From an optimization exercise on the open Yosys and OpenROAD flow, aimed at small area; shortcuts taken in it are not production practice. Where RTL was checked, it was by simulation tests only, not by an equivalence proof against the original. Not every run is shown, and edits may drop behaviour that the tests do not exercise. For runs 2 and 3, only the layout was checked, not whether the RTL still works. Power and IR drop assume default switching activity.

### The whole layout, all layers, run 1

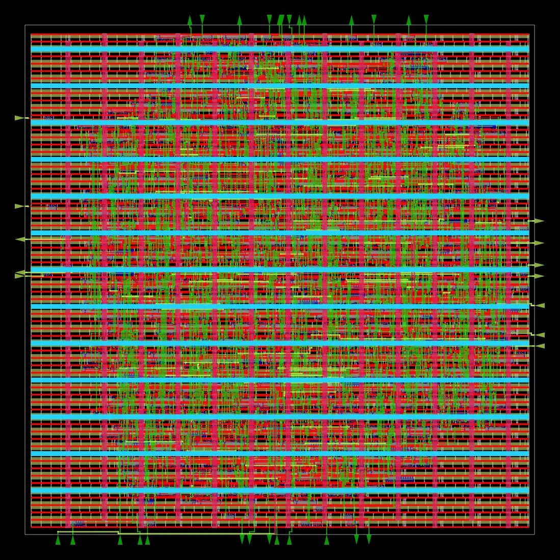
### Signal routing as the flow saved it, run 1

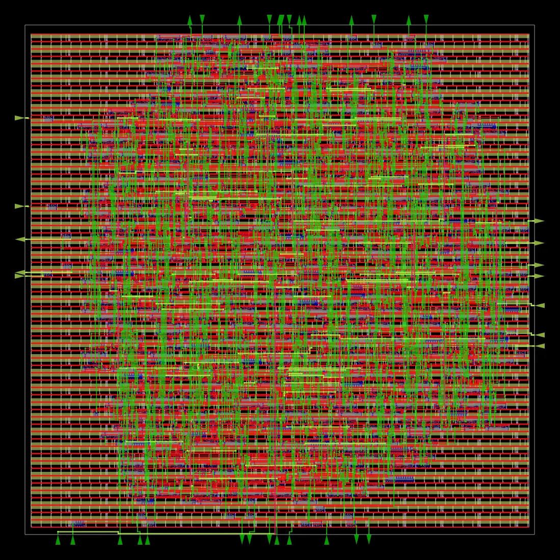
### Cell area per tile, run 1

Scale: 2 px per µm. The die is cut into 19 by 19 equal tiles; dark blue is low, red is high, 0 to 100% covered.
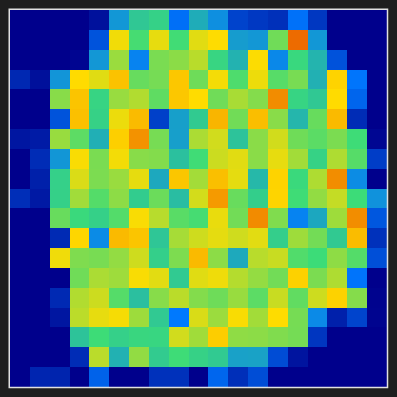
File: flow/config.mk
export PLATFORM = sky130hd
export DESIGN_NAME = fifo
export DESIGN_NICKNAME = fifo
export VERILOG_FILES = /design/flow/design.v
export SDC_FILE = /design/flow/constraint.sdc
export NUM_CORES = 4
export LEC_CHECK = 0
export CAP_MARGIN = 20
export CORE_MARGIN = 2
export CORE_UTILIZATION = 40
export SLEW_MARGIN = 20
File: flow/constraint.sdc
create_clock -name core_clock -period 5.0 [get_ports {clk}]
set_input_delay 1.0000 -clock core_clock [delete_from_list [all_inputs] [get_ports {clk}]]
set_output_delay 1.0000 -clock core_clock [all_outputs]
set_load 0.01 [all_outputs]
File: flow/design.v
module fifo #(parameter WIDTH = 16,parameter DEPTH=16)
(input logic[WIDTH-1:0] fifo_data_in,input logic rst_,fifo_write,fifo_read,clk,
output logic[WIDTH-1:0] fifo_data_out,output logic fifo_full,fifo_empty);
logic [WIDTH-1:0] memory [0:DEPTH-1];
logic [$clog2(WIDTH)-1:0] wr_ptr,rd_ptr;
logic [$clog2(WIDTH):0] cntr;
always_comb begin 
	fifo_empty = cntr ==0;
	fifo_full = cntr == DEPTH;
end
always_ff@(posedge clk,negedge rst_) begin
	if(!rst_)begin
		cntr <= 0;
		wr_ptr <= 0;
		rd_ptr <= 0;
		fifo_data_out <= 0;
		for (int i = 0; i < DEPTH; i++) memory[i] <= '0;
	end
	else begin
		if(fifo_read&&!fifo_empty) begin 
			fifo_data_out <= memory[rd_ptr];
			cntr <= cntr -1;
			rd_ptr <= rd_ptr+1;
		end 
		else if(fifo_write&&!fifo_full) begin
			memory[wr_ptr] <=fifo_data_in;
			cntr <= cntr +1;
			wr_ptr <= wr_ptr+1;
		end
	end
end
endmodule
File: flow/run.sh
#!/bin/bash
# synth_recipe.tcl (not shown) runs the flow's synth.tcl, then flattens the netlist and writes it again
# the make line also repeats each setting of config.mk as NAME=value (left out here)
make -C /OpenROAD-flow-scripts/flow DESIGN_CONFIG=/design/flow/config.mk WORK_HOME=/design/flow/orfs CLKGATE_MAP_FILE= SYNTH_SCRIPT=/design/flow/synth_recipe.tcl finish
==> out/metrics.cfg, run 1 <==
[status]
outcome=no timing/DRC/antenna violations

[synthesis]
ys_ff_latch=285
synth_compound_area_share_pct=10.7
synth_cell_types=60
syn_area_mm2=0.0136
ys_async_sr_fraction_pct=100
synth-edff-count=0
syn_nets=1036
yosys_warnings=2
synth_fa_ha_area_share_pct=1.16
yosys.cell_count.top_type=dfrtp_1
synth-main-ff-cell=dfrtp_1
synthMuxAreaShare_pct=26.2
synth_top_cell_by_area=dfrtp_1
synthDominantCellAreaShare_pct=52.4
ys_seq_area_share_pct=52.4
syn_inst=1004
syn_avg_cell_area_um2=13.5
synth_top_family_by_area=multiplexers
synth_xor_area_share_pct=0.580
synthTopCellsByArea=dfrtp_1, mux2_2, mux2_4
synthSimpleGateAreaFrac_pct=5.49

[timing]
final_hold_viol_count=0
post-route-period-util_pct=68.7
slew_viol_final=0
min_period_ps=3440
fin_setup_tns_ps=0
worst_slack_ps=1560
tightest_slew_ps=1090
rsz0062_at_grt=false
clock_skew_ps=10.8
relSlewSlack_pct=27.6
setup_viol=0
max_freq_mhz=291
holdWs_ps=498

[critical_path]
r2r-start=rd_ptr[0]$_DFFE_PN0P_
crit_start=rd_ptr[0]$_DFFE_PN0P_
path_cells=inv_1 > ha_2 > or3_1 > o221ai_1 > a311oi_1 > a21oi_1
crit_required_ps=5420
slowest_delay_ps=770
reg2regPathDepth=6
start_kind=flop
critPathCaptureType=flop
cp_num_buf_inv=1
critical_path_arrival_ps=3860
endpoint=fifo_data_out[15]$_DFFE_PN0P_
slowest_stage=or3_1
r2r_setup_slack_ps=1560
cp_max_fo=24
cp_top_family=compound AO/OA/AOI/OAI gates
cp.depth=6
r2r_end=fifo_data_out[15]$_DFFE_PN0P_

[drt]
wl_per_cell_um=23.6
vias_per_cell=5.76
drt_iter0_markers=612
antenna_left=0
drc=0
routed.top_layer=met4
met2WireLength_um=16800
dr.pass1.iters=7
num_vias=8511

[grt]
grt_pass1_wl_um=55000
grt_usage_pct=20.0
antenna_found_initial=0
first_global_vias=8892
global_route.usage.met2_pct=33.2
grt_use_met1_pct=28.2
grt.overflow.total=0

[cells_and_area]
drive_above_1_share_pct=34.1
multi_input_area_mm2=0.00602
final-nonclk-buf-share_pct=3.30
reg_top3=memory (256), fifo_data_out (16), cntr (5)
multi_input_area_share_pct=39.3
multi_input_gates=621
num-nets-final=1036
clkCellAreaFrac_pct=6.73
regMostFlops=memory
n_fill_cell=3054
seq_cells=285
inv_count=14
sh_seq_area_pct=46.6
signal_buffers=51
final_common_cell=dfrtp_1
n_clock_buffer=50
antenna_cells=0
seq_area_mm2=0.00713
largest_reg_flops=256
dominant_cells=registers
final_cells=1477
layout_common_cells=dfrtp_1, mux2_2, mux2_4
areaGrowthSynthToFinish_pct=12.5

[clock_network]
clock_latency_ps=560
cts-resized-gates=0
htreeDepth=1
postCtsSetupRepairBufs=0
cts_hold_buf=0
clk_pin_slew_ps=60
cts_root_buf=clkbuf_16
cts_tree=done
cts_buffers=31
cts_sinks=285
cts_buffer_depth=3

[placed_design]
port_buffers=37
gp_congestion=0.740
placed_area_mm2=0.0143
hpwl_um=20000
place_inst=1419
place_ws_ps=1390

[worst_hold_path]
min_from=memory[0][3]$_DFFE_PN0P_
hp-class=flop to flop

[power]
switching_share_pct=34.3
clockPowerShare_pct=23.5
comb-power_uw=3540
power_leader=sequential cells
p_leak_uw=0.00692
p_per_area_mw_per_mm2=643
seq-power_uw=3980
pwr-share-comb_pct=36.0
fin_total_pwr_uw=9830
p_clk_uw=2310
vdd_drop_max_v=0.000304
p_int_uw=6460
p_switching_uw=3370
seq_power_share_pct=40.5

[run]
max-cap-violations=0

[floorplan]
dieArea_mm2=0.0355
n_tap_cell=448

Notes on 'The whole layout, all layers' above:
# IOs: 38
Finished Core Util: 45.6%
Rows: 67
DRT Wirelength: 34,900 µm
die width: 188 µm

Notes on 'Signal routing as the flow saved it' above:
metal3 WL: 1430 µm
WL met1: 16,200 µm

Notes on 'Cell area per tile' above:
- densest ninth of the die: center
- nearly empty tiles: 20%
- mean over tiles: 42%
- fullest tile: 88%
- tiles over 75% full: 9.1%
Core Region: 0.0335 mm²
starting density of the core: 40.6%

==> run 2: changes to the inputs <==
==> flow/design.v (replaced) <==
module fifo #(parameter WIDTH = 16,parameter DEPTH=16)
(input logic[WIDTH-1:0] fifo_data_in,input logic rst_,fifo_write,fifo_read,clk,
output logic[WIDTH-1:0] fifo_data_out,output logic fifo_full,fifo_empty);
logic [WIDTH-1:0] memory [0:DEPTH-1];
logic [$clog2(DEPTH):0] cntr;
logic pop, push;
logic [DEPTH-1:0] hold, sel;
logic [WIDTH-1:0] rd_data;
always_comb begin
	fifo_empty = cntr == 0;
	fifo_full = cntr == DEPTH;
	pop = fifo_read && !fifo_empty;
	push = fifo_write && !fifo_read && !fifo_full || fifo_write && fifo_empty;
	for (int i = 0; i < DEPTH; i++) begin
		hold[i] = !push && (cntr > i);
		sel[i] = cntr == i + 1;
	end
	rd_data = '0;
	for (int i = 0; i < DEPTH; i++) rd_data = rd_data | (memory[i] & {WIDTH{sel[i]}});
end
always_ff @(posedge clk) begin
	memory[0] <= (memory[0] & {WIDTH{hold[0]}}) | (fifo_data_in & {WIDTH{push}});
	for (int i = 1; i < DEPTH; i++)
		memory[i] <= (memory[i] & {WIDTH{hold[i]}}) | (memory[i-1] & {WIDTH{push}});
end
always_ff @(posedge clk, negedge rst_) begin
	if (!rst_) begin
		cntr <= 0;
		fifo_data_out <= 0;
	end
	else begin
		if (pop) begin
			fifo_data_out <= rd_data;
			cntr <= cntr - 1;
		end
		else if (push)
			cntr <= cntr + 1;
	end
end
endmodule
--- a/flow/config.mk
+++ b/flow/config.mk
@@ -9,3 +9,5 @@
 export CORE_MARGIN = 2
 export CORE_UTILIZATION = 40
+export CTS_BUF_LIST = sky130_fd_sc_hd__clkbuf_4
+export CTS_CLUSTER_SIZE = 30
 export SLEW_MARGIN = 20
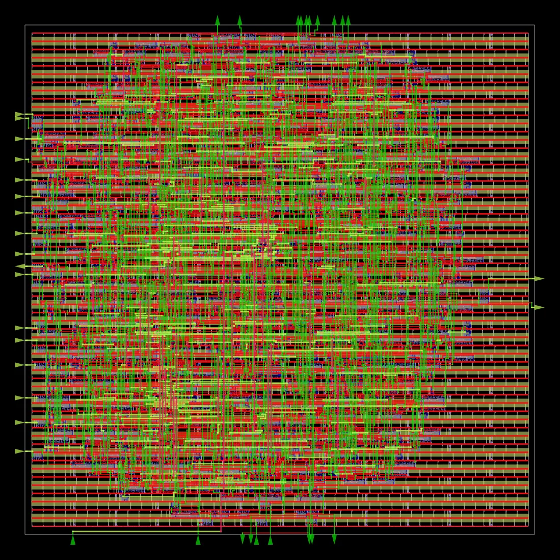
*Signal routing as the flow saved it, run 2*
All-Layer GR Usage: 25.2%
met2 wire len: 16,300 µm
metal3 WL: 3250 µm

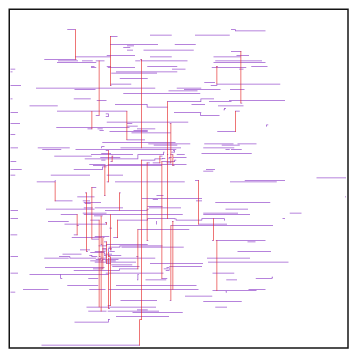
*Signal wires by layer, run 2*
Scale: 2 px per µm. Two of the layers only.
- purple: met3 (wire length 3,250 µm)
- red: met4 (wire length 916 µm)
WL/cell: 23.6 µm
DRT Wirelength: 35,900 µm

==> run 2 against run 1 <==
  * Critical path type is now flop to output port
  * Sequential power shrank 22%
  * Area after synthesis shrank 20%
  * Final cell count grew 2.8%
  * Sequential share of layout area shrank 1.4 points
  * Still clean on timing, DRC and antenna
  * Critical path depth shrank 1
  * Total power shrank 24%
  * Routed wire length grew 2.7%
  * Register-to-register slack lost 100 ps
  * Combinational power shrank 35%
  * Highest routed layer unchanged
==> out/metrics.cfg, run 2 <==
[worst_hold_path]
hp-class=flop to flop
holdPathEnd=memory[8][12]$_DFF_P_
min_from=memory[7][12]$_DFF_P_

[cells_and_area]
regMostFlops=memory
seq_cells=277
n_fill_cell=2496
sh_seq_area_pct=45.3
areaGrowthSynthToFinish_pct=15.2
final-nonclk-buf-share_pct=4.72
multi_input_area_mm2=0.00480
antenna_cells=1
reg_top3=memory (256), fifo_data_out (16), cntr (5)
layout_common_cells=dfxtp_1, a22o_1, nand2_1
dominant_cells=registers
clkCellAreaFrac_pct=7.91
final_cells=1519
signal_buffers=63
drive_above_1_share_pct=16.2
num-nets-final=1151
multi_input_gates=703
multi_input_area_share_pct=38.5

[synthesis]
syn_inst=1084
ys_ff_latch=277
syn_nets=1110
syn_avg_cell_area_um2=10.0
synth_top_cell_by_area=dfxtp_1
yosys.cell_count.top_type=dfxtp_1
syn_area_mm2=0.0108
ys_seq_area_share_pct=52.1
synth_top_family_by_area=compound AO/OA/AOI/OAI gates
synthMuxAreaShare_pct=3.01
synthTopCellsByArea=dfxtp_1, a22o_1, nand2_1
synthSimpleGateAreaFrac_pct=14.5
synth_fa_ha_area_share_pct=0.693
synth_xor_area_share_pct=0.242
ys_async_sr_fraction_pct=7.58
synth_compound_area_share_pct=25.0
yosys_warnings=2

[timing]
holdWs_ps=453
final_hold_viol_count=0
rsz0062_at_grt=false
setup_viol=0
relSlewSlack_pct=16.8
max_freq_mhz=234
clock_skew_ps=30.4
slew_viol_final=0
fin_setup_tns_ps=0
post-route-period-util_pct=85.6

[critical_path]
crit_required_ps=4000
cp.depth=5
start_kind=flop
cp_max_fo=19
critPathCaptureType=output port
cp_num_buf_inv=3
r2r-start=cntr[1]$_DFFE_PN0P_
r2r_setup_slack_ps=1460
endpoint=fifo_empty
slowest_stage=or4b_1
critical_path_arrival_ps=3280
path_cells=inv_1 > ha_1 > or4b_1 > inv_1 > clkdlybuf4s50_1
crit_start=cntr[1]$_DFFE_PN0P_

[power]
vdd_drop_max_v=0.000257
switching_share_pct=39.0
seq_power_share_pct=41.4
fin_total_pwr_uw=7510
p_per_area_mw_per_mm2=602
clockPowerShare_pct=28.1
p_int_uw=4580
seq-power_uw=3110
pwr-share-comb_pct=30.5
p_switching_uw=2930
power_leader=sequential cells
comb-power_uw=2290
p_leak_uw=0.00521

[drt]
drt_iter0_markers=1256
dr.pass1.iters=8
m1WireLength_um=15400
routed.top_layer=met4
vias_per_cell=6.13
num_vias=9314
drc=0
antenna_left=0

[clock_network]
cts_buffers=73
htreeDepth=3
cts_buffer_depth=3
clk_pin_slew_ps=70
cts-resized-gates=0
cts_root_buf=clkbuf_4
cts_hold_buf=0
cts_tree=done

[status]
outcome=no timing/DRC/antenna violations

[grt]
grt_use_met1_pct=34.5
first_global_vias=8783
global_route.usage.met2_pct=39.6
grt.overflow.total=0

[floorplan]
rows=60
io_pins=38
die-width_um=169
dieArea_mm2=0.0284

[placed_design]
port_buffers=37
gp_congestion=0.862
hpwl_um=21700
placed_area_mm2=0.0115
place_ws_ps=1470

[run]
max-cap-violations=0

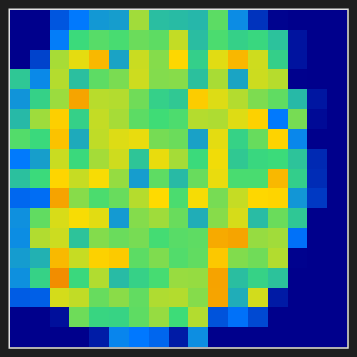
*Cell area per tile, run 2*
Scale: 2 px per µm. The die is cut into 17 by 17 equal tiles; dark blue is low, red is high, 0 to 100% covered.
- tiles over 75% full: 8.3%
- emptiest ninth of the die: lower right
- nearly empty tiles: 18%
Core Region: 0.0268 mm²
Finished Core Util: 46.6%
starting density of the core: 40.4%

==> run 3: changes to the inputs <==
--- a/flow/config.mk
+++ b/flow/config.mk
@@ -9,5 +9,3 @@
 export CORE_MARGIN = 2
 export CORE_UTILIZATION = 40
-export CTS_BUF_LIST = sky130_fd_sc_hd__clkbuf_4
-export CTS_CLUSTER_SIZE = 30
 export SLEW_MARGIN = 20
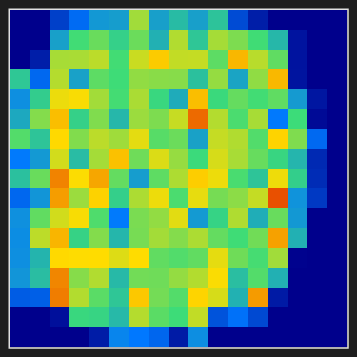
*Cell area per tile, run 3*
Scale: 2 px per µm. The die is cut into 17 by 17 equal tiles; dark blue is low, red is high, 0 to 100% covered.
- tiles over 75% full: 8.0%
- mean over tiles: 42%
- emptiest ninth of the die: lower right
Finished Core Util: 46.6%

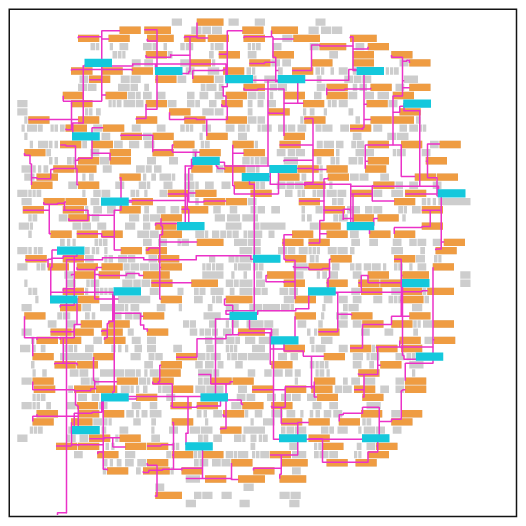
*Clock distribution, run 3*
Scale: 3 px per µm.
- orange: flip-flops (count 277)
- cyan: cells driving clock nets (count 29)
- magenta: clock wires (length 3,290 µm)
- routed clock nets: 30
- flops lie: widely spread
latest clock arrival within the worst-skew pair: 540 ps
clock network power share: 29.2%

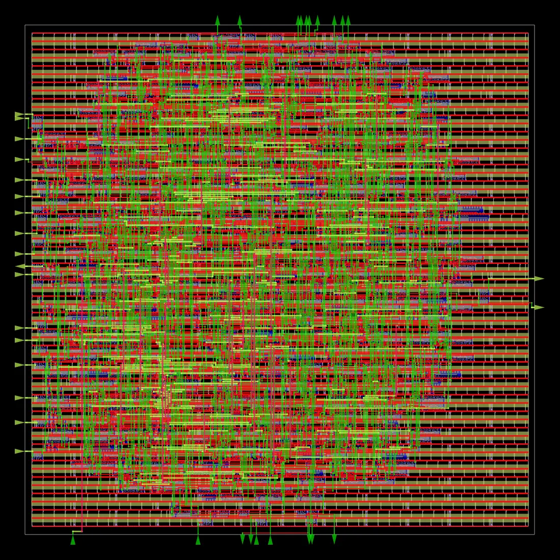
*Signal routing as the flow saved it, run 3*
met2 wire len: 16,100 µm
total number of vias: 8,959
Top Metal Used: met4
DRT Wirelength: 35,300 µm
WL met1: 15,500 µm

==> run 3 against run 2 <==
  * Highest routed layer unchanged
  * Setup slack improved by 140 ps
  * Critical path depth is the same
  * Sequential power about the same
  * Combinational power hardly changed
  * Largest cell class unchanged
  * First-iteration DRC count down 15%
  * Clock-buffer cell count fell by 73
  * Non-clock buffer count unchanged
  * Global-route usage shrank 0.70 points
  * Clock power increased by 6%
  * Critical endpoint unchanged
  * Sequential cell count stayed put
==> out/metrics.cfg, run 3 <==
[power]
p_clk_uw=2230
power_leader=sequential cells
p_int_uw=4720
vdd_drop_max_v=0.000374
p_per_area_mw_per_mm2=611
p_leak_uw=0.00510
comb-power_uw=2290
seq-power_uw=3120
pwr-share-comb_pct=30.0

[cells_and_area]
final_cells=1444
multi_input_area_mm2=0.00480
reg_top3=memory (256), fifo_data_out (16), cntr (5)
inv_count=7
layout_common_cells=dfxtp_1, a22o_1, nand2_1
multi_input_area_share_pct=38.5
antenna_cells=0
sh_seq_area_pct=45.3
seq_area_mm2=0.00565
n_fill_cell=2444
seq_cells=277
final_common_cell=dfxtp_1

[timing]
worst_slack_ps=859
rsz0062_at_grt=false
holdWs_ps=452
fin_setup_tns_ps=0
final_hold_viol_count=0
relSlewSlack_pct=18.3
clock_skew_ps=11.0
min_period_ps=4140

[critical_path]
cp_num_buf_inv=3
reg2regPathDepth=7
critPathCaptureType=output port
crit_start=cntr[1]$_DFFE_PN0P_
cp_max_fo=19
cp_top_family=buffers and inverters
critical_path_arrival_ps=3140
path_cells=inv_1 > ha_1 > or4b_1 > inv_1 > clkdlybuf4s50_1
slowest_delay_ps=830
r2r_setup_slack_ps=1560
r2r-start=cntr[1]$_DFFE_PN0P_

[placed_design]
placed_area_mm2=0.0115
place_ws_ps=1470
port_buffers=37

[floorplan]
n_tap_cell=341
die-width_um=169
io_pins=38
core_area_mm2=0.0268

[worst_hold_path]
min_from=memory[9][14]$_DFF_P_
hp-class=flop to flop
holdPathEnd=memory[10][14]$_DFF_P_

[clock_network]
cts_sinks=277
postCtsSetupRepairBufs=0
htreeDepth=1
cts_buffers=29
cts_root_buf=clkbuf_16
cts_buffer_depth=3

[synthesis]
syn_nets=1110
synthSimpleGateAreaFrac_pct=14.5
synthTopCellsByArea=dfxtp_1, a22o_1, nand2_1
ys_seq_area_share_pct=52.1
syn_area_mm2=0.0108
synth_xor_area_share_pct=0.242
yosys.cell_count.top_type=dfxtp_1
synth-edff-count=0
synth_fa_ha_area_share_pct=0.693
synth_top_cell_by_area=dfxtp_1
synthMuxAreaShare_pct=3.01
synth_cell_types=57

[status]
outcome=no timing/DRC/antenna violations

[drt]
vias_per_cell=6.20
drc=0
antenna_left=0

[grt]
global_route.usage.met2_pct=39.0
grt_use_met1_pct=34.7
grt_usage_pct=24.5

[run]
max-cap-violations=0

==> run 4: changes to the inputs <==
==> flow/design.v (replaced) <==
module fifo_ao22 (input logic a, b, c, d, output logic y);
	assign y = a & b | c & d;
endmodule
module fifo_aoi222 (input logic a1, a2, b1, b2, c1, c2, output logic y);
	assign y = !(a1 & a2 | b1 & b2 | c1 & c2);
endmodule
module fifo_nand2 (input logic a, b, output logic y);
	assign y = !(a & b);
endmodule
module fifo_nand3 (input logic a, b, c, output logic y);
	assign y = !(a & b & c);
endmodule
module fifo_ao211 (input logic a1, a2, b, c, output logic y);
	assign y = a1 & a2 | b | c;
endmodule
module fifo_rdbit (input logic [15:0] q, sel, input logic keep, cur, output logic y);
	logic [5:0] g;
	logic n0, n1;
	fifo_aoi222 u_g0 (q[0],  sel[0],  q[1],  sel[1],  q[2],  sel[2],  g[0]);
	fifo_aoi222 u_g1 (q[3],  sel[3],  q[4],  sel[4],  q[5],  sel[5],  g[1]);
	fifo_aoi222 u_g2 (q[6],  sel[6],  q[7],  sel[7],  q[8],  sel[8],  g[2]);
	fifo_aoi222 u_g3 (q[9],  sel[9],  q[10], sel[10], q[11], sel[11], g[3]);
	fifo_aoi222 u_g4 (q[12], sel[12], q[13], sel[13], q[14], sel[14], g[4]);
	fifo_nand2  u_g5 (q[15], sel[15], g[5]);
	fifo_nand3  u_n0 (g[0], g[1], g[2], n0);
	fifo_nand3  u_n1 (g[3], g[4], g[5], n1);
	fifo_ao211  u_o  (cur, keep, n0, n1, y);
endmodule
module fifo #(parameter WIDTH = 16,parameter DEPTH=16)
(input logic[WIDTH-1:0] fifo_data_in,input logic rst_,fifo_write,fifo_read,clk,
output logic[WIDTH-1:0] fifo_data_out,output logic fifo_full,fifo_empty);
logic [WIDTH-1:0] memory [0:DEPTH-1];
logic [WIDTH-1:0] mem_d [0:DEPTH-1];
logic [$clog2(DEPTH):0] top;
logic pop, push, npush, keep;
logic [DEPTH-1:0] sel;
logic [WIDTH-1:0] rd_data;
always_comb begin
	fifo_empty = top[$clog2(DEPTH)];
	fifo_full = top == DEPTH - 1;
	pop = fifo_read && !fifo_empty;
	push = fifo_write && !pop && !fifo_full;
	npush = !push;
	keep = !pop;
	for (int i = 0; i < DEPTH; i++) sel[i] = pop && top[$clog2(DEPTH)-1:0] == i;
end
for (genvar i = 0; i < DEPTH; i++) begin : row
	for (genvar b = 0; b < WIDTH; b++) begin : bit_
		fifo_ao22 u_nx (.a(memory[i][b]), .b(npush),
			.c(i == 0 ? fifo_data_in[b] : memory[i == 0 ? 0 : i-1][b]), .d(push),
			.y(mem_d[i][b]));
	end
end
for (genvar b = 0; b < WIDTH; b++) begin : col
	logic [DEPTH-1:0] q;
	for (genvar i = 0; i < DEPTH; i++) assign q[i] = memory[i][b];
	fifo_rdbit u_rd (.q(q), .sel(sel), .keep(keep), .cur(fifo_data_out[b]), .y(rd_data[b]));
end
always_ff @(posedge clk) begin
	for (int i = 0; i < DEPTH; i++) memory[i] <= mem_d[i];
end
always_ff @(posedge clk, negedge rst_) begin
	if (!rst_) begin
		top <= '1;
		fifo_data_out <= 0;
	end
	else begin
		fifo_data_out <= rd_data;
		if (pop)
			top <= top - 1;
		else if (push)
			top <= top + 1;
	end
end
endmodule
--- a/flow/config.mk
+++ b/flow/config.mk
@@ -10,2 +10,4 @@
 export CORE_UTILIZATION = 40
 export SLEW_MARGIN = 20
+export SYNTH_HIERARCHICAL = 1
+export SYNTH_MINIMUM_KEEP_SIZE = 0
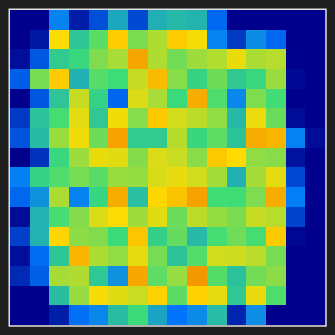
*Cell area per tile, run 4*
Scale: 2 px per µm. The die is cut into 16 by 16 equal tiles; dark blue is low, red is high, 0 to 100% covered.
- densest ninth of the die: center
- emptiest ninth of the die: upper right
- nearly empty tiles: 15%
- tiles over 75% full: 9.8%
Finished Core Util: 48.6%
Core Region: 0.0233 mm²
starting density of the core: 40.4%

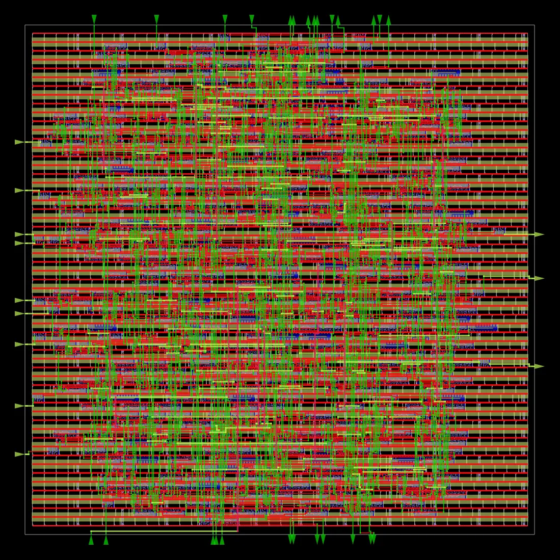
*Signal routing as the flow saved it, run 4*
All-Layer GR Usage: 19.2%
metal3 WL: 1590 µm
DRT Wirelength: 24,400 µm
met2 wire len: 11,200 µm
WL/cell: 21.0 µm

==> run 4 against run 3 <==
  * Still clean on timing, DRC and antenna
  * Core utilization up 2.0 points
  * Non-clock buffer count down 8
  * First-iteration DRC count down 24%
  * Worst hold slack better by 36 ps
  * Critical endpoint is now fifo_full
==> out/metrics.cfg, run 4 <==
[status]
outcome=no timing/DRC/antenna violations

[synthesis]
yosys_warnings=10
synth-edff-count=0
synthDominantCellAreaShare_pct=54.3
ys_ff_latch=277
syn_avg_cell_area_um2=12.7
synth_top_cell_by_area=dfxtp_1
synthMuxAreaShare_pct=0.119
synth_cell_types=36
ys_async_sr_fraction_pct=7.58
synth-main-ff-cell=dfxtp_1

[floorplan]
n_tap_cell=319
io_pins=38

[power]
p_clk_uw=2110
p_switching_uw=2360
pwr-share-comb_pct=19.8
fin_total_pwr_uw=7780
clockPowerShare_pct=27.1
power_leader=sequential cells
seq_power_share_pct=53.1
switching_share_pct=30.3
seq-power_uw=4130
vdd_drop_max_v=0.000278

[run]
max-cap-violations=0

[cells_and_area]
inv_count=5
layout_common_cells=a22o_1, dfxtp_1, a222oi_1
dominant_cells=registers
reg_top3=memory (256), fifo_data_out (16), top (5)
signal_buffers=55
multi_input_area_mm2=0.00379
n_fill_cell=2022
sh_seq_area_pct=49.9
largest_reg_flops=256
num-nets-final=841
final-nonclk-buf-share_pct=4.68
multi_input_gates=453

[critical_path]
start_kind=flop
cp.depth=3
slowest_stage=dfstp_2
slowest_delay_ps=740
crit_start=top[2]$_DFFE_PN1P_
critical_path_arrival_ps=2250
cp_top_family=flip-flops
critPathCaptureType=output port
path_cells=nand4_1 > nor2_1 > clkdlybuf4s50_1

[timing]
setup_viol=0
tightest_slew_ps=1270
fin_setup_tns_ps=0
rsz0062_at_grt=false
clock_skew_ps=12.8
final_hold_viol_count=0
post-route-period-util_pct=64.9

[drt]
m1WireLength_um=11100
drc=0

[clock_network]
cts_tree=done
cts_buffers=28
cts_buffer_depth=3
htreeDepth=1
postCtsSetupRepairBufs=0

[worst_hold_path]
holdPathEnd=memory[15][0]$_DFF_P_

[grt]
antenna_found_initial=0
grt.overflow.total=0
first_global_vias=6805

[placed_design]
place_ws_ps=1310

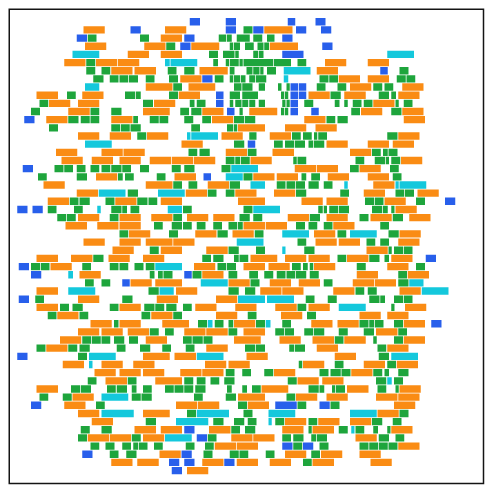
*Cell classes on the final placement, run 4*
Scale: 3 px per µm.
- green: all other logic (cells 458)
- orange: flip-flops (cells 277)
- cyan: clock drivers and dummy loads (cells 51)
- blue: other buffers and delay cells (cells 55)
Rows: 56
post-route cell area: 0.0113 mm²

### The whole layout, all layers, run 4

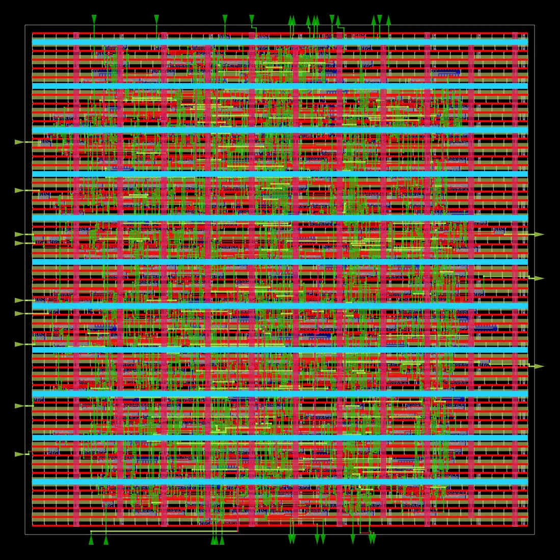

==> run 5: changes to the inputs <==
==> flow/flow/run.sh (new file) <==
#!/bin/bash
# The standard layout with two changes: the port buffers are the smallest
# buffer, and the clock tree is built from larger clusters of clkbuf_8
# leaves without dummy loads.
set -euo pipefail
P=sky130_fd_sc_hd__
bash standard.sh \
  "BUFFER_PORTS_ARGS=-buffer_cell ${P}buf_1" \
  "CTS_ARGS=-sink_clustering_enable -sink_clustering_size 16 -sink_clustering_max_diameter 100 -buf_list ${P}clkbuf_8 -root_buf ${P}clkbuf_16 -dont_use_dummy_load -repair_clock_nets" \
  finish > standard_finish.log 2>&1
==> flow/standard.sh (new file) <==
#!/bin/bash
# synth_recipe.tcl (not shown) runs the flow's synth.tcl, then flattens the netlist and writes it again
# the make line also repeats each setting of config.mk as NAME=value (left out here)
make -C /OpenROAD-flow-scripts/flow DESIGN_CONFIG=/design/flow/config.mk WORK_HOME=/design/flow/orfs CLKGATE_MAP_FILE= SYNTH_SCRIPT=/design/flow/synth_recipe.tcl "${@:-finish}"
removed: flow/run.sh
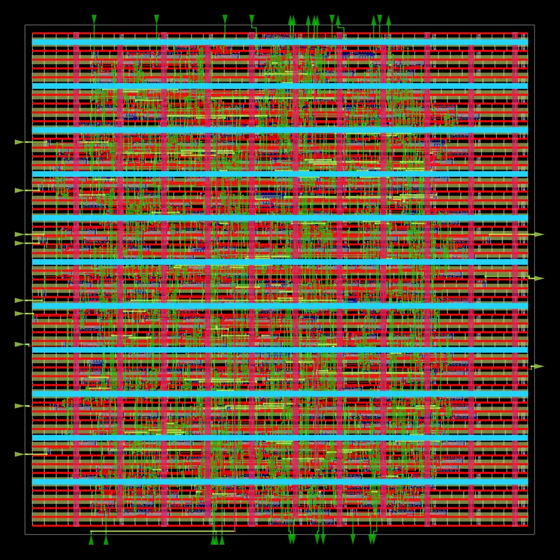
*The whole layout, all layers, run 5*
DRT Wirelength: 23,300 µm
final non-filler cell total: 1,124
post-route cell area: 0.0104 mm²

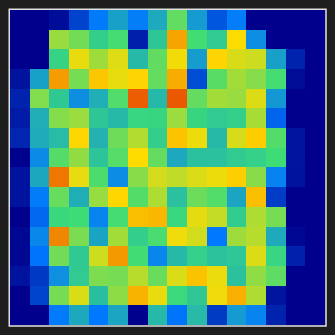
*Cell area per tile, run 5*
Scale: 2 px per µm. The die is cut into 16 by 16 equal tiles; dark blue is low, red is high, 0 to 100% covered.
- mean over tiles: 41%
- tiles over 75% full: 8.6%
- nearly empty tiles: 17%
Finished Core Util: 44.8%

==> run 5 against run 4 <==
  * Still clean on timing, DRC and antenna
  * Sequential share of layout area up 4.2 points
  * Synthesized cell count stayed put
  * Area after synthesis did not move
  * Clock skew up 33 ps
  * Critical path type is now input pin to flop
  * Largest cell class unchanged
  * Largest power group unchanged
==> out/metrics.cfg, run 5 <==
[critical_path]
start_kind=input pin
reg2regPathDepth=5
cp_max_fo=16
r2r_setup_slack_ps=2350
endpoint=fifo_data_out[2]$_DFF_PN0_
slowest_delay_ps=840
cp_num_buf_inv=1
r2r_end=fifo_data_out[2]$_DFF_PN0_
critical_path_arrival_ps=3420
cp.depth=6
slowest_stage=nor2_2
crit_start=fifo_read
cp_top_family=simple AND/OR/NAND/NOR gates
crit_required_ps=5410
path_cells=buf_1 > or4b_1 > nor2_2 > a222oi_1 > nand3_1 > a211o_1
path_class=input pin to flop
r2r-start=top[1]$_DFFE_PN1P_
critPathCaptureType=flop

[drt]
drc=0
met3_length_um=1080
dr.pass1.iters=9
antenna_left=0
met2WireLength_um=10800
m1WireLength_um=10900
routed.top_layer=met4
num_vias=7087
drt_iter0_markers=839
wl_per_cell_um=20.7
vias_per_cell=6.31

[power]
switching_share_pct=32.1
p_switching_uw=2140
pwr-share-comb_pct=21.7
power_leader=sequential cells
p_leak_uw=0.00416
seq-power_uw=4100
fin_total_pwr_uw=6640
seq_power_share_pct=61.8
p_int_uw=4510
comb-power_uw=1440
p_per_area_mw_per_mm2=636
vdd_drop_max_v=0.000239

[clock_network]
postCtsSetupRepairBufs=0
htreeDepth=1
cts_buffer_depth=3
cts-resized-gates=0
cts_root_buf=clkbuf_16
clk_pin_slew_ps=100
cts_buffers=21
cts_tree=done
cts_sinks=277
cts_hold_buf=0

[cells_and_area]
multi_input_area_mm2=0.00380
sh_seq_area_pct=54.1
seq_area_mm2=0.00566
regMostFlops=memory
multi_input_gates=453
antenna_cells=0
largest_reg_flops=256
num-nets-final=828
n_fill_cell=2124
final-nonclk-buf-share_pct=2.31
multi_input_area_share_pct=36.4
areaGrowthSynthToFinish_pct=10.7
drive_above_1_share_pct=6.96
clkCellAreaFrac_pct=3.09
signal_buffers=49
seq_cells=277
inv_count=5
n_clock_buffer=21
reg_top3=memory (256), fifo_data_out (16), top (5)
layout_common_cells=a22o_1, dfxtp_1, a222oi_1
dominant_cells=registers

[timing]
slew_viol_final=0
post-route-period-util_pct=60.1
fin_setup_tns_ps=0
tightest_slew_ps=1220
worst_slack_ps=1990
final_hold_viol_count=0
holdWs_ps=449
min_period_ps=3010
setup_viol=0
rsz0062_at_grt=false
max_freq_mhz=333
relSlewSlack_pct=18.6

[floorplan]
die_h_um=158
initial_core_util_pct=40.4
die-width_um=158
rows=56
n_tap_cell=319
dieArea_mm2=0.0248
core_area_mm2=0.0233
io_pins=38

[synthesis]
ys_async_sr_fraction_pct=7.58
synthSimpleGateAreaFrac_pct=4.40
ys_ff_latch=277
synthTopCellsByArea=dfxtp_1, a22o_1, a222oi_1
syn_inst=742
synth_top_family_by_area=compound AO/OA/AOI/OAI gates
synth_compound_area_share_pct=34.6
ys_seq_area_share_pct=59.9
synth_common_cells=a22o_1, dfxtp_1, a222oi_1
synthMuxAreaShare_pct=0.119
synth_top_cell_by_area=dfxtp_1
syn_area_mm2=0.00944
synth_cell_types=36
synth_fa_ha_area_share_pct=0.133
synthDominantCellAreaShare_pct=54.3
synth-main-ff-cell=dfxtp_1
synth-edff-count=0
synth_xor_area_share_pct=0.186
syn_avg_cell_area_um2=12.7
syn_nets=763
yosys_warnings=10

[grt]
grt_pass1_wl_um=36700
grt.busiest_layer=met2
global_route.usage.met2_pct=28.8
grt_use_met1_pct=26.5
grt_usage_pct=18.4
first_global_vias=6567
grt.overflow.total=0
grt_max_degree=257
met3_usage_pct=2.08
antenna_found_initial=0

[placed_design]
place_ws_ps=1560
port_buffers=37
place_inst=1103
placed_area_mm2=0.0101
gp_congestion=0.831
hpwl_um=13000

[worst_hold_path]
min_from=memory[3][15]$_DFF_P_
hp-class=flop to flop
holdPathStages=1
holdPathEnd=memory[4][15]$_DFF_P_

[status]
outcome=no timing/DRC/antenna violations

[run]
max-cap-violations=0

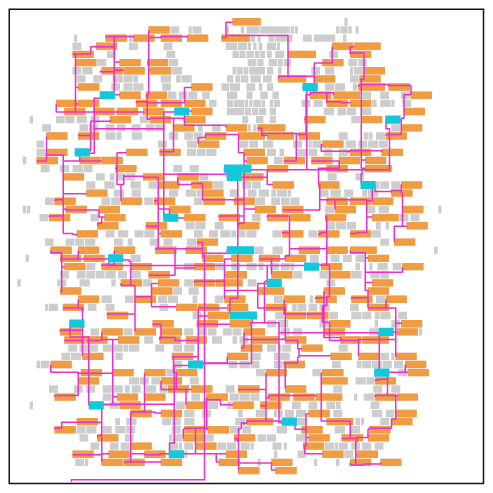
*Clock distribution, run 5*
Scale: 3 px per µm.
- orange: flip-flops (count 277)
- magenta: clock wires (length 2,870 µm)
- cyan: cells driving clock nets (count 21)
- flops lie: widely spread
clock network power share: 16.5%
latest clock arrival within the worst-skew pair: 500 ps
Layout Skew: 46.2 ps
power in the clock group: 1100 µW

### Cell classes on the final placement, run 5

Scale: 3 px per µm.
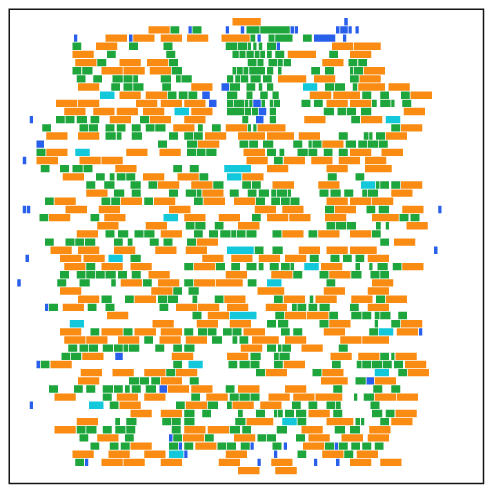

## Run 6: files that changed since run 5, shown whole
==> flow/design.v <==
module fifo_ao22 (input logic a1, a2, b1, b2, output logic y);    
	assign y = a1 & a2 | b1 & b2;
endmodule
module fifo_aoi222 (input logic a1, a2, b1, b2, c1, c2, output logic y);   
	assign y = !(a1 & a2 | b1 & b2 | c1 & c2);
endmodule
module fifo_ao211 (input logic a1, a2, b, c, output logic y);    
	assign y = a1 & a2 | b | c;
endmodule
module fifo_ao32 (input logic a1, a2, a3, b1, b2, output logic y);   
	assign y = a1 & a2 & a3 | b1 & b2;
endmodule
module fifo_inv (input logic a, output logic y);
	assign y = !a;
endmodule
module fifo_nand2 (input logic a, b, output logic y);
	assign y = !(a & b);
endmodule
module fifo_nand3 (input logic a, b, c, output logic y);
	assign y = !(a & b & c);
endmodule
module fifo_nand4 (input logic a, b, c, d, output logic y);
	assign y = !(a & b & c & d);
endmodule
module fifo_nor2 (input logic a, b, output logic y);
	assign y = !(a | b);
endmodule
module fifo_nor3 (input logic a, b, c, output logic y);
	assign y = !(a | b | c);
endmodule
module fifo_nor4 (input logic a, b, c, d, output logic y);
	assign y = !(a | b | c | d);
endmodule
module fifo_and3 (input logic a, b, c, output logic y);
	assign y = a & b & c;
endmodule
module fifo_or2 (input logic a, b, output logic y);
	assign y = a | b;
endmodule
module fifo_andn (input logic a, b, output logic y);
	assign y = !a & b;
endmodule
module fifo_orn (input logic a, b, output logic y);
	assign y = a | !b;
endmodule
module fifo_nor2and (input logic a, b, c, output logic y);
	assign y = !a & !b & c;
endmodule
module fifo_nand3n (input logic a, b, c, output logic y);
	assign y = !(!a & b & c);
endmodule
module fifo_or3n (input logic a, b, c, output logic y);
	assign y = a | b | !c;
endmodule
module fifo_xor2 (input logic a, b, output logic y);
	assign y = a ^ b;
endmodule
module fifo_mux2 (input logic a, b, s, output logic y);
	assign y = s ? b : a;
endmodule
module fifo_rdbit (input logic [15:0] q, sel, input logic keep, cur, output logic y);
	logic [5:0] g;
	logic n0, n1;
	fifo_aoi222 u_g0 (q[0],  sel[0],  q[1],  sel[1],  q[2],  sel[2],  g[0]);
	fifo_aoi222 u_g1 (q[3],  sel[3],  q[4],  sel[4],  q[5],  sel[5],  g[1]);
	fifo_aoi222 u_g2 (q[6],  sel[6],  q[7],  sel[7],  q[8],  sel[8],  g[2]);
	fifo_aoi222 u_g3 (q[9],  sel[9],  q[10], sel[10], q[11], sel[11], g[3]);
	fifo_aoi222 u_g4 (q[12], sel[12], q[13], sel[13], q[14], sel[14], g[4]);
	fifo_nand2  u_g5 (q[15], sel[15], g[5]);
	fifo_nand3  u_n0 (g[0], g[1], g[2], n0);
	fifo_nand3  u_n1 (g[3], g[4], g[5], n1);
	fifo_ao211  u_o  (cur, keep, n0, n1, y);
endmodule
module fifo_ctrl (input logic [4:0] top, input logic fifo_read, fifo_write,
	output logic fifo_full, pop, keep, push, npush, output logic [15:0] sel,
	output logic [4:0] top_d);
	logic na4, a4, any, d2, t2, u3, d3, t3, d4, t4;
	logic [3:0] nlo, nhi;
	logic [4:0] tg;
	fifo_nand4   u_na4 (top[0], top[1], top[2], top[3], na4);
	fifo_nor2    u_full (top[4], na4, fifo_full);
	fifo_andn    u_pop (top[4], fifo_read, pop);
	fifo_inv     u_keep (pop, keep);
	fifo_nor2and u_push (pop, fifo_full, fifo_write, push);
	fifo_inv     u_npush (push, npush);
	fifo_or2     u_lo0 (top[1], top[0], nlo[0]);
	fifo_orn     u_lo1 (top[1], top[0], nlo[1]);
	fifo_orn     u_lo2 (top[0], top[1], nlo[2]);
	fifo_nand2   u_lo3 (top[1], top[0], nlo[3]);
	fifo_or3n    u_hi0 (top[3], top[2], pop, nhi[0]);
	fifo_nand3n  u_hi1 (top[3], top[2], pop, nhi[1]);
	fifo_nand3n  u_hi2 (top[2], top[3], pop, nhi[2]);
	fifo_nand3   u_hi3 (top[3], top[2], pop, nhi[3]);
	for (genvar i = 0; i < 16; i++) begin : dec
		fifo_nor2 u_sel (nhi[i/4], nlo[i%4], sel[i]);
	end
	fifo_nand2   u_any (npush, keep, tg[0]);
	fifo_mux2    u_t1 (pop, push, top[0], tg[1]);
	fifo_nor2    u_d2 (top[0], top[1], d2);
	fifo_ao32    u_t2 (push, top[0], top[1], pop, d2, tg[2]);
	fifo_and3    u_u3 (top[0], top[1], top[2], u3);
	fifo_nor3    u_d3 (top[0], top[1], top[2], d3);
	fifo_ao22    u_t3 (push, u3, pop, d3, tg[3]);
	fifo_inv     u_a4 (na4, a4);
	fifo_nor4    u_d4 (top[0], top[1], top[2], top[3], d4);
	fifo_ao22    u_t4 (push, a4, pop, d4, tg[4]);
	for (genvar i = 0; i < 5; i++) begin : cnt
		fifo_xor2 u_x (top[i], tg[i], top_d[i]);
	end
endmodule
module fifo #(parameter WIDTH = 16,parameter DEPTH=16)
(input logic[WIDTH-1:0] fifo_data_in,input logic rst_,fifo_write,fifo_read,clk,
output logic[WIDTH-1:0] fifo_data_out,output logic fifo_full,fifo_empty);
logic [DEPTH-1:0][WIDTH-1:0] memory, mem_d;
logic [4:0] top, top_d;
logic pop, push, npush, keep;
logic [DEPTH-1:0] sel;
logic [WIDTH-1:0] rd_data;
assign fifo_empty = top[4];
fifo_ctrl u_ctrl (.top(top), .fifo_read(fifo_read), .fifo_write(fifo_write),
	.fifo_full(fifo_full), .pop(pop), .keep(keep), .push(push), .npush(npush),
	.sel(sel), .top_d(top_d));
for (genvar i = 0; i < DEPTH; i++) begin : row
	for (genvar b = 0; b < WIDTH; b++) begin : bit_
		if (i == 0) begin : first
			fifo_ao22 u_nx (memory[i][b], npush, fifo_data_in[b], push, mem_d[i][b]);
		end else begin : next
			fifo_ao22 u_nx (memory[i][b], npush, memory[i-1][b], push, mem_d[i][b]);
		end
	end
end
for (genvar b = 0; b < WIDTH; b++) begin : col
	logic [DEPTH-1:0] q;
	for (genvar i = 0; i < DEPTH; i++) begin : r
		assign q[i] = memory[i][b];
	end
	fifo_rdbit u_rd (.q(q), .sel(sel), .keep(keep), .cur(fifo_data_out[b]), .y(rd_data[b]));
end
always_ff @(posedge clk) memory <= mem_d;
always_ff @(posedge clk, negedge rst_) begin
	if (!rst_) begin
		top <= '1;
		fifo_data_out <= 0;
	end
	else begin
		top <= top_d;
		fifo_data_out <= rd_data;
	end
end
endmodule
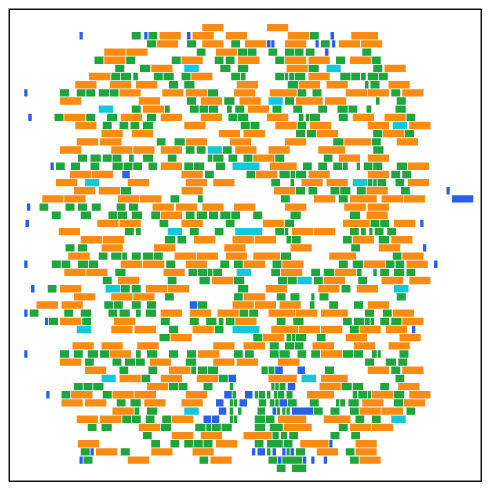
*Cell classes on the final placement, run 6*
Scale: 3 px per µm.
- green: all other logic (cells 445)
- cyan: cells driving clock nets (cells 21)
- orange: flip-flops (cells 277)
- blue: other buffers and delay cells (cells 54)
sequential share of cell area: 54.6%
Rows: 55
post-route cell area: 0.0104 mm²
Core Region: 0.0228 mm²
Finished Core Util: 45.5%

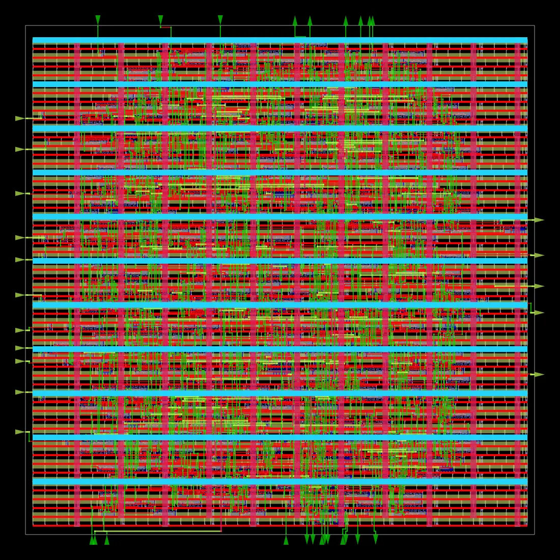
*The whole layout, all layers, run 6*
die area: 0.0246 mm²
Die H: 157 µm
die width: 157 µm

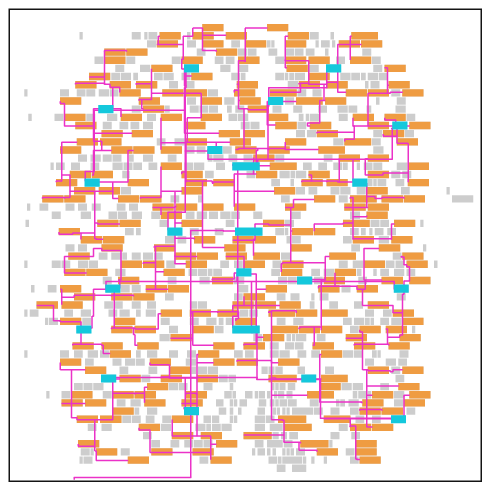
*Clock distribution, run 6*
Scale: 3 px per µm.
Layout Skew: 51.5 ps
clock network power share: 16.8%

==> run 6 against run 5 <==
  * Die area shrank 0.99%
  * Non-clock buffer count grew 5
  * Critical path depth shrank 3
  * Clock power is essentially flat
  * Sequential share of layout area grew 0.43 points
  * Maximum frequency grew 8.6%
  * Largest cell class unchanged
  * Clock skew grew 5.3 ps
  * Register-to-register slack is essentially flat
  * Core utilization grew 0.73 points
  * Cell area shrank 0.79%
==> out/metrics.cfg, run 6 <==
[grt]
antenna_found_initial=0
grt_max_degree=261
grt.busiest_layer=met2
first_global_vias=6834
met3_usage_pct=2.55
grt_use_met1_pct=26.2
grt_usage_pct=18.4
grt.overflow.total=0

[cells_and_area]
signal_buffers=54
dominant_cells=registers
layout_common_cells=a22o_1, dfxtp_1, a222oi_1
areaGrowthSynthToFinish_pct=11.0
inv_count=3
reg_top3=memory (256), fifo_data_out (16), top (5)
largest_reg_flops=256
n_clock_buffer=21
final_cells=1110
seq_cells=277
multi_input_area_share_pct=35.6
regMostFlops=memory
num-nets-final=819
drive_above_1_share_pct=6.52
multi_input_area_mm2=0.00369
seq_area_mm2=0.00566

[worst_hold_path]
holdPathStages=1
hp-class=flop to flop

[power]
p_clk_uw=1110
seq_power_share_pct=59.2
switching_share_pct=32.7
p_switching_uw=2160
pwr-share-comb_pct=24.0
seq-power_uw=3910
vdd_drop_max_v=0.000321
power_leader=sequential cells

[clock_network]
cts-resized-gates=0
cts_sinks=277
postCtsSetupRepairBufs=0
clock_latency_ps=500
cts_hold_buf=0
cts_root_buf=clkbuf_16
clk_pin_slew_ps=110

[drt]
routed.top_layer=met4
met2WireLength_um=10400
vias_per_cell=6.27
dr.pass1.iters=7
drt_iter0_markers=1050
wl_um=23100
m1WireLength_um=11000
num_vias=6960
drc=0

[placed_design]
port_buffers=37
hpwl_um=13200

[timing]
setup_viol=0
relSlewSlack_pct=23.1
post-route-period-util_pct=55.4
min_period_ps=2770
max_freq_mhz=361
rsz0062_at_grt=false
tightest_slew_ps=1150
worst_slack_ps=2230

[critical_path]
slowest_delay_ps=680
cp_top_family=flip-flops
critical_path_arrival_ps=1770
path_class=flop to output port
crit_start=top[0]$_DFF_PN1_
r2r-start=top[0]$_DFF_PN1_
r2r_setup_slack_ps=2350
start_kind=flop
reg2regPathDepth=6
crit_required_ps=4000
path_cells=nand4_1 > nor2_1 > buf_1

[floorplan]
io_pins=38
initial_core_util_pct=41.0
n_tap_cell=313

[synthesis]
synthTopCellsByArea=dfxtp_1, a22o_1, a222oi_1
syn_nets=742
ys_seq_area_share_pct=60.6
synth_compound_area_share_pct=34.4
synthMuxAreaShare_pct=0.161
syn_avg_cell_area_um2=12.9
synth-main-ff-cell=dfxtp_1

[run]
max-cap-violations=0

[status]
outcome=no timing/DRC/antenna violations

==> run 7: changes to the inputs <==
--- a/flow/design.v
+++ b/flow/design.v
@@ -7,4 +7,7 @@
 module fifo_ao211 (input logic a1, a2, b, c, output logic y);    
 	assign y = a1 & a2 | b | c;
+endmodule
+module fifo_ao21 (input logic a1, a2, b, output logic y);    
+	assign y = a1 & a2 | b;
 endmodule
 module fifo_ao32 (input logic a1, a2, a3, b1, b2, output logic y);   
@@ -25,10 +28,4 @@
 module fifo_nor2 (input logic a, b, output logic y);
 	assign y = !(a | b);
-endmodule
-module fifo_nor3 (input logic a, b, c, output logic y);
-	assign y = !(a | b | c);
-endmodule
-module fifo_nor4 (input logic a, b, c, d, output logic y);
-	assign y = !(a | b | c | d);
 endmodule
 module fifo_and3 (input logic a, b, c, output logic y);
@@ -56,7 +53,4 @@
 	assign y = a ^ b;
 endmodule
-module fifo_mux2 (input logic a, b, s, output logic y);
-	assign y = s ? b : a;
-endmodule
 module fifo_rdbit (input logic [15:0] q, sel, input logic keep, cur, output logic y);
 	logic [5:0] g;
@@ -75,5 +69,5 @@
 	output logic fifo_full, pop, keep, push, npush, output logic [15:0] sel,
 	output logic [4:0] top_d);
-	logic na4, a4, any, d2, t2, u3, d3, t3, d4, t4;
+	logic na4, a4, n0, d2, u3, d3;
 	logic [3:0] nlo, nhi;
 	logic [4:0] tg;
@@ -96,13 +90,13 @@
 	end
 	fifo_nand2   u_any (npush, keep, tg[0]);
-	fifo_mux2    u_t1 (pop, push, top[0], tg[1]);
+	fifo_inv     u_n0 (top[0], n0);
+	fifo_ao22    u_t1 (push, top[0], pop, n0, tg[1]);
 	fifo_nor2    u_d2 (top[0], top[1], d2);
 	fifo_ao32    u_t2 (push, top[0], top[1], pop, d2, tg[2]);
 	fifo_and3    u_u3 (top[0], top[1], top[2], u3);
-	fifo_nor3    u_d3 (top[0], top[1], top[2], d3);
+	fifo_nor2    u_d3 (nlo[0], top[2], d3);
 	fifo_ao22    u_t3 (push, u3, pop, d3, tg[3]);
 	fifo_inv     u_a4 (na4, a4);
-	fifo_nor4    u_d4 (top[0], top[1], top[2], top[3], d4);
-	fifo_ao22    u_t4 (push, a4, pop, d4, tg[4]);
+	fifo_ao21    u_t4 (push, a4, sel[0], tg[4]);
 	for (genvar i = 0; i < 5; i++) begin : cnt
 		fifo_xor2 u_x (top[i], tg[i], top_d[i]);
==> flow/flow/run.sh (replaced) <==
#!/bin/bash
# The standard layout with two changes: the port buffers are the smallest
# buffer, and the clock tree is built from small clusters of clkbuf_4
# leaves under a clkbuf_8 root, without dummy loads.
set -euo pipefail
P=sky130_fd_sc_hd__
bash standard.sh \
  "BUFFER_PORTS_ARGS=-buffer_cell ${P}buf_1" \
  "CTS_ARGS=-sink_clustering_enable -sink_clustering_size 10 -sink_clustering_max_diameter 100 -buf_list ${P}clkbuf_4 -root_buf ${P}clkbuf_8 -dont_use_dummy_load -repair_clock_nets" \
  finish > standard_finish.log 2>&1
==> run 7 against run 6 <==
  * Critical path depth up 3
  * Synthesized cell count is the same
  * Core utilization fell by 0.25 points
==> out/metrics.cfg, run 7 <==
[cells_and_area]
multi_input_gates=441
signal_buffers=59
dominant_cells=registers
regMostFlops=memory
n_fill_cell=2127
multi_input_area_mm2=0.00365
sh_seq_area_pct=54.9
drive_above_1_share_pct=7.51
multi_input_area_share_pct=35.4
clkCellAreaFrac_pct=2.44
largest_reg_flops=256
seq_cells=277
reg_top3=memory (256), fifo_data_out (16), top (5)
areaGrowthSynthToFinish_pct=10.6
antenna_cells=0
final_common_cell=a22o_1
fin_area_mm2=0.0103
num-nets-final=834
inv_count=4
n_clock_buffer=31
layout_common_cells=a22o_1, dfxtp_1, a222oi_1
seq_area_mm2=0.00566
final-nonclk-buf-share_pct=3.26

[run]
max-cap-violations=0

[critical_path]
cp.depth=6
path_class=flop to flop
cp_max_fo=154
path_cells=nand4_1 > nor2_1 > nor3b_4 > inv_6 > buf_4 > a22o_1
start_kind=flop
endpoint=memory[17]$_DFF_P_
cp_top_family=buffers and inverters
critical_path_arrival_ps=3280
slowest_delay_ps=730
cp_num_buf_inv=2
r2r_end=memory[17]$_DFF_P_
critPathCaptureType=flop
crit_required_ps=5490
r2r-start=top[0]$_DFF_PN1_
r2r_setup_slack_ps=2200
slowest_stage=inv_6
reg2regPathDepth=6
crit_start=top[0]$_DFF_PN1_

[timing]
relSlewSlack_pct=24.6
clock_skew_ps=42.3
holdWs_ps=407
min_period_ps=2800
final_hold_viol_count=0
setup_viol=0
worst_slack_ps=2200
rsz0062_at_grt=false
fin_setup_tns_ps=0
tightest_slew_ps=1130
slew_viol_final=0
post-route-period-util_pct=56.0
max_freq_mhz=357

[synthesis]
synth_cell_types=21
synth_xor_area_share_pct=0.470
syn_inst=722
synth-main-ff-cell=dfxtp_1
yosys.cell_count.top_type=a22o_1
synthTopCellsByArea=dfxtp_1, a22o_1, a222oi_1
synthSimpleGateAreaFrac_pct=4.14
yosys_warnings=7
synth-edff-count=0
synth_top_family_by_area=compound AO/OA/AOI/OAI gates
synthMuxAreaShare_pct=0
syn_avg_cell_area_um2=12.9
ys_ff_latch=277
synth_common_cells=a22o_1, dfxtp_1, a222oi_1
synth_fa_ha_area_share_pct=0
syn_area_mm2=0.00932
ys_seq_area_share_pct=60.7
synth_compound_area_share_pct=34.5
ys_async_sr_fraction_pct=7.58
syn_nets=742
synth_top_cell_by_area=dfxtp_1
synthDominantCellAreaShare_pct=55.0

[power]
p_per_area_mw_per_mm2=645
switching_share_pct=32.9
fin_total_pwr_uw=6650
clockPowerShare_pct=14.8
seq-power_uw=4040
p_int_uw=4460
comb-power_uw=1630
vdd_drop_max_v=0.000192
seq_power_share_pct=60.7
p_leak_uw=0.00417
p_clk_uw=982
pwr-share-comb_pct=24.5
power_leader=sequential cells
p_switching_uw=2190

[drt]
wl_per_cell_um=20.1
vias_per_cell=6.19
drc=0
dr.pass1.iters=6
m1WireLength_um=10700
drt_iter0_markers=923
routed.top_layer=met4
antenna_left=0

[floorplan]
rows=55
io_pins=38
n_tap_cell=313
core_area_mm2=0.0228

[clock_network]
clock_latency_ps=570
cts_tree=done
postCtsSetupRepairBufs=0
cts_root_buf=clkbuf_8
cts_hold_buf=0
cts_sinks=277
clk_pin_slew_ps=110
cts-resized-gates=0
htreeDepth=1
cts_buffers=31
cts_buffer_depth=3

[worst_hold_path]
hp-class=input pin to async pin

[grt]
met3_usage_pct=3.10
grt_max_degree=261
global_route.usage.met2_pct=28.1
grt.busiest_layer=met2
grt_pass1_wl_um=36100
first_global_vias=6575
grt.overflow.total=0
grt_use_met1_pct=25.7
antenna_found_initial=0

[placed_design]
hpwl_um=12700
placed_area_mm2=0.0100
port_buffers=37
gp_congestion=0.793
place_inst=1093
place_ws_ps=2000

[status]
outcome=no timing/DRC/antenna violations

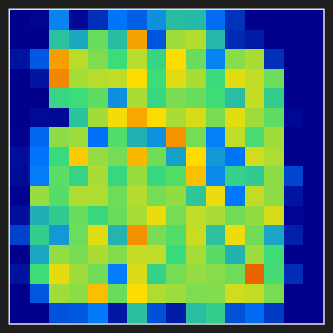
*Cell area per tile, run 7*
Scale: 2 px per µm. The die is cut into 16 by 16 equal tiles; dark blue is low, red is high, 0 to 100% covered.
Finished Core Util: 45.3%
starting density of the core: 40.9%

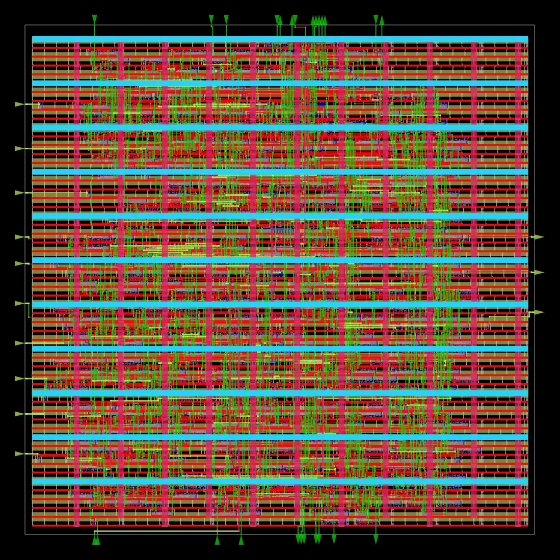
*The whole layout, all layers, run 7*
Die H: 157 µm
die area: 0.0245 mm²
DRT Wirelength: 22,600 µm
die width: 157 µm
final non-filler cell total: 1,125

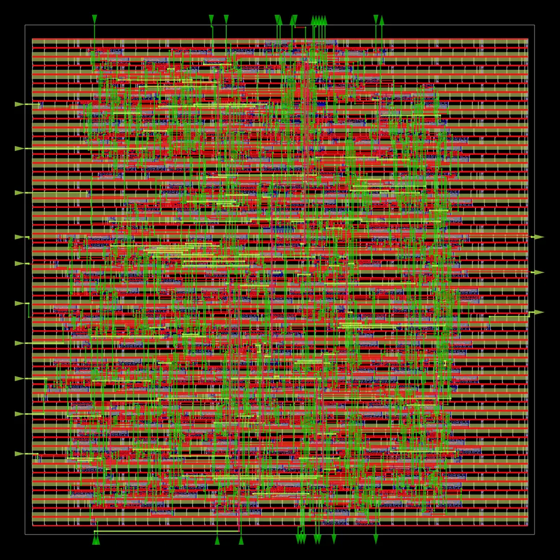
*Signal routing as the flow saved it, run 7*
met2 wire len: 10,100 µm
metal3 WL: 1280 µm
All-Layer GR Usage: 18.1%
total number of vias: 6,962

### Cell classes on the final placement, run 7

Scale: 3 px per µm.
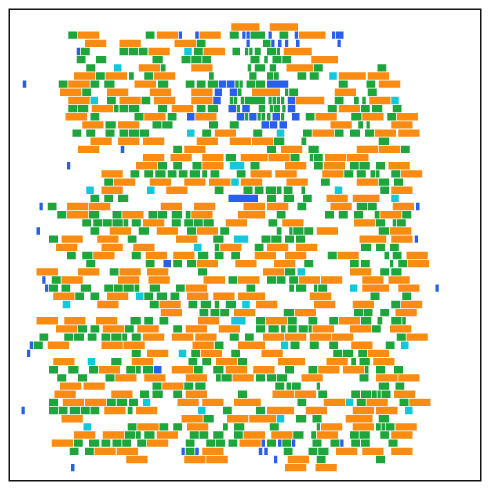

==> run 8: changes to the inputs <==
--- a/flow/config.mk
+++ b/flow/config.mk
@@ -8,5 +8,5 @@
 export CAP_MARGIN = 20
 export CORE_MARGIN = 2
-export CORE_UTILIZATION = 40
+export CORE_UTILIZATION = 60
 export SLEW_MARGIN = 20
 export SYNTH_HIERARCHICAL = 1
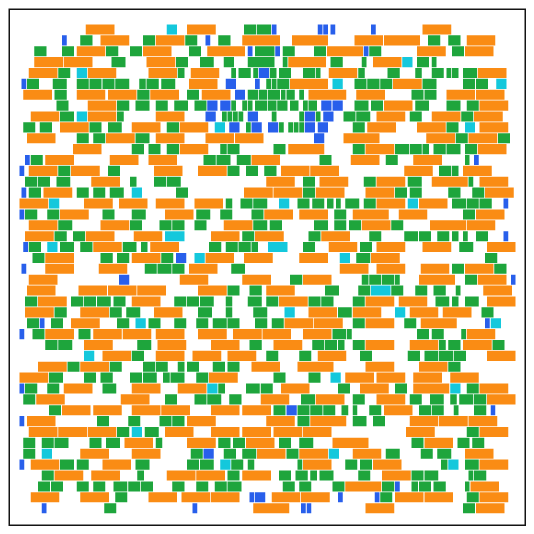
*Cell classes on the final placement, run 8*
Scale: 4 px per µm.
post-route cell area: 0.0101 mm²
Rows: 45

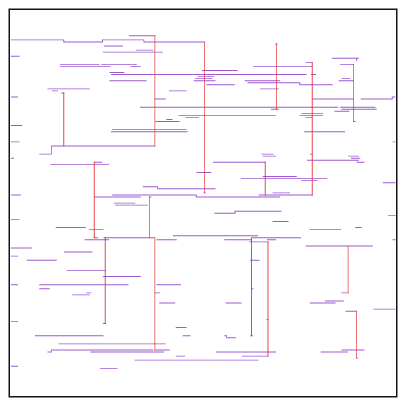
*Signal wires by layer, run 8*
Scale: 3 px per µm. Two of the layers only.
- purple: met3 (wire length 1,500 µm)
- red: met4 (wire length 409 µm)
WL/cell: 21.7 µm
All-Layer GR Usage: 25.9%
total number of vias: 7,048

==> run 8 against run 7 <==
  * Critical path depth is the same
  * Core utilization is 21 points higher
  * Clock-buffer cell count did not move
  * Largest cell class unchanged
  * Synthesized cell count unchanged
  * Highest routed layer unchanged
  * Worst hold slack better by 5.4 ps
  * Maximum frequency fell by 3.8%
  * Critical path type unchanged
  * Sequential power barely moved
  * First-iteration DRC count shrank 3.0%
  * Still clean on timing, DRC and antenna
  * Clock skew shrank 17 ps
  * Die area fell by 33%
  * Cell area down 1.8%
  * Routed wire length down 3.9%
==> out/metrics.cfg, run 8 <==
[status]
outcome=no timing/DRC/antenna violations

[drt]
drc=0
routed.top_layer=met4
drt_iter0_markers=895
vias_per_cell=7.05
dr.pass1.iters=7
antenna_left=0

[worst_hold_path]
hp-class=input pin to async pin

[placed_design]
gp_congestion=0.773
place_ws_ps=1660
placed_area_mm2=0.00987
port_buffers=37
place_inst=969
hpwl_um=12500

[timing]
tightest_slew_ps=1040
final_hold_viol_count=0
fin_setup_tns_ps=0
slew_viol_final=0
max_freq_mhz=344
post-route-period-util_pct=58.2
setup_viol=0
holdWs_ps=413
worst_slack_ps=2090
rsz0062_at_grt=false
relSlewSlack_pct=30.8
clock_skew_ps=25.3
min_period_ps=2910

[synthesis]
syn_avg_cell_area_um2=12.9
yosys.cell_count.top_type=a22o_1
synthMuxAreaShare_pct=0
synth-edff-count=0
synth_compound_area_share_pct=34.5
synth_cell_types=21
syn_nets=742
synth_xor_area_share_pct=0.470
synth_top_cell_by_area=dfxtp_1
synth_fa_ha_area_share_pct=0
synth_top_family_by_area=compound AO/OA/AOI/OAI gates
ys_seq_area_share_pct=60.7
yosys_warnings=7
synth-main-ff-cell=dfxtp_1
syn_area_mm2=0.00932
ys_async_sr_fraction_pct=7.58
synthSimpleGateAreaFrac_pct=4.14
synthTopCellsByArea=dfxtp_1, a22o_1, a222oi_1
synth_common_cells=a22o_1, dfxtp_1, a222oi_1
syn_inst=722
synthDominantCellAreaShare_pct=55.0
ys_ff_latch=277

[cells_and_area]
antenna_cells=0
inv_count=4
seq_area_mm2=0.00566
signal_buffers=59
reg_top3=memory (256), fifo_data_out (16), top (5)
multi_input_area_mm2=0.00365
num-nets-final=834
dominant_cells=registers
final_common_cell=a22o_1
final_cells=1000
clkCellAreaFrac_pct=2.48
multi_input_area_share_pct=36.1
n_fill_cell=1192
areaGrowthSynthToFinish_pct=8.61
n_clock_buffer=31
layout_common_cells=a22o_1, dfxtp_1, a222oi_1
seq_cells=277
final-nonclk-buf-share_pct=3.00
final_util_pct=66.6
regMostFlops=memory
multi_input_gates=441
drive_above_1_share_pct=7.51
sh_seq_area_pct=55.9
largest_reg_flops=256

[power]
switching_share_pct=32.9
p_leak_uw=0.00415
p_per_area_mw_per_mm2=656
p_switching_uw=2180
comb-power_uw=1620
fin_total_pwr_uw=6630
pwr-share-comb_pct=24.4
power_leader=sequential cells
p_int_uw=4450
p_clk_uw=967
seq_power_share_pct=61.0
clockPowerShare_pct=14.6
vdd_drop_max_v=0.000332
seq-power_uw=4050

[critical_path]
r2r_setup_slack_ps=2090
slowest_delay_ps=700
slowest_stage=buf_4
crit_start=top[0]$_DFF_PN1_
cp_num_buf_inv=2
critical_path_arrival_ps=3390
crit_required_ps=5480
r2r_end=memory[110]$_DFF_P_
r2r-start=top[0]$_DFF_PN1_
reg2regPathDepth=6
cp.depth=6
endpoint=memory[110]$_DFF_P_
path_class=flop to flop
path_cells=nand4_1 > nor2_1 > nor3b_4 > inv_6 > buf_4 > a22o_1
cp_top_family=buffers and inverters
start_kind=flop
critPathCaptureType=flop
cp_max_fo=125

[clock_network]
cts-resized-gates=0
clk_pin_slew_ps=110
postCtsSetupRepairBufs=0
cts_root_buf=clkbuf_8
cts_buffer_depth=3
cts_sinks=277
cts_hold_buf=0
clock_latency_ps=540
htreeDepth=1
cts_tree=done
cts_buffers=31

[floorplan]
core_area_mm2=0.0152
die-width_um=129
initial_core_util_pct=61.3
dieArea_mm2=0.0165
n_tap_cell=188
io_pins=38
die_h_um=129

[grt]
grt_use_met1_pct=37.5
grt_pass1_wl_um=34600
grt.overflow.total=0
met3_usage_pct=5.78
first_global_vias=6573
global_route.usage.met2_pct=39.0
grt.busiest_layer=met2
grt_max_degree=126
antenna_found_initial=0

[run]
max-cap-violations=0

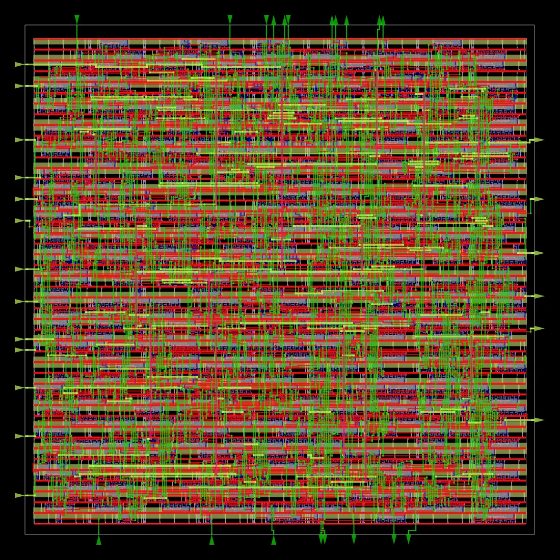
*Signal routing as the flow saved it, run 8*
metal3 WL: 1500 µm
DRT Wirelength: 21,700 µm
WL met1: 10,000 µm
met2 wire len: 9760 µm

### The whole layout, all layers, run 8

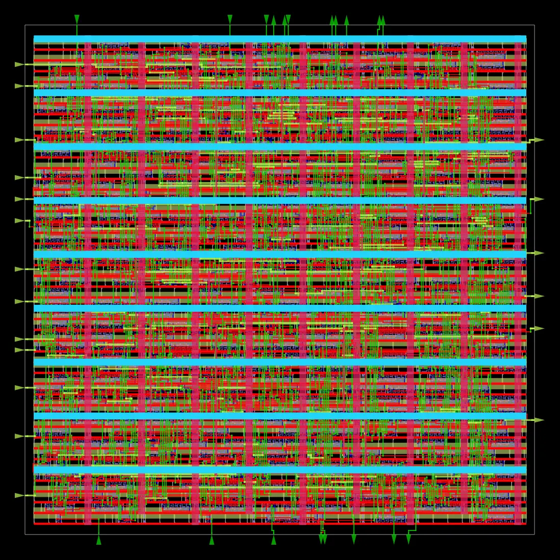

==> run 9: changes to the inputs <==
--- a/flow/design.v
+++ b/flow/design.v
@@ -32,21 +32,9 @@
 	assign y = a & b & c;
 endmodule
-module fifo_or2 (input logic a, b, output logic y);
-	assign y = a | b;
-endmodule
 module fifo_andn (input logic a, b, output logic y);
 	assign y = !a & b;
 endmodule
-module fifo_orn (input logic a, b, output logic y);
-	assign y = a | !b;
-endmodule
 module fifo_nor2and (input logic a, b, c, output logic y);
 	assign y = !a & !b & c;
-endmodule
-module fifo_nand3n (input logic a, b, c, output logic y);
-	assign y = !(!a & b & c);
-endmodule
-module fifo_or3n (input logic a, b, c, output logic y);
-	assign y = a | b | !c;
 endmodule
 module fifo_xor2 (input logic a, b, output logic y);
@@ -69,6 +57,6 @@
 	output logic fifo_full, pop, keep, push, npush, output logic [15:0] sel,
 	output logic [4:0] top_d);
-	logic na4, a4, n0, d2, u3, d3;
-	logic [3:0] nlo, nhi;
+	logic na4, a4, u3;
+	logic [3:0] nt, lo, hi;
 	logic [4:0] tg;
 	fifo_nand4   u_na4 (top[0], top[1], top[2], top[3], na4);
@@ -78,23 +66,23 @@
 	fifo_nor2and u_push (pop, fifo_full, fifo_write, push);
 	fifo_inv     u_npush (push, npush);
-	fifo_or2     u_lo0 (top[1], top[0], nlo[0]);
-	fifo_orn     u_lo1 (top[1], top[0], nlo[1]);
-	fifo_orn     u_lo2 (top[0], top[1], nlo[2]);
-	fifo_nand2   u_lo3 (top[1], top[0], nlo[3]);
-	fifo_or3n    u_hi0 (top[3], top[2], pop, nhi[0]);
-	fifo_nand3n  u_hi1 (top[3], top[2], pop, nhi[1]);
-	fifo_nand3n  u_hi2 (top[2], top[3], pop, nhi[2]);
-	fifo_nand3   u_hi3 (top[3], top[2], pop, nhi[3]);
+	for (genvar i = 0; i < 4; i++) begin : inv
+		fifo_inv u_nt (top[i], nt[i]);
+	end
+	fifo_nor2    u_lo0 (top[1], top[0], lo[0]);
+	fifo_nor2    u_lo1 (top[1], nt[0], lo[1]);
+	fifo_nor2    u_lo2 (nt[1], top[0], lo[2]);
+	fifo_nor2    u_lo3 (nt[1], nt[0], lo[3]);
+	fifo_nor2    u_hi0 (top[3], top[2], hi[0]);
+	fifo_nor2    u_hi1 (top[3], nt[2], hi[1]);
+	fifo_nor2    u_hi2 (nt[3], top[2], hi[2]);
+	fifo_nor2    u_hi3 (nt[3], nt[2], hi[3]);
 	for (genvar i = 0; i < 16; i++) begin : dec
-		fifo_nor2 u_sel (nhi[i/4], nlo[i%4], sel[i]);
+		fifo_and3 u_sel (pop, hi[i/4], lo[i%4], sel[i]);
 	end
 	fifo_nand2   u_any (npush, keep, tg[0]);
-	fifo_inv     u_n0 (top[0], n0);
-	fifo_ao22    u_t1 (push, top[0], pop, n0, tg[1]);
-	fifo_nor2    u_d2 (top[0], top[1], d2);
-	fifo_ao32    u_t2 (push, top[0], top[1], pop, d2, tg[2]);
+	fifo_ao22    u_t1 (push, top[0], pop, nt[0], tg[1]);
+	fifo_ao32    u_t2 (push, top[0], top[1], pop, lo[0], tg[2]);
 	fifo_and3    u_u3 (top[0], top[1], top[2], u3);
-	fifo_nor2    u_d3 (nlo[0], top[2], d3);
-	fifo_ao22    u_t3 (push, u3, pop, d3, tg[3]);
+	fifo_ao32    u_t3 (pop, lo[0], nt[2], push, u3, tg[3]);
 	fifo_inv     u_a4 (na4, a4);
 	fifo_ao21    u_t4 (push, a4, sel[0], tg[4]);
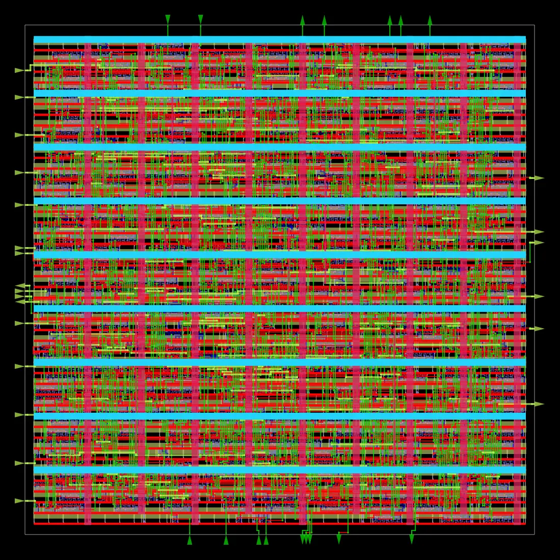
*The whole layout, all layers, run 9*
die width: 129 µm
DRT Wirelength: 22,400 µm
post-route cell area: 0.0100 mm²
die area: 0.0166 mm²
Finished Core Util: 66.1%

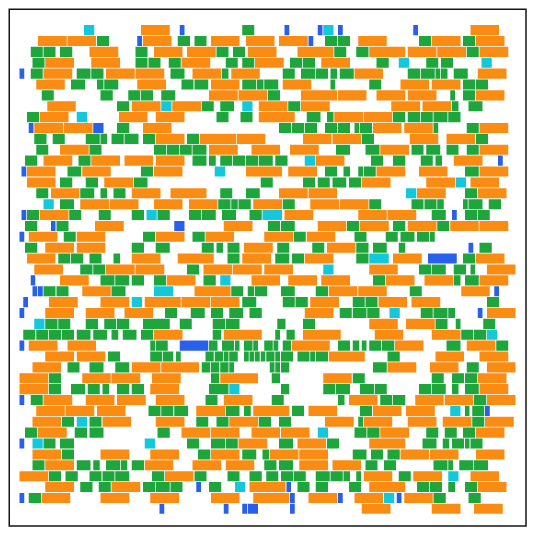
*Cell classes on the final placement, run 9*
Scale: 4 px per µm.
- green: all other logic (cells 446)
- blue: other buffers and delay cells (cells 42)
- orange: flip-flops (cells 277)
- cyan: cells driving clock nets (cells 31)
sequential share of cell area: 56.3%
Core Region: 0.0152 mm²

==> run 9 against run 8 <==
  * Clock power up 0.6%
  * Area after synthesis up 0.26%
  * Clock skew up 10 ps
  * Largest cell class unchanged
  * Non-clock buffer count down 17
  * Routed wire length up 3.5%
==> out/metrics.cfg, run 9 <==
[critical_path]
cp_max_fo=8
reg2regPathDepth=6
cp_top_family=flip-flops
cp.depth=3
path_cells=nand4_1 > nor2_1 > buf_1
slowest_delay_ps=640
start_kind=flop
slowest_stage=dfstp_2
crit_start=top[0]$_DFF_PN1_
r2r-start=top[0]$_DFF_PN1_
r2r_setup_slack_ps=2250
endpoint=fifo_full
critical_path_arrival_ps=1860
path_class=flop to output port
critPathCaptureType=output port
crit_required_ps=4000
cp_num_buf_inv=1
r2r_end=memory[69]$_DFF_P_

[timing]
max_freq_mhz=350
rsz0062_at_grt=false
relSlewSlack_pct=22.9
post-route-period-util_pct=57.2
setup_viol=0
holdWs_ps=401
fin_setup_tns_ps=0
clock_skew_ps=35.7
tightest_slew_ps=1160
worst_slack_ps=2140
slew_viol_final=0
min_period_ps=2860
final_hold_viol_count=0

[clock_network]
htreeDepth=1
cts_hold_buf=0
cts_sinks=277
cts_root_buf=clkbuf_8
postCtsSetupRepairBufs=0
cts_buffer_depth=3
cts_tree=done
cts-resized-gates=0
cts_buffers=31
clock_latency_ps=560
clk_pin_slew_ps=120

[grt]
antenna_found_initial=0
met3_usage_pct=4.41
grt_max_degree=261
global_route.usage.met2_pct=39.2
grt_pass1_wl_um=35000
grt.overflow.total=0
first_global_vias=6399
grt_use_met1_pct=40.1
grt.busiest_layer=met1

[floorplan]
rows=45
initial_core_util_pct=61.5
n_tap_cell=188
io_pins=38

[drt]
met2WireLength_um=10000
drc=0
vias_per_cell=7.25
met3_length_um=1480
routed.top_layer=met4
drt_iter0_markers=1066
dr.pass1.iters=9
m1WireLength_um=10700
antenna_left=0

[cells_and_area]
antenna_cells=0
seq_cells=277
layout_common_cells=a22o_1, dfxtp_1, a222oi_1
largest_reg_flops=256
multi_input_gates=439
n_clock_buffer=31
final_cells=984
signal_buffers=42
n_fill_cell=1183
reg_top3=memory (256), fifo_data_out (16), top (5)
regMostFlops=memory
final-nonclk-buf-share_pct=2.01
areaGrowthSynthToFinish_pct=7.49
multi_input_area_mm2=0.00367
inv_count=7
drive_above_1_share_pct=5.53
multi_input_area_share_pct=36.5
final_common_cell=a22o_1
dominant_cells=registers
seq_area_mm2=0.00566
clkCellAreaFrac_pct=2.50
num-nets-final=818

[synthesis]
synth_top_cell_by_area=dfxtp_1
synth_top_family_by_area=compound AO/OA/AOI/OAI gates
syn_nets=743
syn_area_mm2=0.00934
synth_compound_area_share_pct=34.5
synth_common_cells=a22o_1, dfxtp_1, a222oi_1
synthMuxAreaShare_pct=0
yosys.cell_count.top_type=a22o_1
synth_xor_area_share_pct=0.469
synthDominantCellAreaShare_pct=54.9
synth_cell_types=17
syn_avg_cell_area_um2=12.9
ys_async_sr_fraction_pct=7.58
synthTopCellsByArea=dfxtp_1, a22o_1, a222oi_1
synth-edff-count=0
ys_ff_latch=277
syn_inst=723
synth_fa_ha_area_share_pct=0
synth-main-ff-cell=dfxtp_1
yosys_warnings=7
ys_seq_area_share_pct=60.5
synthSimpleGateAreaFrac_pct=4.25

[placed_design]
placed_area_mm2=0.00979
place_inst=953
place_ws_ps=1960
port_buffers=37
gp_congestion=0.780
hpwl_um=12700

[power]
comb-power_uw=1660
seq-power_uw=4030
switching_share_pct=33.7
clockPowerShare_pct=14.6
p_per_area_mw_per_mm2=663
p_clk_uw=973
vdd_drop_max_v=0.000320
p_int_uw=4410
fin_total_pwr_uw=6650
p_leak_uw=0.00415
seq_power_share_pct=60.5
p_switching_uw=2240
pwr-share-comb_pct=24.9
power_leader=sequential cells

[worst_hold_path]
hp-class=input pin to async pin

[run]
max-cap-violations=0

[status]
outcome=no timing/DRC/antenna violations

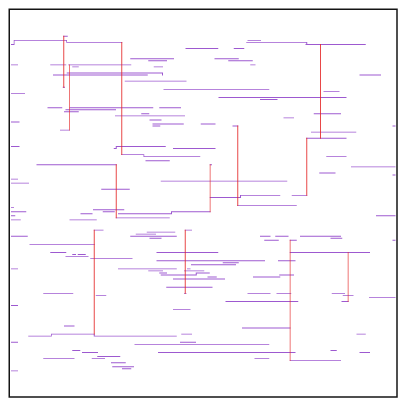
*Signal wires by layer, run 9*
Scale: 3 px per µm. Two of the layers only.
- purple: met3 (wire length 1,480 µm)
- red: met4 (wire length 299 µm)
All-Layer GR Usage: 26.3%
WL/cell: 22.8 µm
total number of vias: 7,131

==> re-timing with driven ports <==
In the flow no input, the clock included, has a driving cell. The finished layouts below were timed again as built, in two steps.
Step 1: set_driving_cell puts a clkbuf_16 on clk and a buf_2 on each other input, an assumption about the parent block.
Step 2 adds t to the input delays and takes it off the output delays; t is the mean of the earliest and latest rising clock arrival at the registers after step 1. Input paths then give back, and output paths get back, about the clock's delay inside the block.
Three values: no drivers, after step 1, after step 2; two values: the first two.
| run | t, ns | slack for setup (ns) | clock arrival spread, ns | worst data-port slew with drivers (ns) |
|---|---|---|---|---|
| run 1 | 0.601 | 1.564 / 1.564 / 1.360 | 0.011 / 0.011 | 0.05 |
| run 2 | 0.697 | 0.721 / 0.678 / 1.375 | 0.033 / 0.032 | 0.03 |
| run 3 | 0.589 | 0.859 / 0.808 / 1.397 | 0.011 / 0.011 | 0.03 |
| run 4 | 0.579 | 1.753 / 1.710 / 1.295 | 0.014 / 0.014 | 0.04 |
| run 5 | 0.515 | 1.994 / 2.012 / 1.497 | 0.047 / 0.046 | 0.04 |
| run 6 | 0.514 | 2.232 / 2.187 / 1.939 | 0.051 / 0.052 | 0.03 |
| run 7 | 0.581 | 2.202 / 2.187 / 1.898 | 0.045 / 0.045 | 0.05 |
| run 8 | 0.571 | 2.090 / 2.090 / 1.581 | 0.025 / 0.026 | 0.03 |
| run 9 | 0.581 | 2.141 / 2.105 / 1.839 | 0.036 / 0.036 | 0.03 |
After both steps setup and hold are still met in every run listed. The setup slack of run 8, which loses most, moves by 0.000 ns with the drivers and by -0.509 ns with both steps.
